This is an optimization exercise on Yosys and OpenROAD, whose aim is small area, not a production implementation.
Where RTL was checked, it was by simulation tests only, not by an equivalence proof against the original.
Not every run is shown, and edits may drop behaviour that the tests do not exercise.
Only the layout flow was run in runs 7 to 10 and 12; the RTL was not checked for function there.

==> flow/design.v <==
`timescale 1ns / 1ps
module Edge_Detection_Top #(
    parameter WIDTH   = 8,
    parameter H_RES   = 80,
    parameter V_RES   = 120,
    parameter TH_HIGH = 40,
    parameter TH_LOW  = 20
) (
    input  logic             clk,
    input  logic             rstn,
    input  logic             i_vsync,
    input  logic             i_hsync,
    input  logic             i_de,
    input  logic [WIDTH-1:0] i_r_data,
    input  logic [WIDTH-1:0] i_g_data,
    input  logic [WIDTH-1:0] i_b_data,
    output logic             o_vsync,
    output logic             o_hsync,
    output logic             o_de,
    output logic [WIDTH-1:0] o_data
);
    localparam int SD = 173;             
    localparam int L2 = 2 * H_RES + 2;   
    logic [SD-1:0] vd, hd, sd;
    always_ff @(posedge clk) begin
        vd <= {vd[SD-2:0], i_vsync};
        hd <= {hd[SD-2:0], i_hsync};
        sd <= {sd[SD-2:0], i_de};
    end
    assign o_vsync = vd[SD-1];
    assign o_hsync = hd[SD-1];
    assign o_de    = sd[SD-1];
    wire en_g = sd[0];   
    wire en_s = sd[3];   
    wire en_n = sd[4];   
    logic [7:0] gray;
    logic [15:0] gsum;
    assign gsum = 16'(i_r_data * 7'd77) + 16'(i_g_data * 8'd150) + 16'(i_b_data * 5'd29);
    always_ff @(posedge clk) gray <= gsum[15:8];
    logic [8*L2-1:0] gc;   
    logic [7:0] g1, g2, g3;   
    logic [11:0] gconv;
    always_comb begin
        gconv = 12'(gc[8*((L2)-1)+:8]) + 12'({gc[8*((L2-1)-1)+:8], 1'b0}) + 12'(gc[8*((L2-2)-1)+:8])
              + 12'({gc[8*((H_RES+2)-1)+:8], 1'b0}) + 12'({gc[8*((H_RES+1)-1)+:8], 2'b0}) + 12'({gc[8*((H_RES)-1)+:8], 1'b0})
              + 12'(gc[8*((2)-1)+:8]) + 12'({gc[8*((1)-1)+:8], 1'b0}) + 12'(gray);
    end
    always_ff @(posedge clk) begin
        if (en_g) begin
            gc <= {gc[8*L2-9:0], gray};
            g1 <= gconv[11:4];
            g2 <= g1;
            g3 <= g2;
        end
    end
    logic [8*L2-1:0] sc;
    always_ff @(posedge clk) if (en_s) sc <= {sc[8*L2-9:0], g3};
    logic signed [10:0] gx, gy;
    always_ff @(posedge clk) begin
        gx <= $signed({3'b0, sc[8*((L2-2)-1)+:8]}) + $signed({2'b0, sc[8*((H_RES)-1)+:8], 1'b0}) + $signed({3'b0, g3})
            - $signed({3'b0, sc[8*((L2)-1)+:8]}) - $signed({2'b0, sc[8*((H_RES+2)-1)+:8], 1'b0}) - $signed({3'b0, sc[8*((2)-1)+:8]});
        gy <= $signed({3'b0, sc[8*((2)-1)+:8]}) + $signed({2'b0, sc[8*((1)-1)+:8], 1'b0}) + $signed({3'b0, g3})
            - $signed({3'b0, sc[8*((L2)-1)+:8]}) - $signed({2'b0, sc[8*((L2-1)-1)+:8], 1'b0}) - $signed({3'b0, sc[8*((L2-2)-1)+:8]});
    end
    logic [10:0] ax, ay;
    logic [11:0] msum;
    logic [7:0] mag;
    logic [1:0] dir;
    always_comb begin
        ax   = gx[10] ? 11'(-gx) : 11'(gx);
        ay   = gy[10] ? 11'(-gy) : 11'(gy);
        msum = ax + ay;
        mag  = (msum[11:9] != 3'b0) ? 8'hFF : msum[8:1];
        if (ax > {ay[9:0], 1'b0}) dir = 2'd0;
        else if (ay > {ax[9:0], 1'b0}) dir = 2'd2;
        else if (gx[10] == gy[10]) dir = 2'd3;
        else dir = 2'd1;
    end
    localparam int LM = H_RES + 1;
    logic [8*LM-1:0] mc;        
    logic [3:0] older_ok;       
    logic [H_RES-1:0] fl;       
    logic [2*H_RES-1:0] dl;     
    logic res;
    logic [7:0] ctr, nb;
    logic f_new, res_new;
    logic [1:0] dold;
    always_comb begin
        f_new = older_ok[dir] & ((dir != 2'd0) | (mc[8*((1)-1)+:8] >= mag));
        dold = dl[2*H_RES-1 -: 2];
        ctr  = mc[8*((LM)-1)+:8];
        case (dold)
            2'd1:    nb = mc[8*((2)-1)+:8];
            2'd2:    nb = mc[8*((1)-1)+:8];
            2'd3:    nb = mag;
            default: nb = 8'd0;
        endcase
        res_new = fl[H_RES-1] & (ctr >= nb);
    end
    always_ff @(posedge clk) begin
        if (en_n) begin
            mc <= {mc[8*LM-9:0], mag};
            older_ok[0] <= (mag >= TH_HIGH) & (mag >= mc[8*((1)-1)+:8]);
            older_ok[1] <= (mag >= TH_HIGH) & (mag >= mc[8*((H_RES-1)-1)+:8]);
            older_ok[2] <= (mag >= TH_HIGH) & (mag >= mc[8*((H_RES)-1)+:8]);
            older_ok[3] <= (mag >= TH_HIGH) & (mag >= mc[8*((H_RES+1)-1)+:8]);
            fl <= {fl[H_RES-2:0], f_new};
            dl <= {dl[2*H_RES-3:0], dir};
            res <= res_new;
        end
    end
    logic [5:0] od;
    always_ff @(posedge clk) od <= {od[4:0], en_n & res};
    assign o_data = {WIDTH{od[5]}};
endmodule
==> flow/run.sh <==
#!/bin/bash
# synth_recipe.tcl (not shown) runs the flow's synth.tcl, then flattens the netlist and writes it again
# the make line also repeats each setting of config.mk as NAME=value (left out here)
make -C /OpenROAD-flow-scripts/flow DESIGN_CONFIG=/design/flow/config.mk WORK_HOME=/design/flow/orfs CLKGATE_MAP_FILE= SYNTH_SCRIPT=/design/flow/synth_recipe.tcl finish
==> flow/config.mk <==
export PLATFORM = sky130hd
export DESIGN_NAME = Edge_Detection_Top
export DESIGN_NICKNAME = Edge_Detection_Top
export VERILOG_FILES = /design/flow/design.v
export SDC_FILE = /design/flow/constraint.sdc
export NUM_CORES = 4
export LEC_CHECK = 0
export CAP_MARGIN = 40
export CORE_MARGIN = 2
export CORE_UTILIZATION = 35
export PLACE_DENSITY = 0.5
export SLEW_MARGIN = 40
==> flow/constraint.sdc <==
create_clock -name core_clock -period 10.0 [get_ports {clk}]
set_input_delay 2.0000 -clock core_clock [delete_from_list [all_inputs] [get_ports {clk}]]
set_output_delay 2.0000 -clock core_clock [all_outputs]
set_load 0.01 [all_outputs]
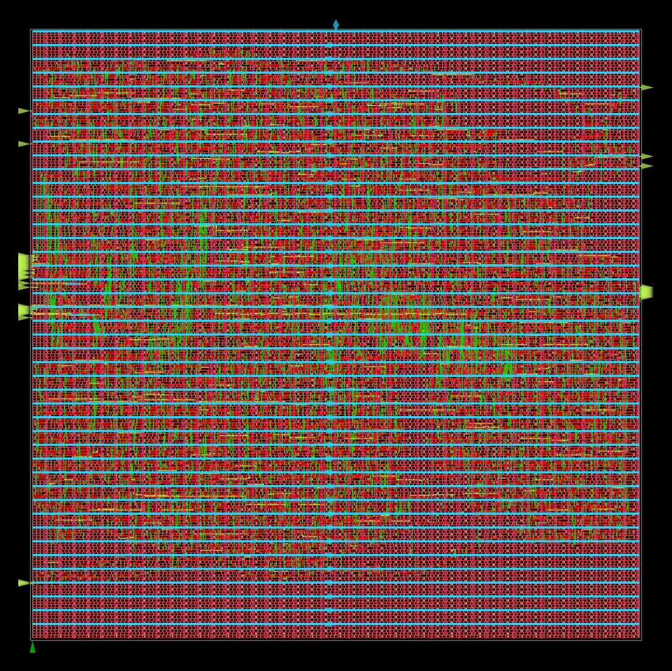
(run_1/chip.png)
Die Span X: 603 um
Cell Count, Final, Fillers Out: 10,626

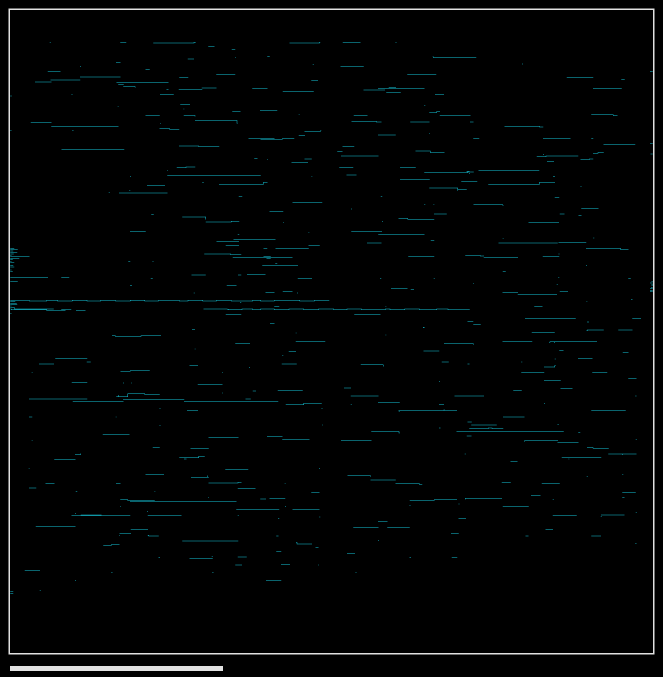
(run_1/layer_met3.png)
Scale bar: 200 um.
wire length on this layer: 6,570 um
share of all routed wire: 4.2%
longest straight run: 100 um
nets with wire on the layer: 113
drt total wl: 156,000 um
GR Layer Usage met3: 1.86%
DR vias: 43,899

==> flow_metrics.tcl, run 1 <==
set metrics [dict create \
    mostFrequentLayoutCell "edfxtp_1" \
    setup_viol 0 \
    cts_tree "built" \
    max_freq_mhz 128 \
    postLayoutSetupSlackWorst_ns 2.18 \
    drc 0 \
    regArea_sq_um 116000 \
    vias_per_cell 4.13 \
    min_to "hd[149]" \
    nets 5883 \
    n_fill_cell 30960 \
    top_usage_layer "met1" \
    multi_input_area_sq_um 8300 \
    whs_path_depth 0 \
    drv_slew 0 \
    io_pins 40 \
    synth_simple_gate_area_share_pct 0.579 \
    dr_wl_met2_um 62300 \
    cts_setup_buffers 0 \
    dominant-cell-class "sequential cells" \
    htree_levels 5 \
    syn_area_per_cell_sq_um 25.0 \
    antenna_found_initial 7 \
    startpoint_type "input port" \
    rsz0062_at_grt "no" \
    arrival_ns 8.67 \
    maxCapViolations 0 \
    ys_seq_area_share_pct 92.7 \
    place.gp.congestion 0.709 \
    cp-endpoint "gray[7]" \
    crit_start "i_g_data[6]" \
    cp_slowest_cell "clkdlybuf4s50_1" \
    relSlewSlack_pct 44.6 \
    synthCells 5034 \
    met3_length_um 6570 \
    endpoint_kind "flop" \
    taps 4773 \
    buf_share_pct 0.804 \
    place_area_sq_um 133000 \
    ys_top_cells_by_count "edfxtp_1, dfxtp_1, inv_1, ha_1, fa_1" \
    final-clk-cell-share_pct 9.02 \
    sh_seq_area_pct 79.8 \
    syn_area_sq_um 126000 \
    buffers 81 \
    place_ws_ns 1.07 \
    grt_usage_pct 8.42 \
    fin_util_pct 40.7 \
    cts_buffers 403 \
    fin_tns_setup_ns 0 \
    crit_fanout 4 \
    portBuffers 38 \
    crit_type "in -> reg" \
    grt_pass1_vias 44980 \
    inv_count 212 \
    critPathMostFrequentCell "fa_1" \
    synthMuxAreaShare_pct 0.0508 \
    postSynth.asyncResetShare_pct 0 \
    ys_types 65 \
    initial_core_util_pct 35.1 \
    crit_family "adder cells" \
    clock_latency_ns 0.93 \
    min-delay-path-class "reg -> reg" \
    core_sq_um 358000 \
    outcome "finished clean" \
    cts_sinks 4064 \
    syn2layout_area_growth_pct 16.1 \
    finalHoldViolations 0 \
    root_buffer "clkbuf_16" \
    reg_top3 "gc x1296, sc x1296, mc x648" \
    avgRoutedWirePerCell_um 14.7 \
    flops_and_latches 4064 \
    synth_compound_area_share_pct 0.913 \
    drtIter0Drc 3614 \
    drt-met1-wl_um 81600 \
    worst_hold_startpoint "hd[148]" \
    slowest_delay_ns 0.58 \
    crit_chain "clkdlybuf4s50_1 -> ha_1 -> ha_1 -> inv_1 -> fa_1 -> fa_1 -> inv_1 -> ha_1 -> xnor2_1 -> fa_1 -> inv_1 -> fa_1 -> fa_1 -> inv_1 -> fa_1 -> ha_1 -> a31oi_1 -> o21ai_0 -> or4_1 -> a31oi_1 -> xnor2_1" \
    multi_input_area_share_pct 5.69 \
    post_cts_resized 0 \
    ctsHoldBuffers 0 \
    met1_usage_pct 13.1 \
]
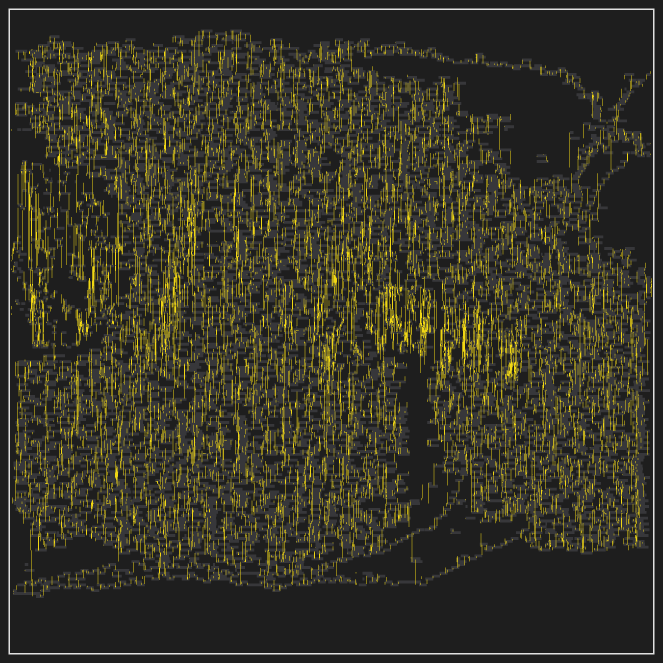
(run_1/layer_met2.png)
Cells faint in the background.
wire length on this layer: 62.3 mm
nets with wire on the layer: 5,450
main direction: vertical
met2 Usage GRT: 11.2%

==> run 2, diff against run 1 <==
--- a/flow/config.mk
+++ b/flow/config.mk
@@ -7,6 +7,6 @@
 export LEC_CHECK = 0
-export CAP_MARGIN = 40
+export CAP_MARGIN = 10
 export CORE_MARGIN = 2
-export CORE_UTILIZATION = 35
-export PLACE_DENSITY = 0.5
-export SLEW_MARGIN = 40
+export CORE_UTILIZATION = 60
+export PLACE_DENSITY = 0.7
+export SLEW_MARGIN = 10
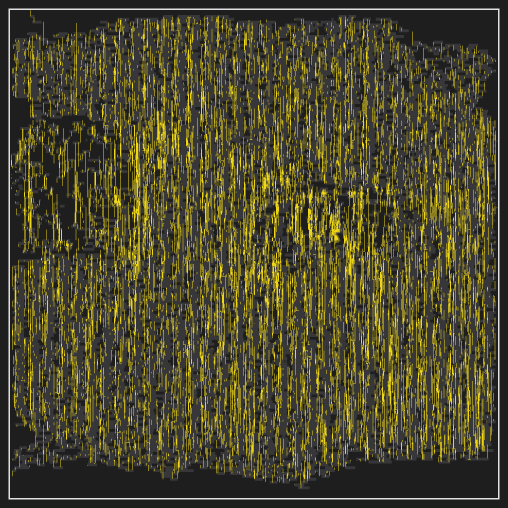
(run_2/layer_met2.png)
Cells faint in the background.
share of all routed wire: 45%
wire length on this layer: 73.2 mm

==> flow_metrics.tcl, run 2 <==
set metrics [dict create \
    multi_input_area_share_pct 5.82 \
    crit_start "i_g_data[4]" \
    grt_usage_pct 15.3 \
    met3_length_um 5970 \
    routed_wl_um 162000 \
    flops_and_latches 4064 \
    regArea_sq_um 116000 \
    slowest_delay_ns 0.51 \
    fin_util_pct 68.4 \
    place_area_sq_um 130000 \
    worst_hold_startpoint "hd[64]" \
    clock_latency_ns 0.93 \
    endpoint_kind "flop" \
    buffers 70 \
    synth_compound_area_share_pct 0.913 \
    cp_slowest_cell "clkdlybuf4s50_1" \
    nets 5851 \
    final-clk-cell-share_pct 8.69 \
    drc 0 \
    die_width_um 462 \
    arrival_ns 8.70 \
    top_usage_layer "met1" \
    vias_per_cell 5.10 \
    io_pins 40 \
    dominant-cell-class "sequential cells" \
    n_fill_cell 12279 \
    met2_usage_pct 22.4 \
    htree_levels 5 \
    crit_family "adder cells" \
    crit_type "in -> reg" \
    min_to "hd[65]" \
    place.gp.congestion 0.755 \
    crit_chain "clkdlybuf4s50_1 -> ha_1 -> ha_1 -> inv_1 -> fa_1 -> fa_1 -> inv_1 -> ha_1 -> xnor2_1 -> fa_1 -> inv_1 -> fa_1 -> fa_1 -> inv_1 -> fa_1 -> ha_1 -> a31oi_1 -> o21ai_0 -> or4_1 -> a31oi_1 -> xnor2_1" \
    drtIter0Drc 4045 \
    max_freq_mhz 127 \
    postSynth.asyncResetShare_pct 0 \
    cts_tree "built" \
    sh_seq_area_pct 81.9 \
    relSlewSlack_pct 23.0 \
    synth_simple_gate_area_share_pct 0.579 \
    crit_fanout 4 \
    drv_slew 0 \
    multi_input_area_sq_um 8280 \
    portBuffers 38 \
    reg_top3 "gc x1296, sc x1296, mc x648" \
    startpoint_type "input port" \
    syn2layout_area_growth_pct 13.1 \
    initial_core_util_pct 60.5 \
    cts_buffers 382 \
    fin_tns_setup_ns 0 \
    outcome "finished clean" \
    syn_area_sq_um 126000 \
    grt_pass1_vias 44351 \
    syn_area_per_cell_sq_um 25.0 \
    ys_types 65 \
    post_cts_resized 0 \
    min-delay-path-class "reg -> reg" \
    buf_share_pct 0.525 \
    maxCapViolations 0 \
    rsz0062_at_grt "no" \
    place_ws_ns 1.06 \
    mostFrequentLayoutCell "edfxtp_1" \
]
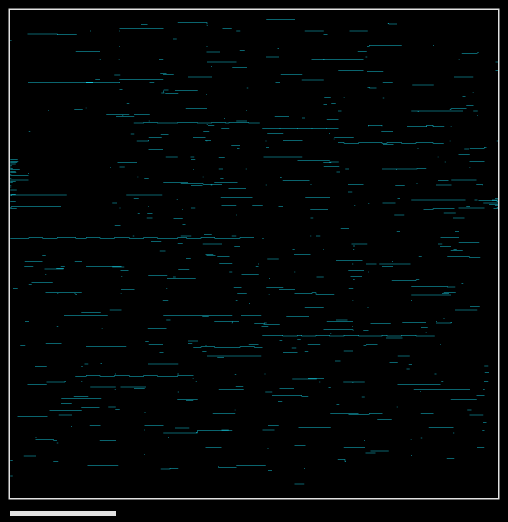
(run_2/layer_met3.png)
Scale bar: 100 um.
wire length on this layer: 5,970 um
main direction: horizontal

==> run 3, diff against run 2 <==
==> flow/flow/run.sh (new file) <==
#!/bin/bash
# Standard ORFS layout, except that clock tree synthesis uses small clock
# buffers and inserts no dummy balancing loads.  Each tool's output goes to a
# log file of its own in this folder.
set -euo pipefail
cd "$(dirname "$0")/.."
source flow/opts.sh
bash standard.sh "CTS_ARGS=$CTS_ARGS" $EXTRA synth > synth.log 2>&1
bash standard.sh "CTS_ARGS=$CTS_ARGS" $EXTRA floorplan > floorplan.log 2>&1
bash standard.sh "CTS_ARGS=$CTS_ARGS" $EXTRA place > place.log 2>&1
bash standard.sh "CTS_ARGS=$CTS_ARGS" $EXTRA cts > cts.log 2>&1
bash standard.sh "CTS_ARGS=$CTS_ARGS" $EXTRA finish > finish.log 2>&1
==> flow/flow/opts.sh (new file) <==
CTS_ARGS="-sink_clustering_enable -repair_clock_nets -dont_use_dummy_load -buf_list sky130_fd_sc_hd__clkbuf_4"
EXTRA=""
==> flow/standard.sh (new file) <==
#!/bin/bash
# synth_recipe.tcl (not shown) runs the flow's synth.tcl, then flattens the netlist and writes it again
# the make line also repeats each setting of config.mk as NAME=value (left out here)
make -C /OpenROAD-flow-scripts/flow DESIGN_CONFIG=/design/flow/config.mk WORK_HOME=/design/flow/orfs CLKGATE_MAP_FILE= SYNTH_SCRIPT=/design/flow/synth_recipe.tcl "${@:-finish}"
removed: flow/run.sh
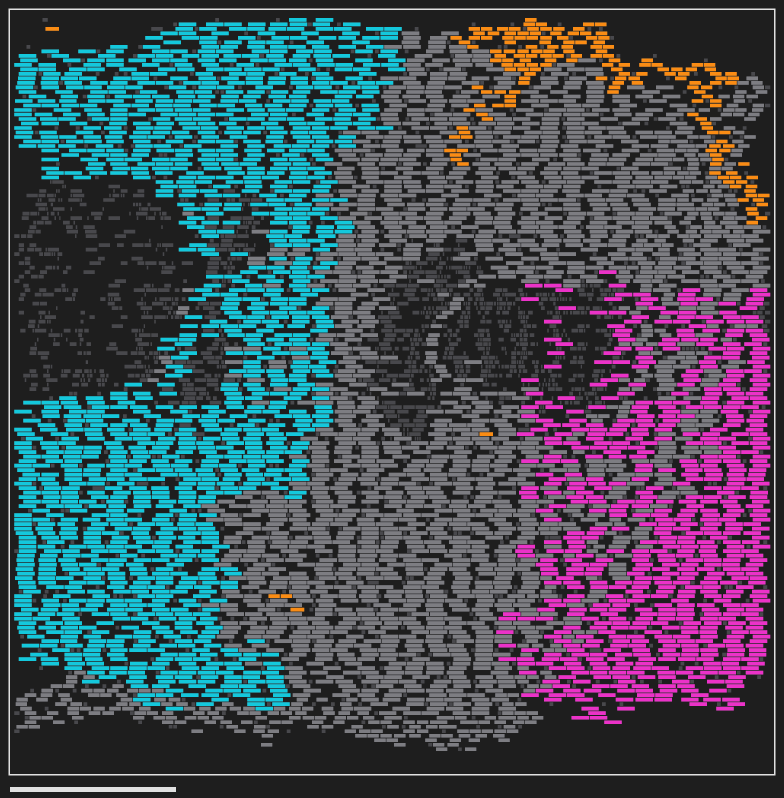
(run_3/flops_by_reg.png)
Scale bar: 100 um. Other sequential cells in the stronger grey, the rest of the logic in the fainter grey.
| colour | netlist name | flops |
|---|---|---|
| magenta | mc | 648 |
| orange | sd | 173 |
| cyan | gc | 1,296 |
not coloured: 1,947
fraction of area in registers: 85.2%

==> flow_metrics.tcl, run 3 <==
set metrics [dict create \
    outcome "finished clean" \
    syn_area_per_cell_sq_um 25.0 \
    stdcell_count 8804 \
    met3_length_um 7010 \
    ys_seq_area_share_pct 92.7 \
    rsz0062_at_grt "no" \
    portBuffers 38 \
    cts_tree "built" \
    io_pins 40 \
    synthMuxAreaShare_pct 0.0508 \
    ys_types 65 \
    setup_viol 0 \
    cts_sinks 4064 \
    use_met3_pct 4.17 \
    syn_area_sq_um 126000 \
    buf_share_pct 0.545 \
    maxCapViolations 0 \
    reg_top3 "gc x1296, sc x1296, mc x648" \
    dominant-cell-class "sequential cells" \
    crit_fanout 4 \
    die_width_um 462 \
    slowest_delay_ns 0.51 \
    met1_usage_pct 22.9 \
    mostFrequentLayoutCell "edfxtp_1" \
    place_ws_ns 1.06 \
    nets 6387 \
    dr_wl_met2_um 62000 \
    min-delay-path-class "reg -> reg" \
    postSynth.asyncResetShare_pct 0 \
    drc 0 \
    core_sq_um 208000 \
    endpoint_kind "flop" \
    met2_usage_pct 17.8 \
    vias 45115 \
    finalHoldViolations 0 \
    htree_levels 6 \
    drv_slew 0 \
    worst_hold_startpoint "hd[83]" \
    min_to "hd[84]" \
    critPathMostFrequentCell "fa_1" \
    antenna_found_initial 6 \
    max_freq_mhz 133 \
    taps 2788 \
    cts_setup_buffers 0 \
    fin_tns_setup_ns 0 \
    postLayoutSetupSlackWorst_ns 2.46 \
    flops_and_latches 4064 \
    crit_type "in -> reg" \
    place.gp.congestion 0.755 \
    syn2layout_area_growth_pct 8.81 \
    synth_simple_gate_area_share_pct 0.579 \
    crit_start "i_g_data[4]" \
    relSlewSlack_pct 21.4 \
    cp-endpoint "gray[7]" \
    ys_top_cells_by_count "edfxtp_1, dfxtp_1, inv_1, ha_1, fa_1" \
    post_cts_resized 0 \
    cts_buffers 918 \
    crit_chain "clkdlybuf4s50_1 -> ha_1 -> ha_1 -> inv_1 -> fa_1 -> fa_1 -> inv_1 -> ha_1 -> xnor2_1 -> fa_1 -> inv_1 -> fa_1 -> fa_1 -> inv_1 -> fa_1 -> ha_1 -> a31oi_1 -> o21ai_0 -> or4_1 -> a31oi_1 -> xnor2_1" \
    place_area_sq_um 130000 \
    root_buffer "clkbuf_4" \
    initial_core_util_pct 60.5 \
]
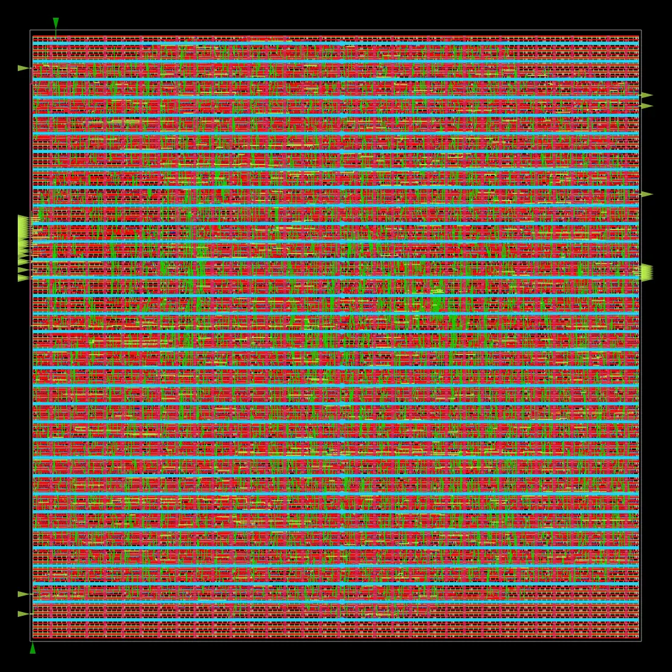
(run_3/chip.png)
drt total wl: 150,000 um
num rows: 167

==> run 4, diff against run 3 <==
==> flow/flow/opts.sh (replaced) <==
CTS_ARGS="-sink_clustering_enable -repair_clock_nets -dont_use_dummy_load -buf_list sky130_fd_sc_hd__clkbuf_8"
EXTRA=""
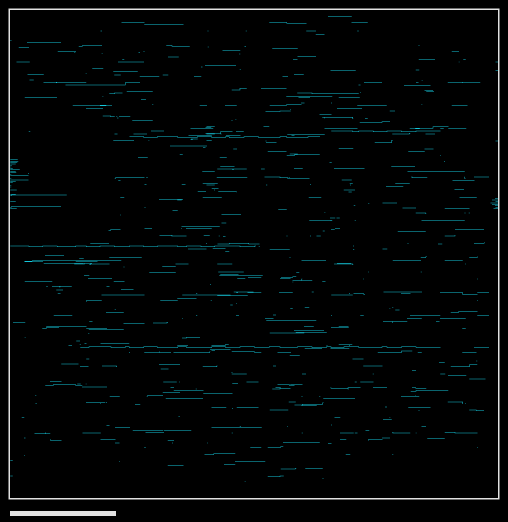
(run_4/layer_met3.png)
Scale bar: 100 um.
main direction: horizontal
longest straight run: 84.2 um

==> flow_metrics.tcl, run 4 <==
set metrics [dict create \
    drc 0 \
    whs_path_depth 0 \
    sh_seq_area_pct 84.3 \
    initial_core_util_pct 60.5 \
    syn_area_per_cell_sq_um 25.0 \
    syn2layout_area_growth_pct 9.96 \
    cp-endpoint "gray[7]" \
    ctsHoldBuffers 0 \
    relSlewSlack_pct 19.4 \
    postSynth.asyncResetShare_pct 0 \
    min-delay-path-class "reg -> reg" \
    core_sq_um 208000 \
    worst_hold_startpoint "sd[107]" \
    fin_tns_setup_ns 0 \
    nets 6075 \
    die_width_um 462 \
    placementRows 167 \
    grt_pass1_vias 44055 \
    postLayoutSetupSlackWorst_ns 2.13 \
    finalHoldViolations 0 \
    crit_start "i_g_data[4]" \
    antenna_found_initial 4 \
    dominant-cell-class "sequential cells" \
    startpoint_type "input port" \
    synthCells 5034 \
    synthMuxAreaShare_pct 0.0508 \
    synth_compound_area_share_pct 0.913 \
    htree_levels 6 \
    post_cts_resized 0 \
    use_met3_pct 3.73 \
    vias_per_cell 5.14 \
    cts_sinks 4064 \
    buffers 70 \
    routed_wl_um 149000 \
    mostFrequentLayoutCell "edfxtp_1" \
    dr_wl_met2_um 60600 \
    grt_usage_pct 14.0 \
    cp_slowest_cell "clkdlybuf4s50_1" \
    cts_tree "built" \
    endpoint_kind "flop" \
    drtIter0Drc 3724 \
    crit_type "in -> reg" \
    root_buffer "clkbuf_8" \
    multi_input_area_sq_um 8280 \
    place.gp.congestion 0.755 \
    final-clk-cell-share_pct 6.04 \
    outcome "finished clean" \
    inv_count 212 \
    critPathMostFrequentCell "fa_1" \
    top_usage_layer "met1" \
    arrival_ns 8.75 \
    taps 2788 \
    crit_fanout 4 \
    synth_simple_gate_area_share_pct 0.579 \
    place_area_sq_um 130000 \
    buf_share_pct 0.540 \
    syn_area_sq_um 126000 \
]
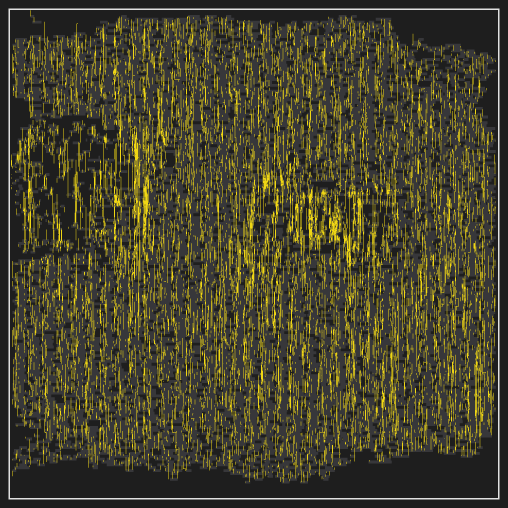
(run_4/layer_met2.png)
Cells faint in the background.
main direction: vertical
wire length on this layer: 60.6 mm
DR vias: 43,634
met2 Usage GRT: 17.9%

==> run 5, diff against run 4 <==
--- a/flow/design.v
+++ b/flow/design.v
@@ -36,4 +36,9 @@
     logic [7:0] gray;
-    logic [15:0] gsum;
-    assign gsum = 16'(i_r_data * 7'd77) + 16'(i_g_data * 8'd150) + 16'(i_b_data * 5'd29);
+    logic [15:0] gsum, rr, gg, bb, rb;
+    assign rr = 16'(i_r_data);
+    assign gg = 16'(i_g_data);
+    assign bb = 16'(i_b_data);
+    assign rb = rr + bb;
+    assign gsum = (rr << 6) + (bb << 4) + (rb << 3) + (rb << 2) + rb
+                + (gg << 7) + (gg << 4) + (gg << 2) + (gg << 1);
     always_ff @(posedge clk) gray <= gsum[15:8];
@@ -57,11 +62,14 @@
     always_ff @(posedge clk) if (en_s) sc <= {sc[8*L2-9:0], g3};
-    logic signed [10:0] gx, gy;
+    logic signed [10:0] ss, tt;
     always_ff @(posedge clk) begin
-        gx <= $signed({3'b0, sc[8*((L2-2)-1)+:8]}) + $signed({2'b0, sc[8*((H_RES)-1)+:8], 1'b0}) + $signed({3'b0, g3})
-            - $signed({3'b0, sc[8*((L2)-1)+:8]}) - $signed({2'b0, sc[8*((H_RES+2)-1)+:8], 1'b0}) - $signed({3'b0, sc[8*((2)-1)+:8]});
-        gy <= $signed({3'b0, sc[8*((2)-1)+:8]}) + $signed({2'b0, sc[8*((1)-1)+:8], 1'b0}) + $signed({3'b0, g3})
-            - $signed({3'b0, sc[8*((L2)-1)+:8]}) - $signed({2'b0, sc[8*((L2-1)-1)+:8], 1'b0}) - $signed({3'b0, sc[8*((L2-2)-1)+:8]});
+        ss <= $signed({3'b0, g3}) - $signed({3'b0, sc[8*((L2)-1)+:8]})
+            + $signed({3'b0, sc[8*((H_RES)-1)+:8]}) - $signed({3'b0, sc[8*((H_RES+2)-1)+:8]})
+            + $signed({3'b0, sc[8*((1)-1)+:8]}) - $signed({3'b0, sc[8*((L2-1)-1)+:8]});
+        tt <= $signed({3'b0, sc[8*((L2-2)-1)+:8]}) - $signed({3'b0, sc[8*((2)-1)+:8]})
+            + $signed({3'b0, sc[8*((H_RES)-1)+:8]}) - $signed({3'b0, sc[8*((H_RES+2)-1)+:8]})
+            - $signed({3'b0, sc[8*((1)-1)+:8]}) + $signed({3'b0, sc[8*((L2-1)-1)+:8]});
     end
-    logic [10:0] ax, ay;
-    logic [11:0] msum;
+    logic [9:0] as, at, ma, mb;
+    logic s_ge_t;
+    logic [11:0] mb3;
     logic [7:0] mag;
@@ -69,10 +77,11 @@
     always_comb begin
-        ax   = gx[10] ? 11'(-gx) : 11'(gx);
-        ay   = gy[10] ? 11'(-gy) : 11'(gy);
-        msum = ax + ay;
-        mag  = (msum[11:9] != 3'b0) ? 8'hFF : msum[8:1];
-        if (ax > {ay[9:0], 1'b0}) dir = 2'd0;
-        else if (ay > {ax[9:0], 1'b0}) dir = 2'd2;
-        else if (gx[10] == gy[10]) dir = 2'd3;
-        else dir = 2'd1;
+        as   = ss[10] ? 10'(-ss) : 10'(ss);
+        at   = tt[10] ? 10'(-tt) : 10'(tt);
+        s_ge_t = as >= at;
+        ma   = s_ge_t ? as : at;
+        mb   = s_ge_t ? at : as;
+        mb3  = 12'(mb) + 12'({mb, 1'b0});
+        mag  = (ma[9:8] != 2'b0) ? 8'hFF : ma[7:0];
+        if (mb3 > 12'(ma)) dir = (ss[10] == tt[10]) ? 2'd0 : 2'd2;
+        else dir = s_ge_t ? 2'd3 : 2'd1;
     end
==> flow/flow/opts.sh (replaced) <==
CTS_ARGS="-sink_clustering_enable -repair_clock_nets -dont_use_dummy_load -buf_list sky130_fd_sc_hd__clkbuf_8 -sink_clustering_size 20 -sink_clustering_max_diameter 50"
EXTRA=""
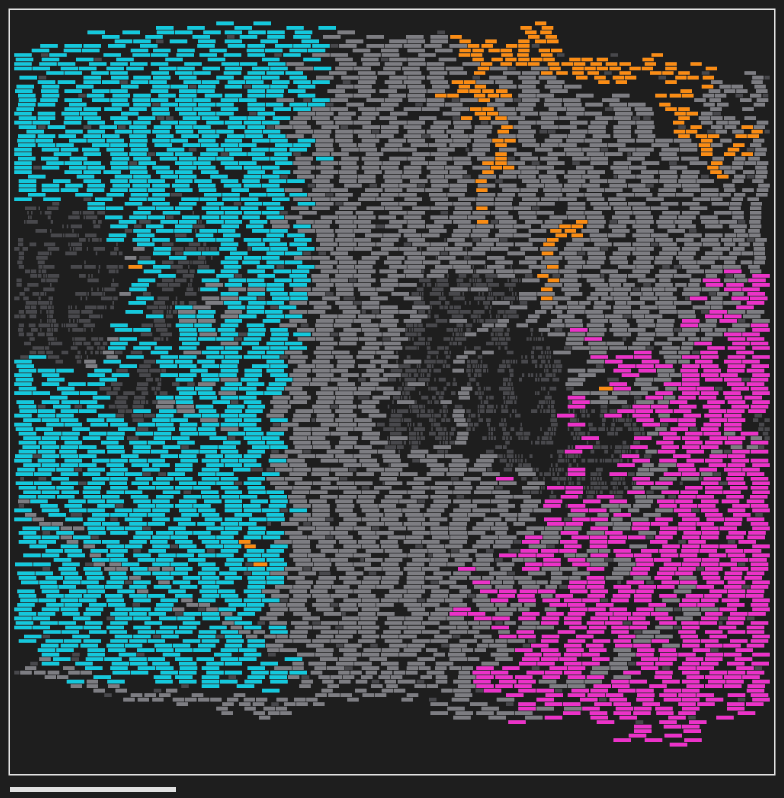
(run_5/flops_by_reg.png)
Scale bar: 100 um. Other sequential cells in the stronger grey, the rest of the logic in the fainter grey.
| colour | netlist name | flops |
|---|---|---|
| magenta | mc | 648 |
| cyan | gc | 1,296 |
| orange | sd | 173 |
not coloured: 1,947

==> flow_metrics.tcl, run 5 <==
set metrics [dict create \
    outcome "finished clean" \
    antenna_found_initial 2 \
    max_freq_mhz 138 \
    stdcell_count 8189 \
    setup_viol 0 \
    ys_seq_area_share_pct 93.0 \
    whs_path_depth 0 \
    cp_slowest_cell "nand2_1" \
    postSynth.asyncResetShare_pct 0 \
    die_width_um 461 \
    syn2layout_area_growth_pct 6.44 \
    rsz0062_at_grt "no" \
    finalHoldViolations 0 \
    cts_sinks 4064 \
    arrival_ns 8.06 \
    sh_seq_area_pct 87.3 \
    met3_length_um 5360 \
    ys_top_cells_by_count "edfxtp_1, dfxtp_1, inv_1, ha_1, fa_1" \
    placementRows 167 \
    core_sq_um 207000 \
    synthCells 5062 \
    postLayoutSetupSlackWorst_ns 2.77 \
    synth_simple_gate_area_share_pct 0.631 \
    portBuffers 38 \
    final-clk-cell-share_pct 2.96 \
    dr.max_layer_used "met4" \
    clock_latency_ns 1.03 \
    place_ws_ns 1.76 \
    startpoint_type "flop" \
    syn_area_per_cell_sq_um 24.8 \
    crit_family "compound AO/OA/AOI/OAI gates" \
    drc 0 \
    fin_util_pct 64.3 \
    nets 5733 \
    inv_count 223 \
    slowest_delay_ns 0.57 \
    dr_wl_met2_um 57100 \
    reg_top3 "gc x1296, sc x1296, mc x648" \
    ys_types 62 \
    vias_per_cell 5.13 \
    drt-met1-wl_um 73600 \
    initial_core_util_pct 60.5 \
    met1_usage_pct 22.0 \
    buf_share_pct 0.531 \
    place.gp.congestion 0.765 \
    post_cts_resized 0 \
    io_pins 40 \
    n_fill_cell 13105 \
    cts_setup_buffers 0 \
    taps 2788 \
    cp-endpoint "fl[0]" \
    multi_input_area_sq_um 7870 \
    min_to "sd[116]" \
    synthMuxAreaShare_pct 0.0759 \
    cts_tree "built" \
    drv_slew 0 \
    endpoint_kind "flop" \
    drtIter0Drc 3650 \
    cts_buffers 287 \
    regArea_sq_um 116000 \
    maxCapViolations 0 \
    mostFrequentLayoutCell "edfxtp_1" \
    buffers 65 \
    dominant-cell-class "sequential cells" \
    drive_gt1_share_pct 6.21 \
    crit_start "tt[2]" \
    fin_tns_setup_ns 0 \
    htree_levels 5 \
    syn_area_sq_um 125000 \
    place_area_sq_um 129000 \
    avgRoutedWirePerCell_um 17.1 \
    relSlewSlack_pct 18.7 \
]
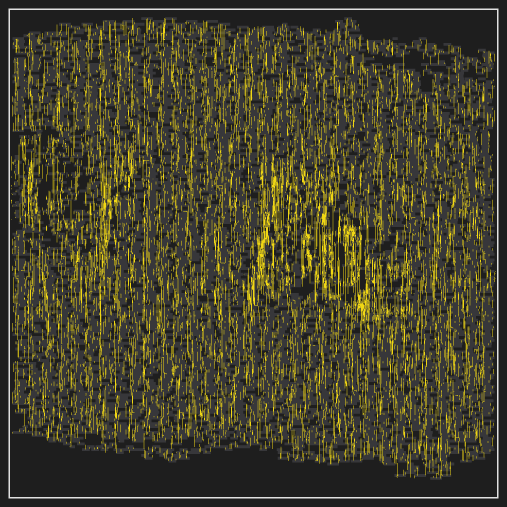
(run_5/layer_met2.png)
Cells faint in the background.
wire length on this layer: 57.1 mm
share of all routed wire: 41%
nets with wire on the layer: 5,205
main direction: vertical
longest straight run: 69.1 um
DR vias: 42,027
drt total wl: 140,000 um
met2 Usage GRT: 17.2%

==> run 6, diff against run 5 <==
==> flow/flow/opts.sh (replaced) <==
CTS_ARGS="-sink_clustering_enable -repair_clock_nets -dont_use_dummy_load -buf_list sky130_fd_sc_hd__clkbuf_4 -sink_clustering_size 10 -sink_clustering_max_diameter 40"
EXTRA=""
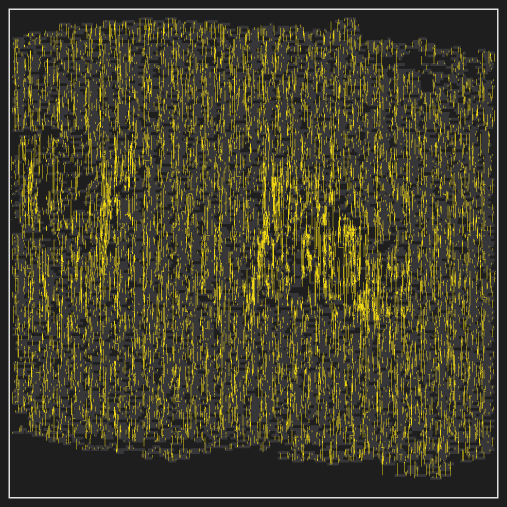
(run_6/layer_met2.png)
Cells faint in the background.
longest straight run: 68.3 um
share of all routed wire: 40%
main direction: vertical
wire length on this layer: 58.0 mm
nets with wire on the layer: 5,407
drt total wl: 143,000 um
DR vias: 43,246
met2 Usage GRT: 17.2%

==> flow_metrics.tcl, run 6 <==
set metrics [dict create \
    outcome "finished clean" \
    setup_viol 0 \
    antenna_found_initial 3 \
    mostFrequentLayoutCell "edfxtp_1" \
    postSynth.asyncResetShare_pct 0 \
    regArea_sq_um 116000 \
    drt-met1-wl_um 75300 \
    relSlewSlack_pct 20.0 \
    place.gp.congestion 0.765 \
    finalHoldViolations 0 \
    cts_setup_buffers 0 \
    final-clk-cell-share_pct 2.73 \
    cts_tree "built" \
    dr_wl_met2_um 58000 \
    min_to "hd[28]" \
    crit_family "compound AO/OA/AOI/OAI gates" \
    htree_levels 5 \
    rsz0062_at_grt "no" \
    min-delay-path-class "reg -> reg" \
    synth_simple_gate_area_share_pct 0.631 \
    flops_and_latches 4064 \
    met3_length_um 5960 \
    crit_type "reg -> reg" \
    ys_types 62 \
    syn2layout_area_growth_pct 6.19 \
    cts_buffers 484 \
    synth_compound_area_share_pct 1.10 \
    syn_area_sq_um 125000 \
    drc 0 \
    crit_fanout 25 \
    reg_top3 "gc x1296, sc x1296, mc x648" \
    arrival_ns 8.45 \
    synthCells 5062 \
    post_cts_resized 0 \
    die_width_um 461 \
    whs_path_depth 0 \
    placementRows 167 \
    taps 2788 \
    met1_usage_pct 22.5 \
    cp-endpoint "fl[0]" \
    place_area_sq_um 129000 \
    dr.max_layer_used "met4" \
    fin_tns_setup_ns 0 \
    n_fill_cell 13390 \
    initial_core_util_pct 60.5 \
    syn_area_per_cell_sq_um 24.8 \
    max_freq_mhz 137 \
    ctsHoldBuffers 0 \
]
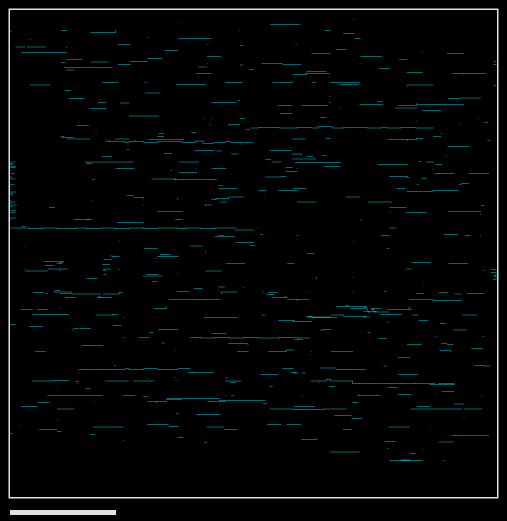
(run_6/layer_met3.png)
Scale bar: 100 um.
nets with wire on the layer: 184
longest straight run: 52.0 um
main direction: horizontal
GR Layer Usage met3: 3.00%

==> run 7, diff against run 6 <==
--- a/flow/design.v
+++ b/flow/design.v
@@ -63,7 +63,7 @@
     logic signed [10:0] ss, tt;
-    always_ff @(posedge clk) begin
-        ss <= $signed({3'b0, g3}) - $signed({3'b0, sc[8*((L2)-1)+:8]})
+    always_comb begin
+        ss = $signed({3'b0, g3}) - $signed({3'b0, sc[8*((L2)-1)+:8]})
             + $signed({3'b0, sc[8*((H_RES)-1)+:8]}) - $signed({3'b0, sc[8*((H_RES+2)-1)+:8]})
             + $signed({3'b0, sc[8*((1)-1)+:8]}) - $signed({3'b0, sc[8*((L2-1)-1)+:8]});
-        tt <= $signed({3'b0, sc[8*((L2-2)-1)+:8]}) - $signed({3'b0, sc[8*((2)-1)+:8]})
+        tt = $signed({3'b0, sc[8*((L2-2)-1)+:8]}) - $signed({3'b0, sc[8*((2)-1)+:8]})
             + $signed({3'b0, sc[8*((H_RES)-1)+:8]}) - $signed({3'b0, sc[8*((H_RES+2)-1)+:8]})
@@ -74,4 +74,4 @@
     logic [11:0] mb3;
-    logic [7:0] mag;
-    logic [1:0] dir;
+    logic [7:0] mag_c, mag;
+    logic [1:0] dir_c, dir;
     always_comb begin
@@ -83,5 +83,9 @@
         mb3  = 12'(mb) + 12'({mb, 1'b0});
-        mag  = (ma[9:8] != 2'b0) ? 8'hFF : ma[7:0];
-        if (mb3 > 12'(ma)) dir = (ss[10] == tt[10]) ? 2'd0 : 2'd2;
-        else dir = s_ge_t ? 2'd3 : 2'd1;
+        mag_c = (ma[9:8] != 2'b0) ? 8'hFF : ma[7:0];
+        if (mb3 > 12'(ma)) dir_c = (ss[10] == tt[10]) ? 2'd0 : 2'd2;
+        else dir_c = s_ge_t ? 2'd3 : 2'd1;
+    end
+    always_ff @(posedge clk) begin
+        mag <= mag_c;
+        dir <= dir_c;
     end
==> flow/flow/run.sh (replaced) <==
#!/bin/bash
# Standard ORFS layout (standard.sh, standard synthesis), except for
# the make variables in flow/opts.sh: clock tree synthesis with small clock
# buffers and no dummy balancing loads, and small port buffers.
# Each step's output goes to a log file of its own in this folder.
set -euo pipefail
cd "$(dirname "$0")/.."
source flow/opts.sh
for step in synth floorplan place cts finish; do
  bash standard.sh "${ARGS[@]}" $step > $step.log 2>&1
done
==> flow/flow/opts.sh (replaced) <==
ARGS=(
  "CTS_ARGS=-sink_clustering_enable -repair_clock_nets -dont_use_dummy_load -buf_list sky130_fd_sc_hd__clkbuf_4 -sink_clustering_size 11 -sink_clustering_max_diameter 40"
  "BUFFER_PORTS_ARGS=-buffer_cell sky130_fd_sc_hd__buf_1"
)
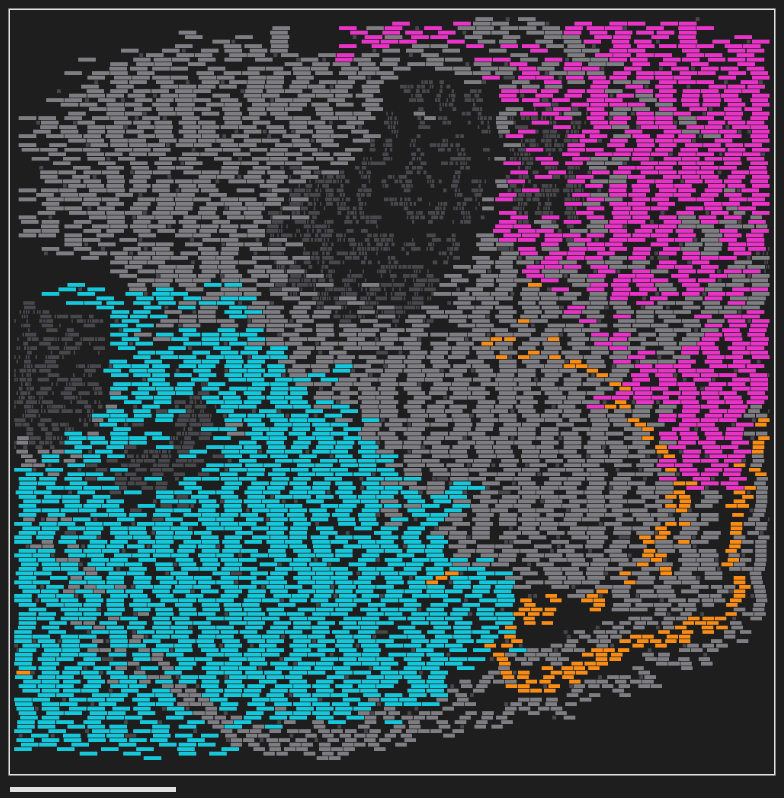
(run_7/flops_by_reg.png)
Scale bar: 100 um. Other sequential cells in the stronger grey, the rest of the logic in the fainter grey.
| colour | netlist name | flops |
|---|---|---|
| cyan | gc | 1,296 |
| magenta | mc | 648 |
| orange | sd | 173 |
not coloured: 1,935

==> flow_metrics.tcl, run 7 <==
set metrics [dict create \
    syn_area_sq_um 125000 \
    maxCapViolations 0 \
    top_usage_layer "met1" \
    ys_types 66 \
    dominant-cell-class "sequential cells" \
    setup_viol 0 \
    outcome "finished clean" \
    flops_and_latches 4052 \
    synthMuxAreaShare_pct 0.130 \
    met1_usage_pct 23.0 \
    max_freq_mhz 108 \
    avgRoutedWirePerCell_um 17.3 \
    cts_buffers 456 \
    endpoint_kind "flop" \
    min_to "mc[591]" \
    n_fill_cell 13474 \
    ys_top_cells_by_count "edfxtp_1, dfxtp_1, inv_1, ha_1, fa_1" \
    sh_seq_area_pct 87.4 \
    buf_share_pct 0.592 \
    place.gp.congestion 0.777 \
    io_pins 40 \
    synth_simple_gate_area_share_pct 0.800 \
    regArea_sq_um 116000 \
    drc 0 \
    multi_input_area_share_pct 6.17 \
    crit_start "sc[9]" \
    crit_family "compound AO/OA/AOI/OAI gates" \
    cp_slowest_cell "fa_1" \
    drtIter0Drc 3911 \
    dr_wl_met2_um 59900 \
    synthCells 5105 \
    nets 5984 \
    crit_fanout 8 \
    final-clk-cell-share_pct 2.57 \
    postLayoutSetupSlackWorst_ns 0.707 \
    slowest_delay_ns 0.48 \
    relSlewSlack_pct 25.6 \
    drv_slew 0 \
    cts_sinks 4052 \
    cts_tree "built" \
    met2_usage_pct 17.9 \
]
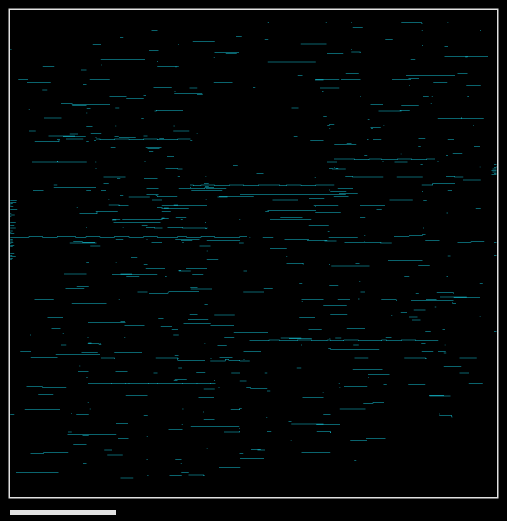
(run_7/layer_met3.png)
Scale bar: 100 um.
longest straight run: 99.8 um
share of all routed wire: 4.4%
drt total wl: 146,000 um
DR vias: 43,538

==> run 8, diff against run 7 <==
==> flow/flow/opts.sh (replaced) <==
ARGS=(
  "CTS_ARGS=-sink_clustering_enable -repair_clock_nets -dont_use_dummy_load -buf_list sky130_fd_sc_hd__clkbuf_4 -sink_clustering_size 12 -sink_clustering_max_diameter 35"
  "BUFFER_PORTS_ARGS=-buffer_cell sky130_fd_sc_hd__buf_1"
)
--- a/flow/config.mk
+++ b/flow/config.mk
@@ -9,4 +9,4 @@
 export CORE_MARGIN = 2
-export CORE_UTILIZATION = 60
-export PLACE_DENSITY = 0.7
+export CORE_UTILIZATION = 70
+export PLACE_DENSITY = 0.8
 export SLEW_MARGIN = 10
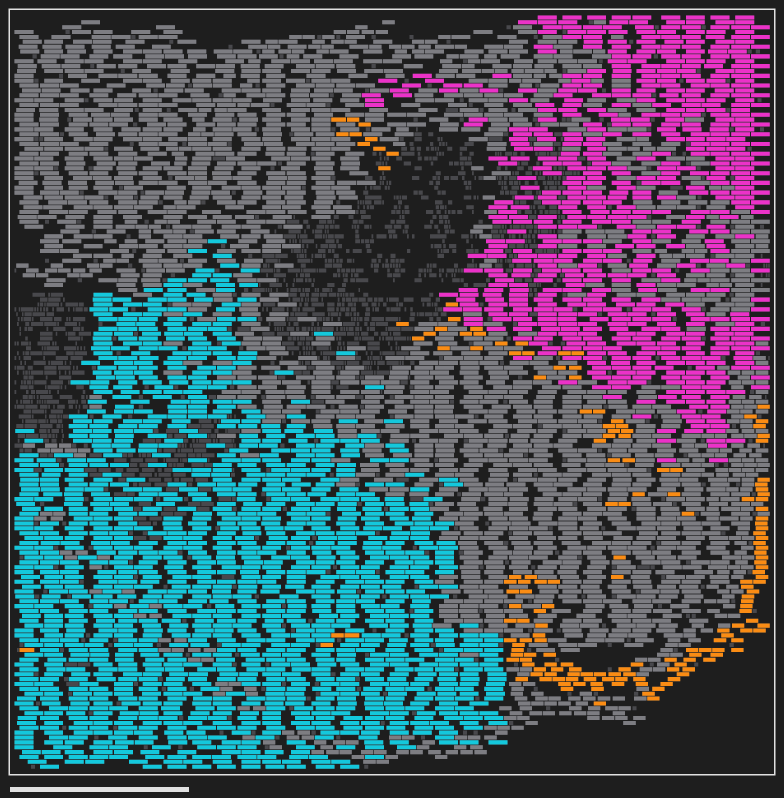
(run_8/flops_by_reg.png)
Scale bar: 100 um. Other sequential cells in the stronger grey, the rest of the logic in the fainter grey.
| colour | netlist name | flops |
|---|---|---|
| magenta | mc | 648 |
| orange | sd | 173 |
| cyan | gc | 1,296 |

==> flow_metrics.tcl, run 8 <==
set metrics [dict create \
    drt-met1-wl_um 74100 \
    mostFrequentLayoutCell "edfxtp_1" \
    max_freq_mhz 107 \
    routed_wl_um 157000 \
    grt_usage_pct 17.5 \
    cp_slowest_cell "fa_1" \
    synthCells 5105 \
    initial_core_util_pct 70.3 \
    core_sq_um 178000 \
    synthMuxAreaShare_pct 0.130 \
    portBuffers 38 \
    maxCapViolations 0 \
    final-clk-cell-share_pct 2.65 \
    outcome "finished clean" \
    ys_seq_area_share_pct 92.7 \
    crit_family "adder cells" \
    cts_tree "built" \
    reg_top3 "gc x1296, sc x1296, mc x648" \
    die_width_um 427 \
    antenna_found_initial 9 \
    crit_fanout 13 \
    vias_per_cell 5.48 \
    postLayoutSetupSlackWorst_ns 0.698 \
    grt_pass1_vias 44677 \
    sh_seq_area_pct 87.7 \
    crit_type "reg -> reg" \
    met2_usage_pct 25.2 \
    syn_area_per_cell_sq_um 24.6 \
    inv_count 237 \
    drc 0 \
    placementRows 155 \
    setup_viol 0 \
    stdcell_count 8017 \
    post_cts_resized 0 \
    dr.max_layer_used "met5" \
    min-delay-path-class "reg -> reg" \
    place.gp.congestion 0.810 \
    ys_types 66 \
    finalHoldViolations 0 \
    dominant-cell-class "sequential cells" \
    avgRoutedWirePerCell_um 19.6 \
    io_pins 40 \
    taps 2355 \
    cp-endpoint "dir[1]" \
    ctsHoldBuffers 0 \
    slowest_delay_ns 0.56 \
    crit_start "sc[634]" \
    fin_util_pct 74.4 \
    ys_top_cells_by_count "edfxtp_1, dfxtp_1, inv_1, ha_1, fa_1" \
    multi_input_area_share_pct 6.21 \
    cts_sinks 4052 \
    worst_hold_startpoint "hd[47]" \
    syn2layout_area_growth_pct 5.81 \
    drive_gt1_share_pct 10.3 \
    met3_length_um 7370 \
    cts_buffers 469 \
    postSynth.asyncResetShare_pct 0 \
    min_to "hd[48]" \
    n_fill_cell 9221 \
    place_ws_ns 0.211 \
    relSlewSlack_pct 19.8 \
    endpoint_kind "flop" \
    fin_tns_setup_ns 0 \
    dr_wl_met2_um 71500 \
    buffers 100 \
    met1_usage_pct 27.5 \
    syn_area_sq_um 125000 \
    nets 5993 \
    synth_simple_gate_area_share_pct 0.800 \
    place_area_sq_um 129000 \
    multi_input_area_sq_um 8230 \
    clock_latency_ns 1.43 \
    use_met3_pct 3.56 \
    cts_setup_buffers 0 \
    whs_path_depth 0 \
]
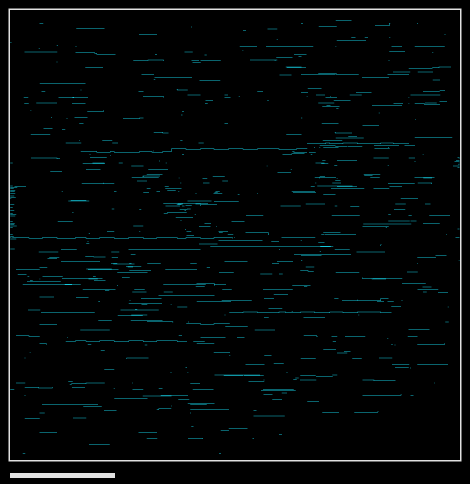
(run_8/layer_met3.png)
Scale bar: 100 um.
share of all routed wire: 4.7%
main direction: horizontal
nets with wire on the layer: 253
wire length on this layer: 7,370 um

==> run 9, diff against run 8 <==
--- a/flow/design.v
+++ b/flow/design.v
@@ -62,10 +62,13 @@
     always_ff @(posedge clk) if (en_s) sc <= {sc[8*L2-9:0], g3};
+    logic signed [9:0] dfd, dhb, dia, dcg;
     logic signed [10:0] ss, tt;
     always_comb begin
-        ss = $signed({3'b0, g3}) - $signed({3'b0, sc[8*((L2)-1)+:8]})
-            + $signed({3'b0, sc[8*((H_RES)-1)+:8]}) - $signed({3'b0, sc[8*((H_RES+2)-1)+:8]})
-            + $signed({3'b0, sc[8*((1)-1)+:8]}) - $signed({3'b0, sc[8*((L2-1)-1)+:8]});
-        tt = $signed({3'b0, sc[8*((L2-2)-1)+:8]}) - $signed({3'b0, sc[8*((2)-1)+:8]})
-            + $signed({3'b0, sc[8*((H_RES)-1)+:8]}) - $signed({3'b0, sc[8*((H_RES+2)-1)+:8]})
-            - $signed({3'b0, sc[8*((1)-1)+:8]}) + $signed({3'b0, sc[8*((L2-1)-1)+:8]});
+        dfd = $signed({2'b0, sc[8*((H_RES)-1)+:8]}) - $signed({2'b0, sc[8*((H_RES+2)-1)+:8]});   
+        dhb = $signed({2'b0, sc[8*((1)-1)+:8]}) - $signed({2'b0, sc[8*((L2-1)-1)+:8]});          
+        dia = $signed({2'b0, g3}) - $signed({2'b0, sc[8*((L2)-1)+:8]});                          
+        dcg = $signed({2'b0, sc[8*((L2-2)-1)+:8]}) - $signed({2'b0, sc[8*((2)-1)+:8]});          
+    end
+    always_ff @(posedge clk) begin
+        ss <= 11'(dia) + 11'(dfd) + 11'(dhb);
+        tt <= 11'(dcg) + 11'(dfd) - 11'(dhb);
     end
@@ -74,4 +77,4 @@
     logic [11:0] mb3;
-    logic [7:0] mag_c, mag;
-    logic [1:0] dir_c, dir;
+    logic [7:0] mag;
+    logic [1:0] dir;
     always_comb begin
@@ -83,9 +86,5 @@
         mb3  = 12'(mb) + 12'({mb, 1'b0});
-        mag_c = (ma[9:8] != 2'b0) ? 8'hFF : ma[7:0];
-        if (mb3 > 12'(ma)) dir_c = (ss[10] == tt[10]) ? 2'd0 : 2'd2;
-        else dir_c = s_ge_t ? 2'd3 : 2'd1;
-    end
-    always_ff @(posedge clk) begin
-        mag <= mag_c;
-        dir <= dir_c;
+        mag  = (ma[9:8] != 2'b0) ? 8'hFF : ma[7:0];
+        if (mb3 > 12'(ma)) dir = (ss[10] == tt[10]) ? 2'd0 : 2'd2;
+        else dir = s_ge_t ? 2'd3 : 2'd1;
     end
==> flow/flow/opts.sh (replaced) <==
ARGS=(
  "CTS_ARGS=-sink_clustering_enable -repair_clock_nets -dont_use_dummy_load -buf_list sky130_fd_sc_hd__clkbuf_4 -sink_clustering_size 10 -sink_clustering_max_diameter 40"
  "BUFFER_PORTS_ARGS=-buffer_cell sky130_fd_sc_hd__buf_1"
)
--- a/flow/config.mk
+++ b/flow/config.mk
@@ -9,4 +9,4 @@
 export CORE_MARGIN = 2
-export CORE_UTILIZATION = 70
-export PLACE_DENSITY = 0.8
+export CORE_UTILIZATION = 60
+export PLACE_DENSITY = 0.7
 export SLEW_MARGIN = 10
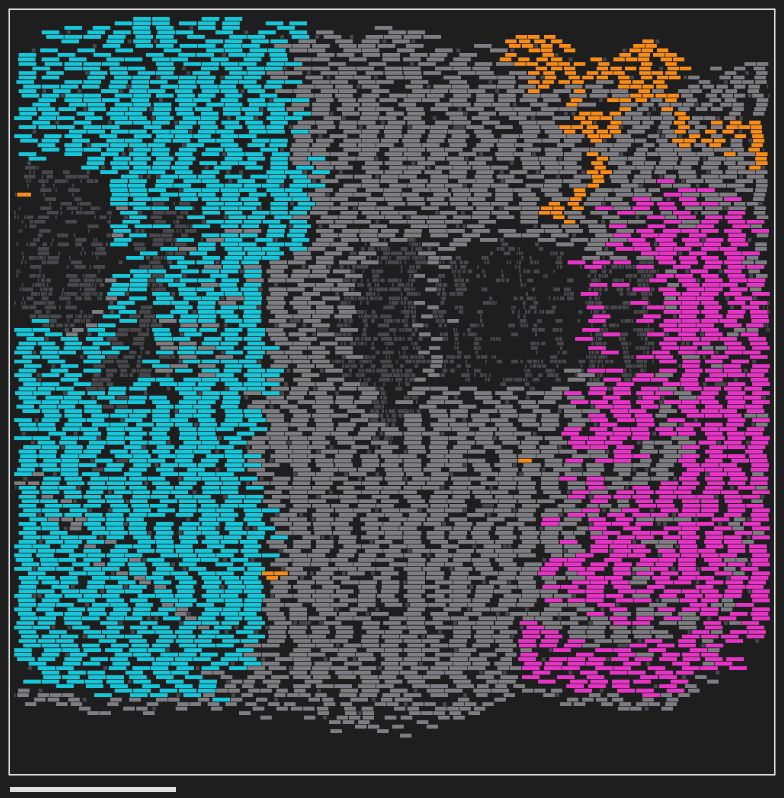
(run_9/flops_by_reg.png)
Scale bar: 100 um. Other sequential cells in the stronger grey, the rest of the logic in the fainter grey.
| colour | netlist name | flops |
|---|---|---|
| magenta | mc | 648 |
| orange | sd | 173 |
| cyan | gc | 1,296 |

==> flow_metrics.tcl, run 9 <==
set metrics [dict create \
    setup_viol 0 \
    flops_and_latches 4064 \
    io_pins 40 \
    taps 2788 \
    slowest_delay_ns 0.64 \
    placementRows 167 \
    buf_share_pct 0.383 \
    ys_top_cells_by_count "edfxtp_1, dfxtp_1, inv_1, ha_1, fa_1" \
    cts_buffers 480 \
    vias 43336 \
    inv_count 215 \
    mostFrequentLayoutCell "edfxtp_1" \
    regArea_sq_um 116000 \
    final-clk-cell-share_pct 2.71 \
    met2_usage_pct 18.0 \
    startpoint_type "flop" \
    ctsHoldBuffers 0 \
    grt_pass1_vias 43234 \
    core_sq_um 207000 \
    root_buffer "clkbuf_4" \
    multi_input_area_share_pct 5.91 \
    fin_tns_setup_ns 0 \
    grt_usage_pct 13.8 \
    synth_simple_gate_area_share_pct 0.707 \
    min-delay-path-class "reg -> reg" \
    initial_core_util_pct 60.4 \
    fin_util_pct 64.1 \
    synth_compound_area_share_pct 1.27 \
    nets 5940 \
    stdcell_count 8417 \
    htree_levels 5 \
    met1_usage_pct 22.7 \
    use_met3_pct 3.05 \
    synthCells 5089 \
    portBuffers 38 \
    place.gp.congestion 0.759 \
    routed_wl_um 146000 \
    ys_types 74 \
    arrival_ns 8.25 \
    ys_seq_area_share_pct 93.0 \
    syn_area_sq_um 125000 \
    die_width_um 461 \
    clock_latency_ns 1.42 \
    n_fill_cell 13516 \
    dr.max_layer_used "met4" \
    rsz0062_at_grt "no" \
    outcome "finished clean" \
    crit_start "ss[3]" \
    worst_hold_startpoint "sd[15]" \
    syn_area_per_cell_sq_um 24.6 \
    cp_slowest_cell "nand2_1" \
    syn2layout_area_growth_pct 5.97 \
    drt-met1-wl_um 75400 \
    drc 0 \
    multi_input_area_sq_um 7840 \
    sh_seq_area_pct 87.7 \
    post_cts_resized 0 \
    cts_sinks 4064 \
    dr_wl_met2_um 60100 \
    buffers 70 \
    place_ws_ns 2.11 \
    drv_slew 0 \
    synthMuxAreaShare_pct 0.0749 \
    avgRoutedWirePerCell_um 17.3 \
    drive_gt1_share_pct 9.72 \
    vias_per_cell 5.15 \
    finalHoldViolations 0 \
    crit_family "compound AO/OA/AOI/OAI gates" \
    reg_top3 "gc x1296, sc x1296, mc x648" \
    place_area_sq_um 129000 \
    cts_tree "built" \
    max_freq_mhz 140 \
    relSlewSlack_pct 22.6 \
]
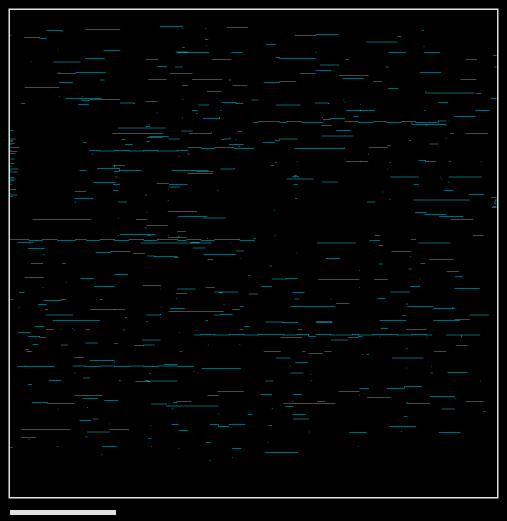
(run_9/layer_met3.png)
Scale bar: 100 um.
nets with wire on the layer: 164
main direction: horizontal
share of all routed wire: 4.2%

==> run 10, diff against run 9 <==
--- a/flow/design.v
+++ b/flow/design.v
@@ -21,3 +21,3 @@
 );
-    localparam int SD = 173;             
+    localparam int SD = 2 * H_RES + 13;  
     localparam int L2 = 2 * H_RES + 2;   
@@ -44,9 +44,10 @@
     always_ff @(posedge clk) gray <= gsum[15:8];
-    logic [8*L2-1:0] gc;   
+    localparam int GL = 2 * H_RES;
+    logic [8*GL-1:0] gc;      
+    logic [9:0] vnew, va, vb;
+    logic [11:0] gconv;
     logic [7:0] g1, g2, g3;   
-    logic [11:0] gconv;
     always_comb begin
-        gconv = 12'(gc[8*((L2)-1)+:8]) + 12'({gc[8*((L2-1)-1)+:8], 1'b0}) + 12'(gc[8*((L2-2)-1)+:8])
-              + 12'({gc[8*((H_RES+2)-1)+:8], 1'b0}) + 12'({gc[8*((H_RES+1)-1)+:8], 2'b0}) + 12'({gc[8*((H_RES)-1)+:8], 1'b0})
-              + 12'(gc[8*((2)-1)+:8]) + 12'({gc[8*((1)-1)+:8], 1'b0}) + 12'(gray);
+        vnew  = 10'(gc[8*((GL)-1)+:8]) + 10'({gc[8*((H_RES)-1)+:8], 1'b0}) + 10'(gray);
+        gconv = 12'(vb) + 12'({va, 1'b0}) + 12'(vnew);
     end
@@ -54,3 +55,5 @@
         if (en_g) begin
-            gc <= {gc[8*L2-9:0], gray};
+            gc <= {gc[8*GL-9:0], gray};
+            va <= vnew;
+            vb <= va;
             g1 <= gconv[11:4];
--- a/flow/config.mk
+++ b/flow/config.mk
@@ -10,2 +10,3 @@
 export CORE_UTILIZATION = 60
+export GPL_TIMING_DRIVEN = 0
 export PLACE_DENSITY = 0.7
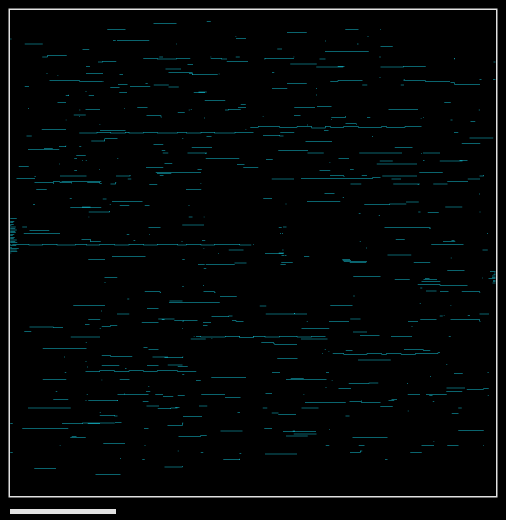
(run_10/layer_met3.png)
Scale bar: 100 um.
longest straight run: 67.8 um
main direction: horizontal
wire length on this layer: 6,270 um

==> flow_metrics.tcl, run 10 <==
set metrics [dict create \
    outcome "finished clean" \
    maxCapViolations 0 \
    drtIter0Drc 3300 \
    initial_core_util_pct 60.3 \
    ys_seq_area_share_pct 93.4 \
    core_sq_um 207000 \
    postSynth.asyncResetShare_pct 0 \
    die_width_um 460 \
    use_met3_pct 3.07 \
    cts_setup_buffers 0 \
    cp-endpoint "fl[0]" \
    synth_simple_gate_area_share_pct 0.717 \
    place.gp.congestion 0.760 \
    reg_top3 "sc x1296, gc x1280, mc x648" \
    met3_length_um 6270 \
    portBuffers 38 \
    antenna_found_initial 7 \
    syn2layout_area_growth_pct 7.06 \
    multi_input_area_sq_um 7230 \
    fin_tns_setup_ns 0 \
    flops_and_latches 4068 \
    place_area_sq_um 130000 \
    root_buffer "clkbuf_4" \
    place_ws_ns 2.21 \
    clock_latency_ns 1.34 \
    worst_hold_startpoint "sd[149]" \
    startpoint_type "flop" \
    synthCells 5102 \
    grt_pass1_vias 43246 \
    crit_start "tt[2]" \
    sh_seq_area_pct 87.2 \
    grt_usage_pct 13.6 \
    ys_top_cells_by_count "edfxtp_1, dfxtp_1, inv_1, ha_1, fa_1" \
    cts_buffers 482 \
    finalHoldViolations 0 \
    crit_fanout 10 \
    syn_area_per_cell_sq_um 24.5 \
    nets 5970 \
    ctsHoldBuffers 0 \
    whs_path_depth 0 \
    rsz0062_at_grt "no" \
    min-delay-path-class "reg -> reg" \
    n_fill_cell 13223 \
    vias 43538 \
    endpoint_kind "flop" \
    avgRoutedWirePerCell_um 16.9 \
    dr.max_layer_used "met4" \
    placementRows 167 \
    drive_gt1_share_pct 10.2 \
]
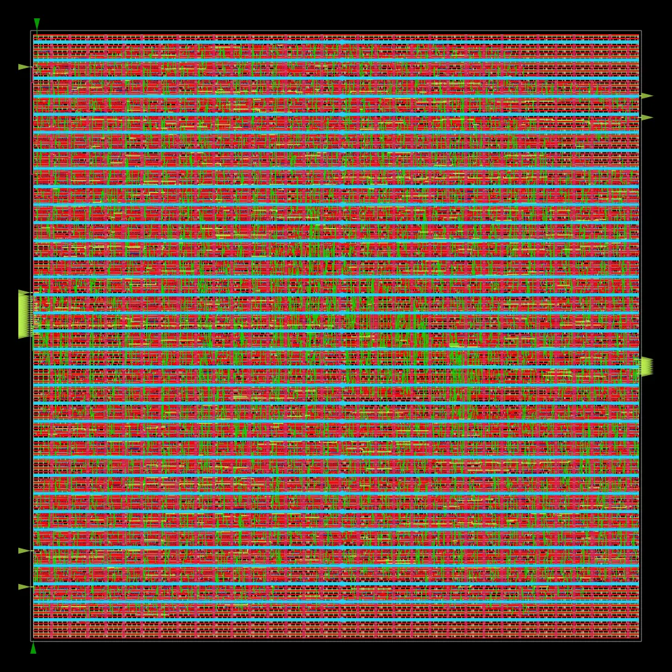
(run_10/chip.png)
# IOs: 40
die height: 460 um
final core utilization: 64.6%
die area: 212,000 sq um
drt total wl: 144,000 um

==> run 11, diff against run 10 <==
--- a/flow/design.v
+++ b/flow/design.v
@@ -21,3 +21,3 @@
 );
-    localparam int SD = 2 * H_RES + 13;  
+    localparam int SD = 173;             
     localparam int L2 = 2 * H_RES + 2;   
--- a/flow/config.mk
+++ b/flow/config.mk
@@ -10,3 +10,2 @@
 export CORE_UTILIZATION = 60
-export GPL_TIMING_DRIVEN = 0
 export PLACE_DENSITY = 0.7
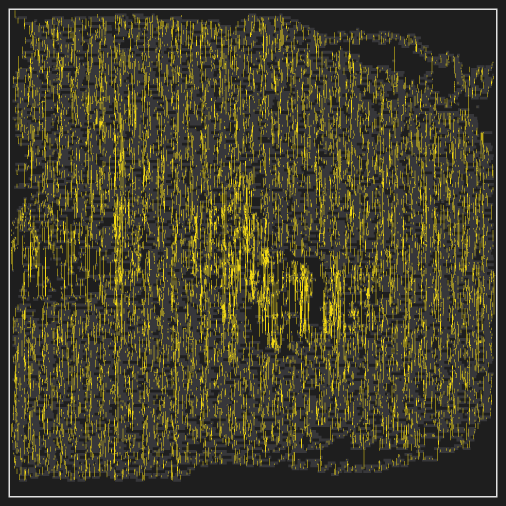
(run_11/layer_met2.png)
Cells faint in the background.
longest straight run: 79.7 um
share of all routed wire: 40%
wire length on this layer: 58.5 mm
main direction: vertical
DR vias: 43,479
met2 Usage GRT: 17.4%
drt total wl: 145,000 um

==> flow_metrics.tcl, run 11 <==
set metrics [dict create \
    dr_wl_met2_um 58500 \
    stdcell_count 8433 \
    endpoint_kind "flop" \
    core_sq_um 207000 \
    ys_seq_area_share_pct 93.4 \
    antenna_found_initial 5 \
    taps 2788 \
    synth_compound_area_share_pct 1.23 \
    cp-endpoint "fl[0]" \
    synthCells 5102 \
    relSlewSlack_pct 23.6 \
    placementRows 167 \
    fin_tns_setup_ns 0 \
    multi_input_area_share_pct 5.46 \
    arrival_ns 8.39 \
    drtIter0Drc 3907 \
    crit_fanout 41 \
    vias_per_cell 5.16 \
    drive_gt1_share_pct 9.59 \
    regArea_sq_um 117000 \
    ctsHoldBuffers 0 \
    cts_setup_buffers 0 \
    buf_share_pct 0.380 \
    cts_tree "built" \
    htree_levels 5 \
    crit_family "compound AO/OA/AOI/OAI gates" \
    n_fill_cell 13421 \
    place_area_sq_um 129000 \
    startpoint_type "flop" \
    place.gp.congestion 0.777 \
    postLayoutSetupSlackWorst_ns 2.80 \
    fin_util_pct 64.0 \
    met1_usage_pct 22.7 \
    rsz0062_at_grt "no" \
    multi_input_area_sq_um 7230 \
    syn2layout_area_growth_pct 6.04 \
    nets 5924 \
    whs_path_depth 0 \
    min_to "hd[104]" \
    dr.max_layer_used "met4" \
    portBuffers 38 \
    ys_types 68 \
    worst_hold_startpoint "hd[103]" \
    use_met3_pct 3.05 \
    flops_and_latches 4068 \
    io_pins 40 \
    buffers 66 \
    slowest_delay_ns 0.50 \
    crit_type "reg -> reg" \
    sh_seq_area_pct 88.1 \
    post_cts_resized 0 \
    final-clk-cell-share_pct 2.74 \
    synth_simple_gate_area_share_pct 0.717 \
    cts_sinks 4068 \
    syn_area_sq_um 125000 \
    grt_pass1_vias 42393 \
    crit_start "tt[2]" \
    avgRoutedWirePerCell_um 17.2 \
    die_h_um 460 \
    clock_latency_ns 1.39 \
    drv_slew 0 \
    inv_count 248 \
    maxCapViolations 0 \
    outcome "finished clean" \
    drc 0 \
    root_buffer "clkbuf_4" \
    cp_slowest_cell "a2111o_1" \
    reg_top3 "sc x1296, gc x1280, mc x648" \
    syn_area_per_cell_sq_um 24.5 \
    top_usage_layer "met1" \
    met3_length_um 6180 \
]
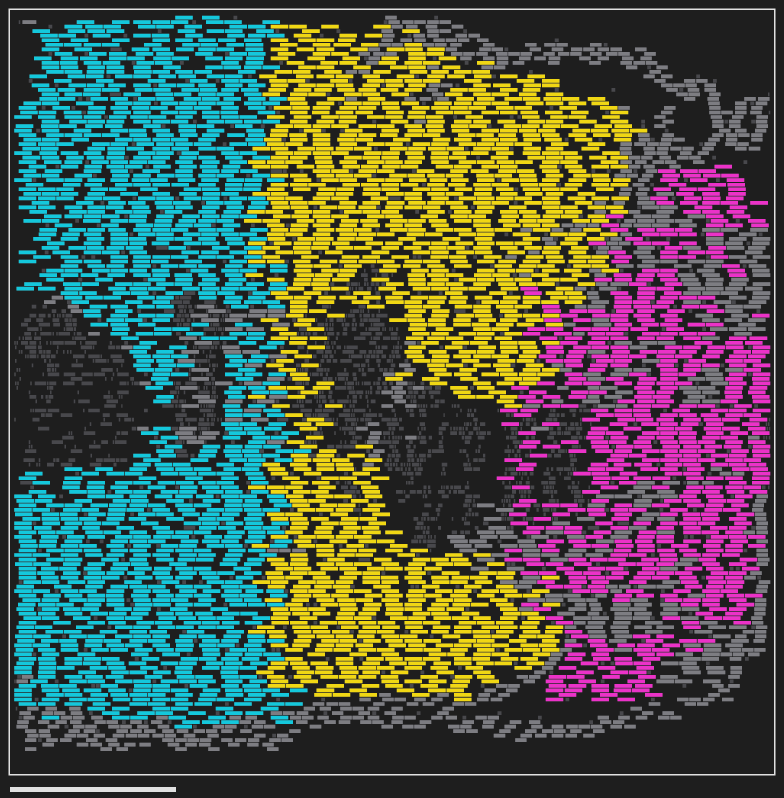
(run_11/flops_by_reg.png)
Scale bar: 100 um. Other sequential cells in the stronger grey, the rest of the logic in the fainter grey.
| colour | netlist name | flops |
|---|---|---|
| magenta | mc | 648 |
| yellow | sc | 1,296 |
| cyan | gc | 1,280 |
not coloured: 844

==> run 12, diff against run 11 <==
--- a/flow/design.v
+++ b/flow/design.v
@@ -21,3 +21,3 @@
 );
-    localparam int SD = 173;             
+    localparam int SD = 2 * H_RES + 13;  
     localparam int L2 = 2 * H_RES + 2;   
==> flow/flow/opts.sh (replaced) <==
ARGS=(
  "CTS_ARGS=-sink_clustering_enable -repair_clock_nets -dont_use_dummy_load -buf_list sky130_fd_sc_hd__clkbuf_4 -sink_clustering_size 10 -sink_clustering_max_diameter 50"
  "BUFFER_PORTS_ARGS=-buffer_cell sky130_fd_sc_hd__buf_1"
)
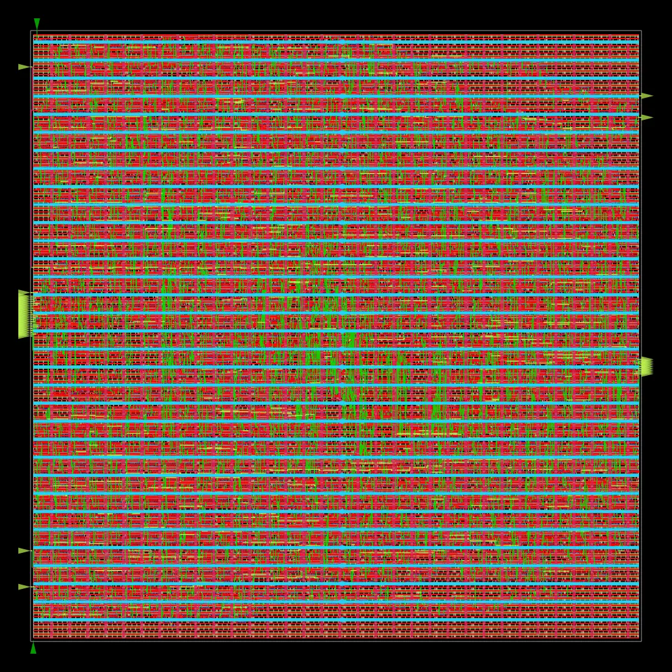
(run_12/chip.png)
Cell Count, Final, Fillers Out: 8,407
drt total wl: 145,000 um
Die Span X: 460 um
fin area: 132,000 sq um
final core utilization: 63.9%

==> flow_metrics.tcl, run 12 <==
set metrics [dict create \
    inv_count 248 \
    crit_start "tt[2]" \
    met1_usage_pct 22.7 \
    maxCapViolations 0 \
    dr.max_layer_used "met4" \
    drt-met1-wl_um 75400 \
    postSynth.asyncResetShare_pct 0 \
    drc 0 \
    grt_usage_pct 13.6 \
    taps 2788 \
    core_sq_um 207000 \
    largest_register_ff_count 1296 \
    outcome "finished clean" \
    cp_slowest_cell "a2111o_1" \
    buffers 66 \
    initial_core_util_pct 60.3 \
    endpoint_kind "flop" \
    grt_max_degree 222 \
    multi_input_area_sq_um 7230 \
    whs_path_depth 0 \
    drtAntennaViolNets 0 \
    buf_share_pct 0.380 \
    portBuffers 38 \
    num-clock-buffers 462 \
    min-delay-path-class "reg -> reg" \
    dominant-cell-class "sequential cells" \
    clock_latency_ns 1.31 \
    reg_top3 "sc x1296, gc x1280, mc x648" \
    relSlewSlack_pct 21.3 \
    min_to "vd[44]" \
    ys_seq_area_share_pct 93.4 \
    synthCells 5102 \
    cts_sinks 4068 \
    cp-endpoint "fl[0]" \
    fp.dieArea_sq_um 212000 \
    placementRows 167 \
    place_area_sq_um 129000 \
    synth-warning-count 1 \
    htree_levels 5 \
    nets 5902 \
    finalHoldViolations 0 \
    crit_type "reg -> reg" \
    fin_crit_ns 7.24 \
    io_pins 40 \
    met3_length_um 6380 \
    regArea_sq_um 117000 \
    cts_buffers 462 \
    yosys.area.top_type "edfxtp_1" \
    post_cts_resized 0 \
    overflow 0 \
    cts_tree "built" \
    synth_simple_gate_area_share_pct 0.717 \
    vias_per_cell 5.17 \
    grt_pass1_vias 42404 \
    antenna_found_initial 6 \
    syn_area_per_cell_sq_um 24.5 \
    cts_setup_buffers 0 \
    place.gp.congestion 0.777 \
    syn2layout_area_growth_pct 5.90 \
    drtIter0Drc 3915 \
    ctsHoldBuffers 0 \
    crit_fanout 41 \
    synthMuxAreaShare_pct 0.103 \
    first_pass_iters 5 \
    postLayoutSetupSlackWorst_ns 2.76 \
    multi_input_area_share_pct 5.47 \
    yosysMostFrequentCell "edfxtp_1" \
    flops_and_latches 4068 \
    whs_ns 0.239 \
    mostFrequentLayoutCells "edfxtp_1, dfxtp_1, clkbuf_4" \
    ys_types 68 \
    met2_usage_pct 17.5 \
    dp.cells 7937 \
    syn_area_sq_um 125000 \
    final-clk-cell-share_pct 2.62 \
    mostFrequentLayoutCell "edfxtp_1" \
    synth_area_leaders "edfxtp_1, dfxtp_1, ha_1" \
    root_buffer "clkbuf_4" \
    grt_pass1_wl_um 227000 \
    rsz0062_at_grt "no" \
    sh_seq_area_pct 88.2 \
    arrival_ns 8.36 \
    slowest_delay_ns 0.50 \
    dr_wl_met2_um 59200 \
    worst_hold_startpoint "vd[43]" \
    max_freq_mhz 138 \
    startpoint_type "flop" \
    synth_compound_area_share_pct 1.23 \
    setup_viol 0 \
    ys_top_cells_by_count "edfxtp_1, dfxtp_1, inv_1, ha_1, fa_1" \
    drv_slew 0 \
    crit_family "compound AO/OA/AOI/OAI gates" \
    top_usage_layer "met1" \
    avgRoutedWirePerCell_um 17.2 \
    fin_tns_setup_ns 0 \
    n_fill_cell 13447 \
    drive_gt1_share_pct 9.23 \
    place_ws_ns 2.26 \
]
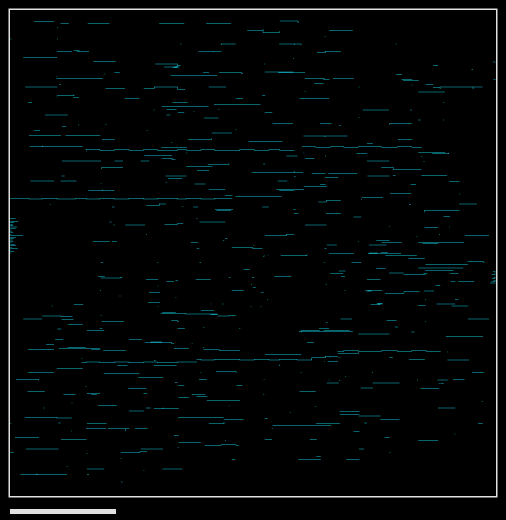
(run_12/layer_met3.png)
Scale bar: 100 um.
nets with wire on the layer: 181
main direction: horizontal
share of all routed wire: 4.4%
DR vias: 43,428
GR Layer Usage met3: 3.05%

==> run 13, diff against run 12 <==
--- a/flow/design.v
+++ b/flow/design.v
@@ -65,13 +65,13 @@
     always_ff @(posedge clk) if (en_s) sc <= {sc[8*L2-9:0], g3};
-    logic signed [9:0] dfd, dhb, dia, dcg;
+    logic [9:0] sp, sn, tp, tn;
     logic signed [10:0] ss, tt;
     always_comb begin
-        dfd = $signed({2'b0, sc[8*((H_RES)-1)+:8]}) - $signed({2'b0, sc[8*((H_RES+2)-1)+:8]});   
-        dhb = $signed({2'b0, sc[8*((1)-1)+:8]}) - $signed({2'b0, sc[8*((L2-1)-1)+:8]});          
-        dia = $signed({2'b0, g3}) - $signed({2'b0, sc[8*((L2)-1)+:8]});                          
-        dcg = $signed({2'b0, sc[8*((L2-2)-1)+:8]}) - $signed({2'b0, sc[8*((2)-1)+:8]});          
+        sp = 10'(g3) + 10'(sc[8*((H_RES)-1)+:8]) + 10'(sc[8*((1)-1)+:8]);                   
+        sn = 10'(sc[8*((L2)-1)+:8]) + 10'(sc[8*((H_RES+2)-1)+:8]) + 10'(sc[8*((L2-1)-1)+:8]);  
+        tp = 10'(sc[8*((L2-2)-1)+:8]) + 10'(sc[8*((H_RES)-1)+:8]) + 10'(sc[8*((L2-1)-1)+:8]);  
+        tn = 10'(sc[8*((2)-1)+:8]) + 10'(sc[8*((H_RES+2)-1)+:8]) + 10'(sc[8*((1)-1)+:8]);     
     end
     always_ff @(posedge clk) begin
-        ss <= 11'(dia) + 11'(dfd) + 11'(dhb);
-        tt <= 11'(dcg) + 11'(dfd) - 11'(dhb);
+        ss <= $signed({1'b0, sp}) - $signed({1'b0, sn});
+        tt <= $signed({1'b0, tp}) - $signed({1'b0, tn});
     end
==> flow/flow/opts.sh (replaced) <==
ARGS=(
  "CTS_ARGS=-sink_clustering_enable -repair_clock_nets -dont_use_dummy_load -buf_list sky130_fd_sc_hd__clkbuf_4 -sink_clustering_size 10 -sink_clustering_max_diameter 40"
  "BUFFER_PORTS_ARGS=-buffer_cell sky130_fd_sc_hd__buf_1"
)
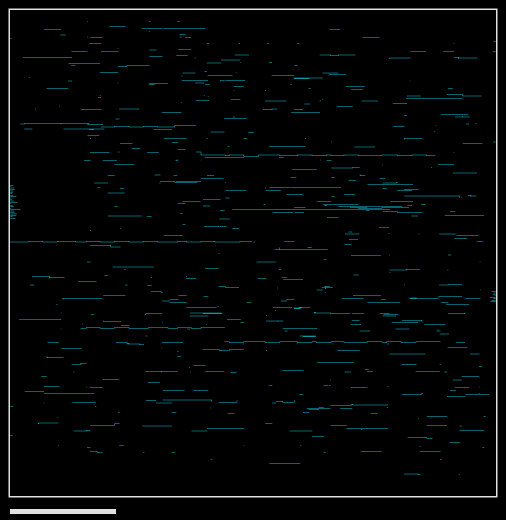
(run_13/layer_met3.png)
Scale bar: 100 um.
share of all routed wire: 4.7%
nets with wire on the layer: 186
wire length on this layer: 6,620 um
longest straight run: 149 um
main direction: horizontal
drt total wl: 141,000 um
DR vias: 42,713
GR Layer Usage met3: 3.10%

==> flow_metrics.tcl, run 13 <==
set metrics [dict create \
    ys_types 61 \
    maxCapViolations 0 \
    ctsHoldBuffers 0 \
    drtIter0Drc 3688 \
    endpoint_kind "flop" \
    cts_tree "built" \
    buffers 66 \
    cp-endpoint "dl[1]" \
    crit_family "compound AO/OA/AOI/OAI gates" \
    cts_setup_buffers 0 \
    portBuffers 38 \
    synth_compound_area_share_pct 1.03 \
    dr_wl_met2_um 56200 \
    place.gp.congestion 0.742 \
    final-clk-cell-share_pct 2.73 \
    min_to "hd[70]" \
    drtAntennaViolNets 0 \
    buf_share_pct 0.381 \
    reg_top3 "sc x1296, gc x1280, mc x648" \
    nets 5848 \
    met2_usage_pct 16.8 \
    top_usage_layer "met1" \
    whs_ns 0.261 \
    worst_hold_startpoint "hd[69]" \
    largest_register_ff_count 1296 \
    multi_input_area_share_pct 5.36 \
    drv_slew 0 \
    relSlewSlack_pct 17.4 \
    cp_slowest_cell "or2_1" \
    synth_simple_gate_area_share_pct 0.645 \
    antenna_found_initial 6 \
    outcome "finished clean" \
    first_pass_iters 5 \
    grt_max_degree 241 \
    arrival_ns 8.36 \
    flops_and_latches 4068 \
    whs_path_depth 0 \
    root_buffer "clkbuf_4" \
    cts_sinks 4068 \
    die_h_um 460 \
    mostFrequentLayoutCell "edfxtp_1" \
    grt_pass1_wl_um 224000 \
    synth_area_leaders "edfxtp_1, dfxtp_1, fa_1" \
    drive_gt1_share_pct 9.48 \
    dp.cells 7769 \
    placementRows 167 \
    n_fill_cell 13421 \
    crit_fanout 25 \
    htree_levels 5 \
    syn_area_sq_um 125000 \
    avgRoutedWirePerCell_um 17.0 \
    fin_tns_setup_ns 0 \
    post_cts_resized 0 \
    clock_latency_ns 1.41 \
    ys_seq_area_share_pct 93.5 \
]
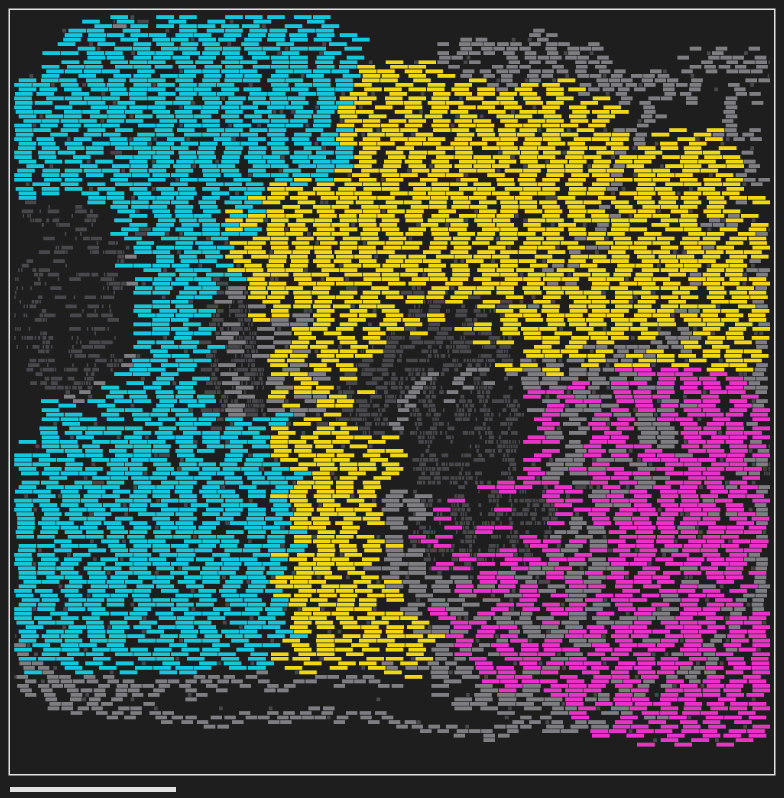
(run_13/flops_by_reg.png)
Scale bar: 100 um. Other sequential cells in the stronger grey, the rest of the logic in the fainter grey.
| colour | netlist name | flops |
|---|---|---|
| cyan | gc | 1,280 |
| magenta | mc | 648 |
| yellow | sc | 1,296 |
final core utilization: 63.9%
Storage cell area: 117,000 sq um
fraction of area in registers: 88.3%

==> run 14, diff against run 13 <==
==> flow/flow/opts.sh (replaced) <==
ARGS=(
  "CTS_ARGS=-sink_clustering_enable -repair_clock_nets -dont_use_dummy_load -buf_list sky130_fd_sc_hd__clkbuf_4 -sink_clustering_size 12 -sink_clustering_max_diameter 35"
  "BUFFER_PORTS_ARGS=-buffer_cell sky130_fd_sc_hd__buf_1"
)
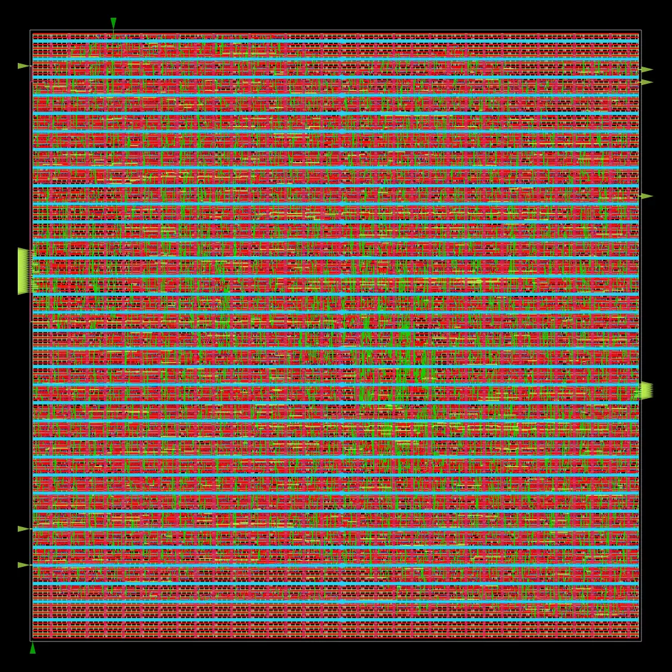
(run_14/chip.png)
fin area: 132,000 sq um
drt total wl: 140,000 um

==> flow_metrics.tcl, run 14 <==
set metrics [dict create \
    nets 5851 \
    antenna_found_initial 6 \
    core_sq_um 207000 \
    ys_types 61 \
    critPathMostFrequentCell "ha_1" \
    relSlewSlack_pct 17.3 \
    crit_fanout 25 \
    synthMuxAreaShare_pct 0.0723 \
    mostFrequentLayoutCells "edfxtp_1, dfxtp_1, clkbuf_4" \
    vias 42767 \
    reg_top3 "sc x1296, gc x1280, mc x648" \
    ctsHoldBuffers 0 \
    cp_slowest_cell "or2_1" \
    whs_ns 0.216 \
    largest_register_ff_count 1296 \
    synth-warning-count 1 \
    min_to "hd[70]" \
    place_ws_ns 1.90 \
    synth_area_leaders "edfxtp_1, dfxtp_1, fa_1" \
    drc 0 \
    slowest_delay_ns 0.73 \
    yosys.area.top_type "edfxtp_1" \
    num-clock-buffers 484 \
    overflow 0 \
    cts_tree "built" \
    multi_input_area_share_pct 5.36 \
    buf_share_pct 0.381 \
    grt_max_degree 241 \
    met2_usage_pct 16.8 \
    drt-met1-wl_um 73400 \
    grt_pass1_wl_um 224000 \
    taps 2704 \
    placementRows 167 \
    dr.max_layer_used "met4" \
    yosysMostFrequentCell "edfxtp_1" \
    initial_core_util_pct 60.3 \
    place.gp.congestion 0.742 \
    dp.cells 7769 \
    cp-endpoint "dl[1]" \
    max_freq_mhz 138 \
    die_h_um 460 \
    htree_levels 5 \
    finalHoldViolations 0 \
    min-delay-path-class "reg -> reg" \
    drv_slew 0 \
    fp.dieArea_sq_um 211000 \
    synthCells 5019 \
    postLayoutSetupSlackWorst_ns 2.74 \
    inv_count 234 \
    flops_and_latches 4068 \
    cts_sinks 4068 \
    whs_path_depth 0 \
    crit_family "compound AO/OA/AOI/OAI gates" \
    cts_setup_buffers 0 \
    crit_start "ss[0]" \
    cts_buffers 484 \
    rsz0062_at_grt "no" \
    outcome "finished clean" \
    drtAntennaViolNets 0 \
    portBuffers 38 \
    avgRoutedWirePerCell_um 17.0 \
    place_area_sq_um 128000 \
    root_buffer "clkbuf_4" \
    syn2layout_area_growth_pct 5.96 \
    maxCapViolations 0 \
    startpoint_type "flop" \
    dominant-cell-class "sequential cells" \
    grt_pass1_vias 42242 \
    worst_hold_startpoint "hd[69]" \
]
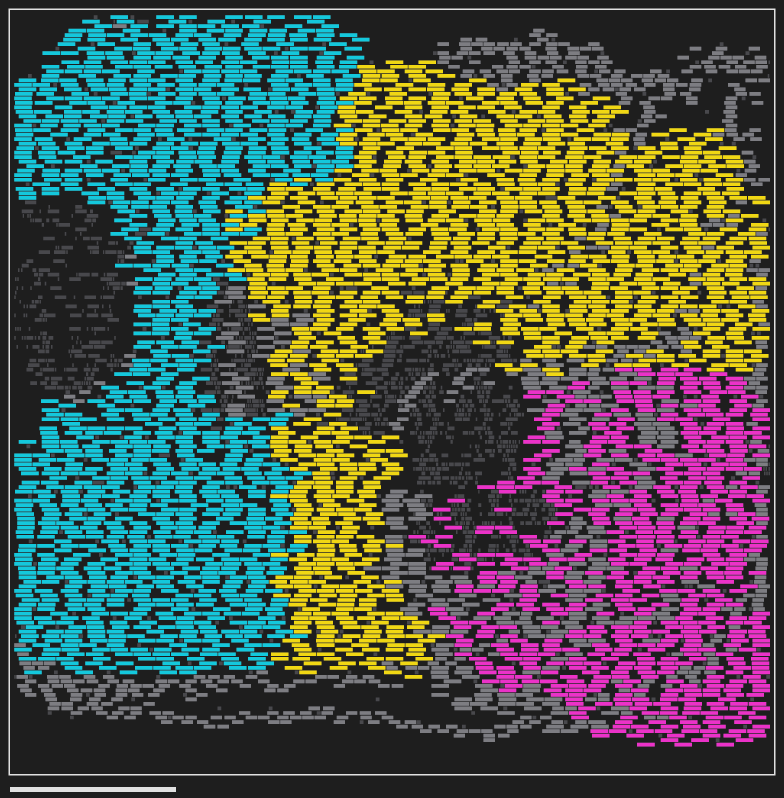
(run_14/flops_by_reg.png)
Scale bar: 100 um. Other sequential cells in the stronger grey, the rest of the logic in the fainter grey.
| colour | netlist name | flops |
|---|---|---|
| yellow | sc | 1,296 |
| cyan | gc | 1,280 |
| magenta | mc | 648 |

==> run 15, diff against run 14 <==
==> flow/flow/opts.sh (replaced) <==
ARGS=(
  "CTS_ARGS=-sink_clustering_enable -repair_clock_nets -dont_use_dummy_load -buf_list sky130_fd_sc_hd__clkbuf_4 -sink_clustering_size 10 -sink_clustering_max_diameter 50"
  "BUFFER_PORTS_ARGS=-buffer_cell sky130_fd_sc_hd__buf_1"
)
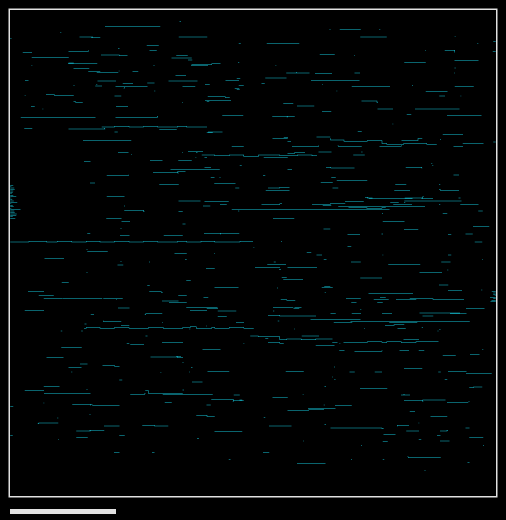
(run_15/layer_met3.png)
Scale bar: 100 um.
main direction: horizontal
nets with wire on the layer: 170

==> flow_metrics.tcl, run 15 <==
set metrics [dict create \
    outcome "finished clean" \
    drive_gt1_share_pct 9.16 \
    stdcell_count 8242 \
    cts_buffer_depth 4 \
    cts_tree "built" \
    io_pins 40 \
    dr.max_layer_used "met5" \
    place.gp.congestion 0.742 \
    cts_setup_buffers 0 \
    dr_wl_met2_um 56600 \
    crit_type "reg -> reg" \
    critPathRequiredTime_ns 11.07 \
    dominant-cell-class "sequential cells" \
    post_cts_resized 0 \
    syn2layout_area_growth_pct 5.83 \
    worst_hold_startpoint "sd[110]" \
    grt_pass1_wl_um 224000 \
    synth_compound_area_share_pct 1.03 \
    postLayoutSetupSlackWorst_ns 2.67 \
    fin_tns_setup_ns 0 \
    overflow 0 \
    htree_levels 5 \
    setup_viol 0 \
    rsz0062_at_grt "no" \
    cp_slowest_cell "or2_1" \
    cts_sinks 4068 \
    vias 42613 \
    ctsHoldBuffers 0 \
    syn_area_sq_um 125000 \
    postSynth.asyncResetShare_pct 0 \
    ys_types 61 \
    critPathMostFrequentCell "ha_1" \
    crit_family "compound AO/OA/AOI/OAI gates" \
    met2_usage_pct 16.9 \
    die_width_um 460 \
    arrival_ns 8.40 \
    portBuffers 38 \
    place_area_sq_um 128000 \
    fp.dieArea_sq_um 211000 \
    mostFrequentLayoutCell "edfxtp_1" \
    ys_seq_area_share_pct 93.5 \
    mostFrequentLayoutCells "edfxtp_1, dfxtp_1, clkbuf_4" \
    startpoint_type "flop" \
    regArea_sq_um 117000 \
    crit_chain "inv_1 -> ha_1 -> nand2b_1 -> xor2_1 -> inv_1 -> ha_1 -> a211oi_1 -> o21ai_0 -> a31oi_4 -> or2_1 -> a21oi_1 -> ha_1 -> a311o_1 -> o32a_1 -> a221oi_2 -> o21ai_1 -> a21o_1 -> a21oi_1 -> xnor2_1 -> ha_1 -> a2111oi_0 -> a21oi_1 -> nor4_4 -> mux2i_1" \
    drc 0 \
    place_ws_ns 1.90 \
    multi_input_area_sq_um 7080 \
    top_usage_layer "met1" \
    synth_area_leaders "edfxtp_1, dfxtp_1, fa_1" \
    crit_fanout 25 \
    multi_input_area_share_pct 5.36 \
    buf_share_pct 0.381 \
    avgRoutedWirePerCell_um 17.0 \
    n_fill_cell 13411 \
    drt-met1-wl_um 73500 \
    drtIter0Drc 3735 \
    buffers 66 \
    core_sq_um 207000 \
    flops_and_latches 4068 \
    fin_util_pct 63.8 \
    maxCapViolations 0 \
    synth-warning-count 1 \
    nets 5828 \
    grt_max_degree 241 \
    cts_buffers 461 \
    yosysMostFrequentCell "edfxtp_1" \
    num-clock-buffers 461 \
    die_h_um 460 \
    met3_length_um 6420 \
    sh_seq_area_pct 88.4 \
    max_freq_mhz 136 \
    synth_simple_gate_area_share_pct 0.645 \
    whs_path_depth 0 \
    use_met3_pct 3.11 \
    placementRows 167 \
    ys_top_cells_by_count "edfxtp_1, dfxtp_1, inv_1, ha_1, fa_1" \
    initial_core_util_pct 60.3 \
    slowest_delay_ns 0.73 \
    drtAntennaViolNets 0 \
    drv_slew 0 \
    first_pass_iters 5 \
    clock_latency_ns 1.38 \
    synth-edff-count 3513 \
    yosys.area.top_type "edfxtp_1" \
    finalHoldViolations 0 \
    inv_count 234 \
    min_to "sd[111]" \
    multi_input_gates 697 \
    synthMuxAreaShare_pct 0.0723 \
    grt_pass1_vias 42120 \
    endpoint_kind "flop" \
    root_buffer "clkbuf_4" \
    dp.cells 7769 \
    cp-endpoint "dl[1]" \
    routed_wl_um 140000 \
    largest_register_ff_count 1296 \
    grt_usage_pct 13.3 \
    met1_usage_pct 22.3 \
]
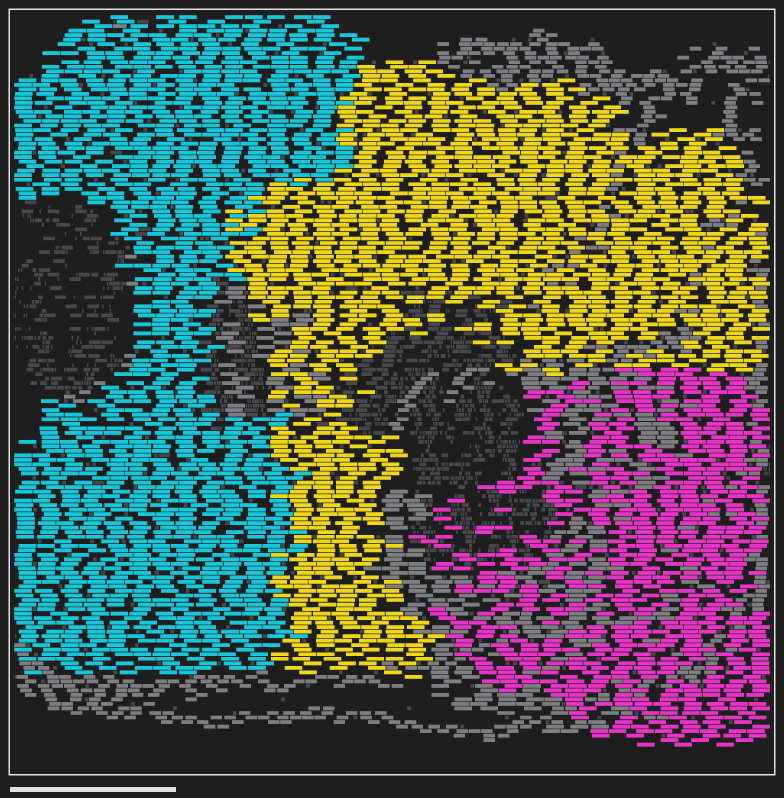
(run_15/flops_by_reg.png)
Scale bar: 100 um. Other sequential cells in the stronger grey, the rest of the logic in the fainter grey.
| colour | netlist name | flops |
|---|---|---|
| magenta | mc | 648 |
| yellow | sc | 1,296 |
| cyan | gc | 1,280 |

==> run 16, diff against run 15 <==
==> flow/flow/opts.sh (replaced) <==
ARGS=(
  "CTS_ARGS=-sink_clustering_enable -repair_clock_nets -dont_use_dummy_load -buf_list sky130_fd_sc_hd__clkbuf_4 -sink_clustering_size 11 -sink_clustering_max_diameter 45"
  "BUFFER_PORTS_ARGS=-buffer_cell sky130_fd_sc_hd__buf_1"
)
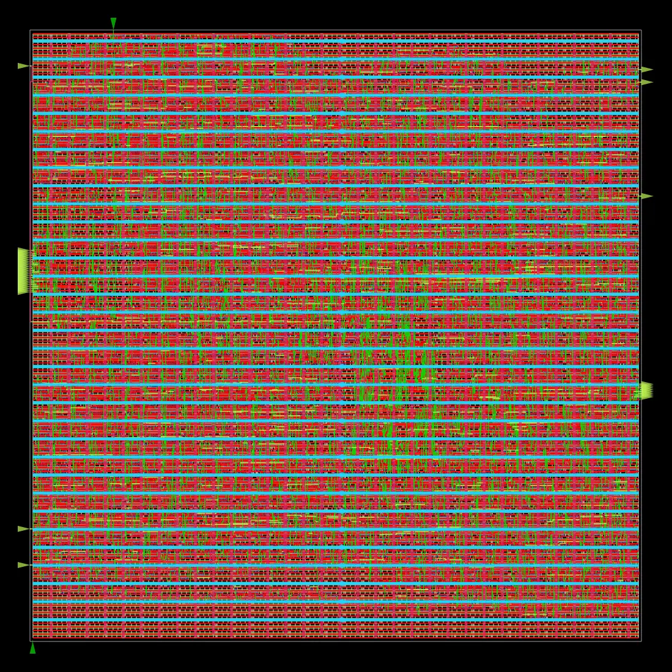
(run_16/chip.png)
fin area: 132,000 sq um
Cell Count, Final, Fillers Out: 8,214
final core utilization: 63.7%
drt total wl: 140,000 um

==> flow_metrics.tcl, run 16 <==
set metrics [dict create \
    initial_core_util_pct 60.3 \
    synthMuxAreaShare_pct 0.0723 \
    min_to "hd[89]" \
    ys_types 61 \
    ctsHoldBuffers 0 \
    io_pins 40 \
    reg_top3 "sc x1296, gc x1280, mc x648" \
    outcome "finished clean" \
    regArea_sq_um 117000 \
    met3_length_um 6370 \
    crit_family "compound AO/OA/AOI/OAI gates" \
    largest_register_ff_count 1296 \
    syn_area_sq_um 125000 \
    mostFrequentLayoutCells "edfxtp_1, dfxtp_1, clkbuf_4" \
    buffers 66 \
    n_fill_cell 13426 \
    synth-warning-count 1 \
    grt_pass1_wl_um 222000 \
    grt_pass1_vias 41875 \
    synthCells 5019 \
    nets 5801 \
    post_cts_resized 0 \
    die_h_um 460 \
    overflow 0 \
    clock_latency_ns 1.37 \
    cts_setup_buffers 0 \
    grt_usage_pct 13.2 \
    taps 2704 \
    maxCapViolations 0 \
    arrival_ns 8.37 \
    max_freq_mhz 136 \
    min-delay-path-class "reg -> reg" \
    rsz0062_at_grt "no" \
    critPathMostFrequentCell "ha_1" \
    place_area_sq_um 128000 \
    flops_and_latches 4068 \
    first_pass_iters 5 \
    postSynth.asyncResetShare_pct 0 \
    yosysMostFrequentCell "edfxtp_1" \
    cts_buffers 434 \
    startpoint_type "flop" \
    cp-endpoint "dl[1]" \
    syn_area_per_cell_sq_um 24.8 \
    multi_input_gates 697 \
    setup_viol 0 \
]
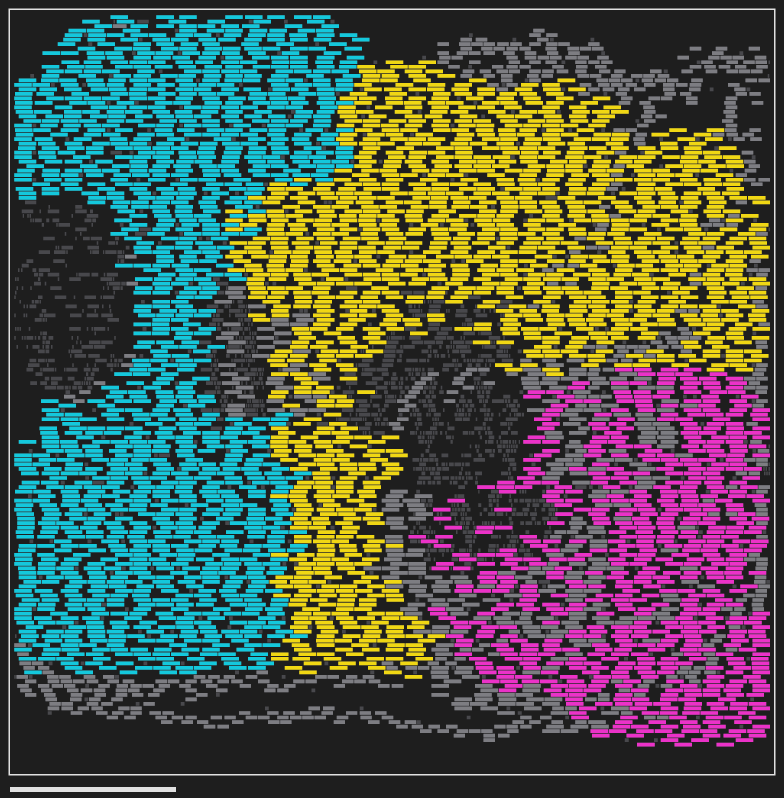
(run_16/flops_by_reg.png)
Scale bar: 100 um. Other sequential cells in the stronger grey, the rest of the logic in the fainter grey.
| colour | netlist name | flops |
|---|---|---|
| magenta | mc | 648 |
| yellow | sc | 1,296 |
| cyan | gc | 1,280 |
not coloured: 844
fraction of area in registers: 88.5%

## port drivers added, routing unchanged
How much do the figures lean on ideal ports? The routed layouts below were timed once more, with nothing changed but the port constraints. Step 1: set_driving_cell puts a clkbuf_16 on clk and a buf_2 on each other input, an assumption about the parent block. Step 2 adds t to the input delays and takes it off the output delays; t is the mean of the earliest and latest rising clock arrival at the registers after step 1. Input paths then give back, and output paths get back, about the clock's delay inside the block. Slacks: ideal / step 1 / step 2; pairs: ideal / step 1.
run | t (ns) | setup WS [ns] | hold WS [ns] | worst setup path after step 2 | pins driven straight from the clock port
run 1 | 0.993 | 2.177 / 2.242 / 1.249 | 0.316 / 0.316 / 0.316 | input to register | 1
run 2 | 0.987 | 2.108 / 2.165 / 1.177 | 0.300 / 0.300 / 0.300 | input to register | 1
run 3 | 1.421 | 2.458 / 2.511 / 1.090 | 0.252 / 0.252 / 0.252 | input to register | 1
run 4 | 1.085 | 2.129 / 2.185 / 1.100 | 0.280 / 0.280 / 0.280 | input to register | 1
run 5 | 1.063 | 2.766 / 2.766 / 1.793 | 0.255 / 0.255 / 0.255 | input to register | 1
run 6 | 1.401 | 2.711 / 2.711 / 1.866 | 0.261 / 0.261 / 0.261 | input to register | 1
run 7 | 1.379 | 0.707 / 0.707 / 0.707 | 0.262 / 0.262 / 0.262 | register to register | 1
run 8 | 1.433 | 0.698 / 0.698 / 0.698 | 0.270 / 0.270 / 0.270 | register to register | 1
run 9 | 1.425 | 2.856 / 2.856 / 2.188 | 0.265 / 0.265 / 0.265 | input to register | 1
run 10 | 1.371 | 2.300 / 2.300 / 2.300 | 0.249 / 0.249 / 0.249 | register to register | 1
run 11 | 1.397 | 2.798 / 2.798 / 2.328 | 0.239 / 0.239 / 0.239 | input to register | 1
run 12 | 1.368 | 2.761 / 2.761 / 2.315 | 0.238 / 0.238 / 0.238 | input to register | 1
run 13 | 1.417 | 2.691 / 2.691 / 2.073 | 0.261 / 0.261 / 0.261 | input to register | 1
run 14 | 1.424 | 2.741 / 2.741 / 2.099 | 0.216 / 0.216 / 0.216 | input to register | 1
run 15 | 1.409 | 2.671 / 2.671 / 2.094 | 0.266 / 0.266 / 0.266 | input to register | 1
run 16 | 1.395 | 2.632 / 2.632 / 2.109 | 0.249 / 0.249 / 0.249 | input to register | 1
After both steps setup and hold are still met in every run listed. For run 3, which loses most, drivers alone change the setup slack by +0.053 ns; drivers and shift together by -1.368 ns.
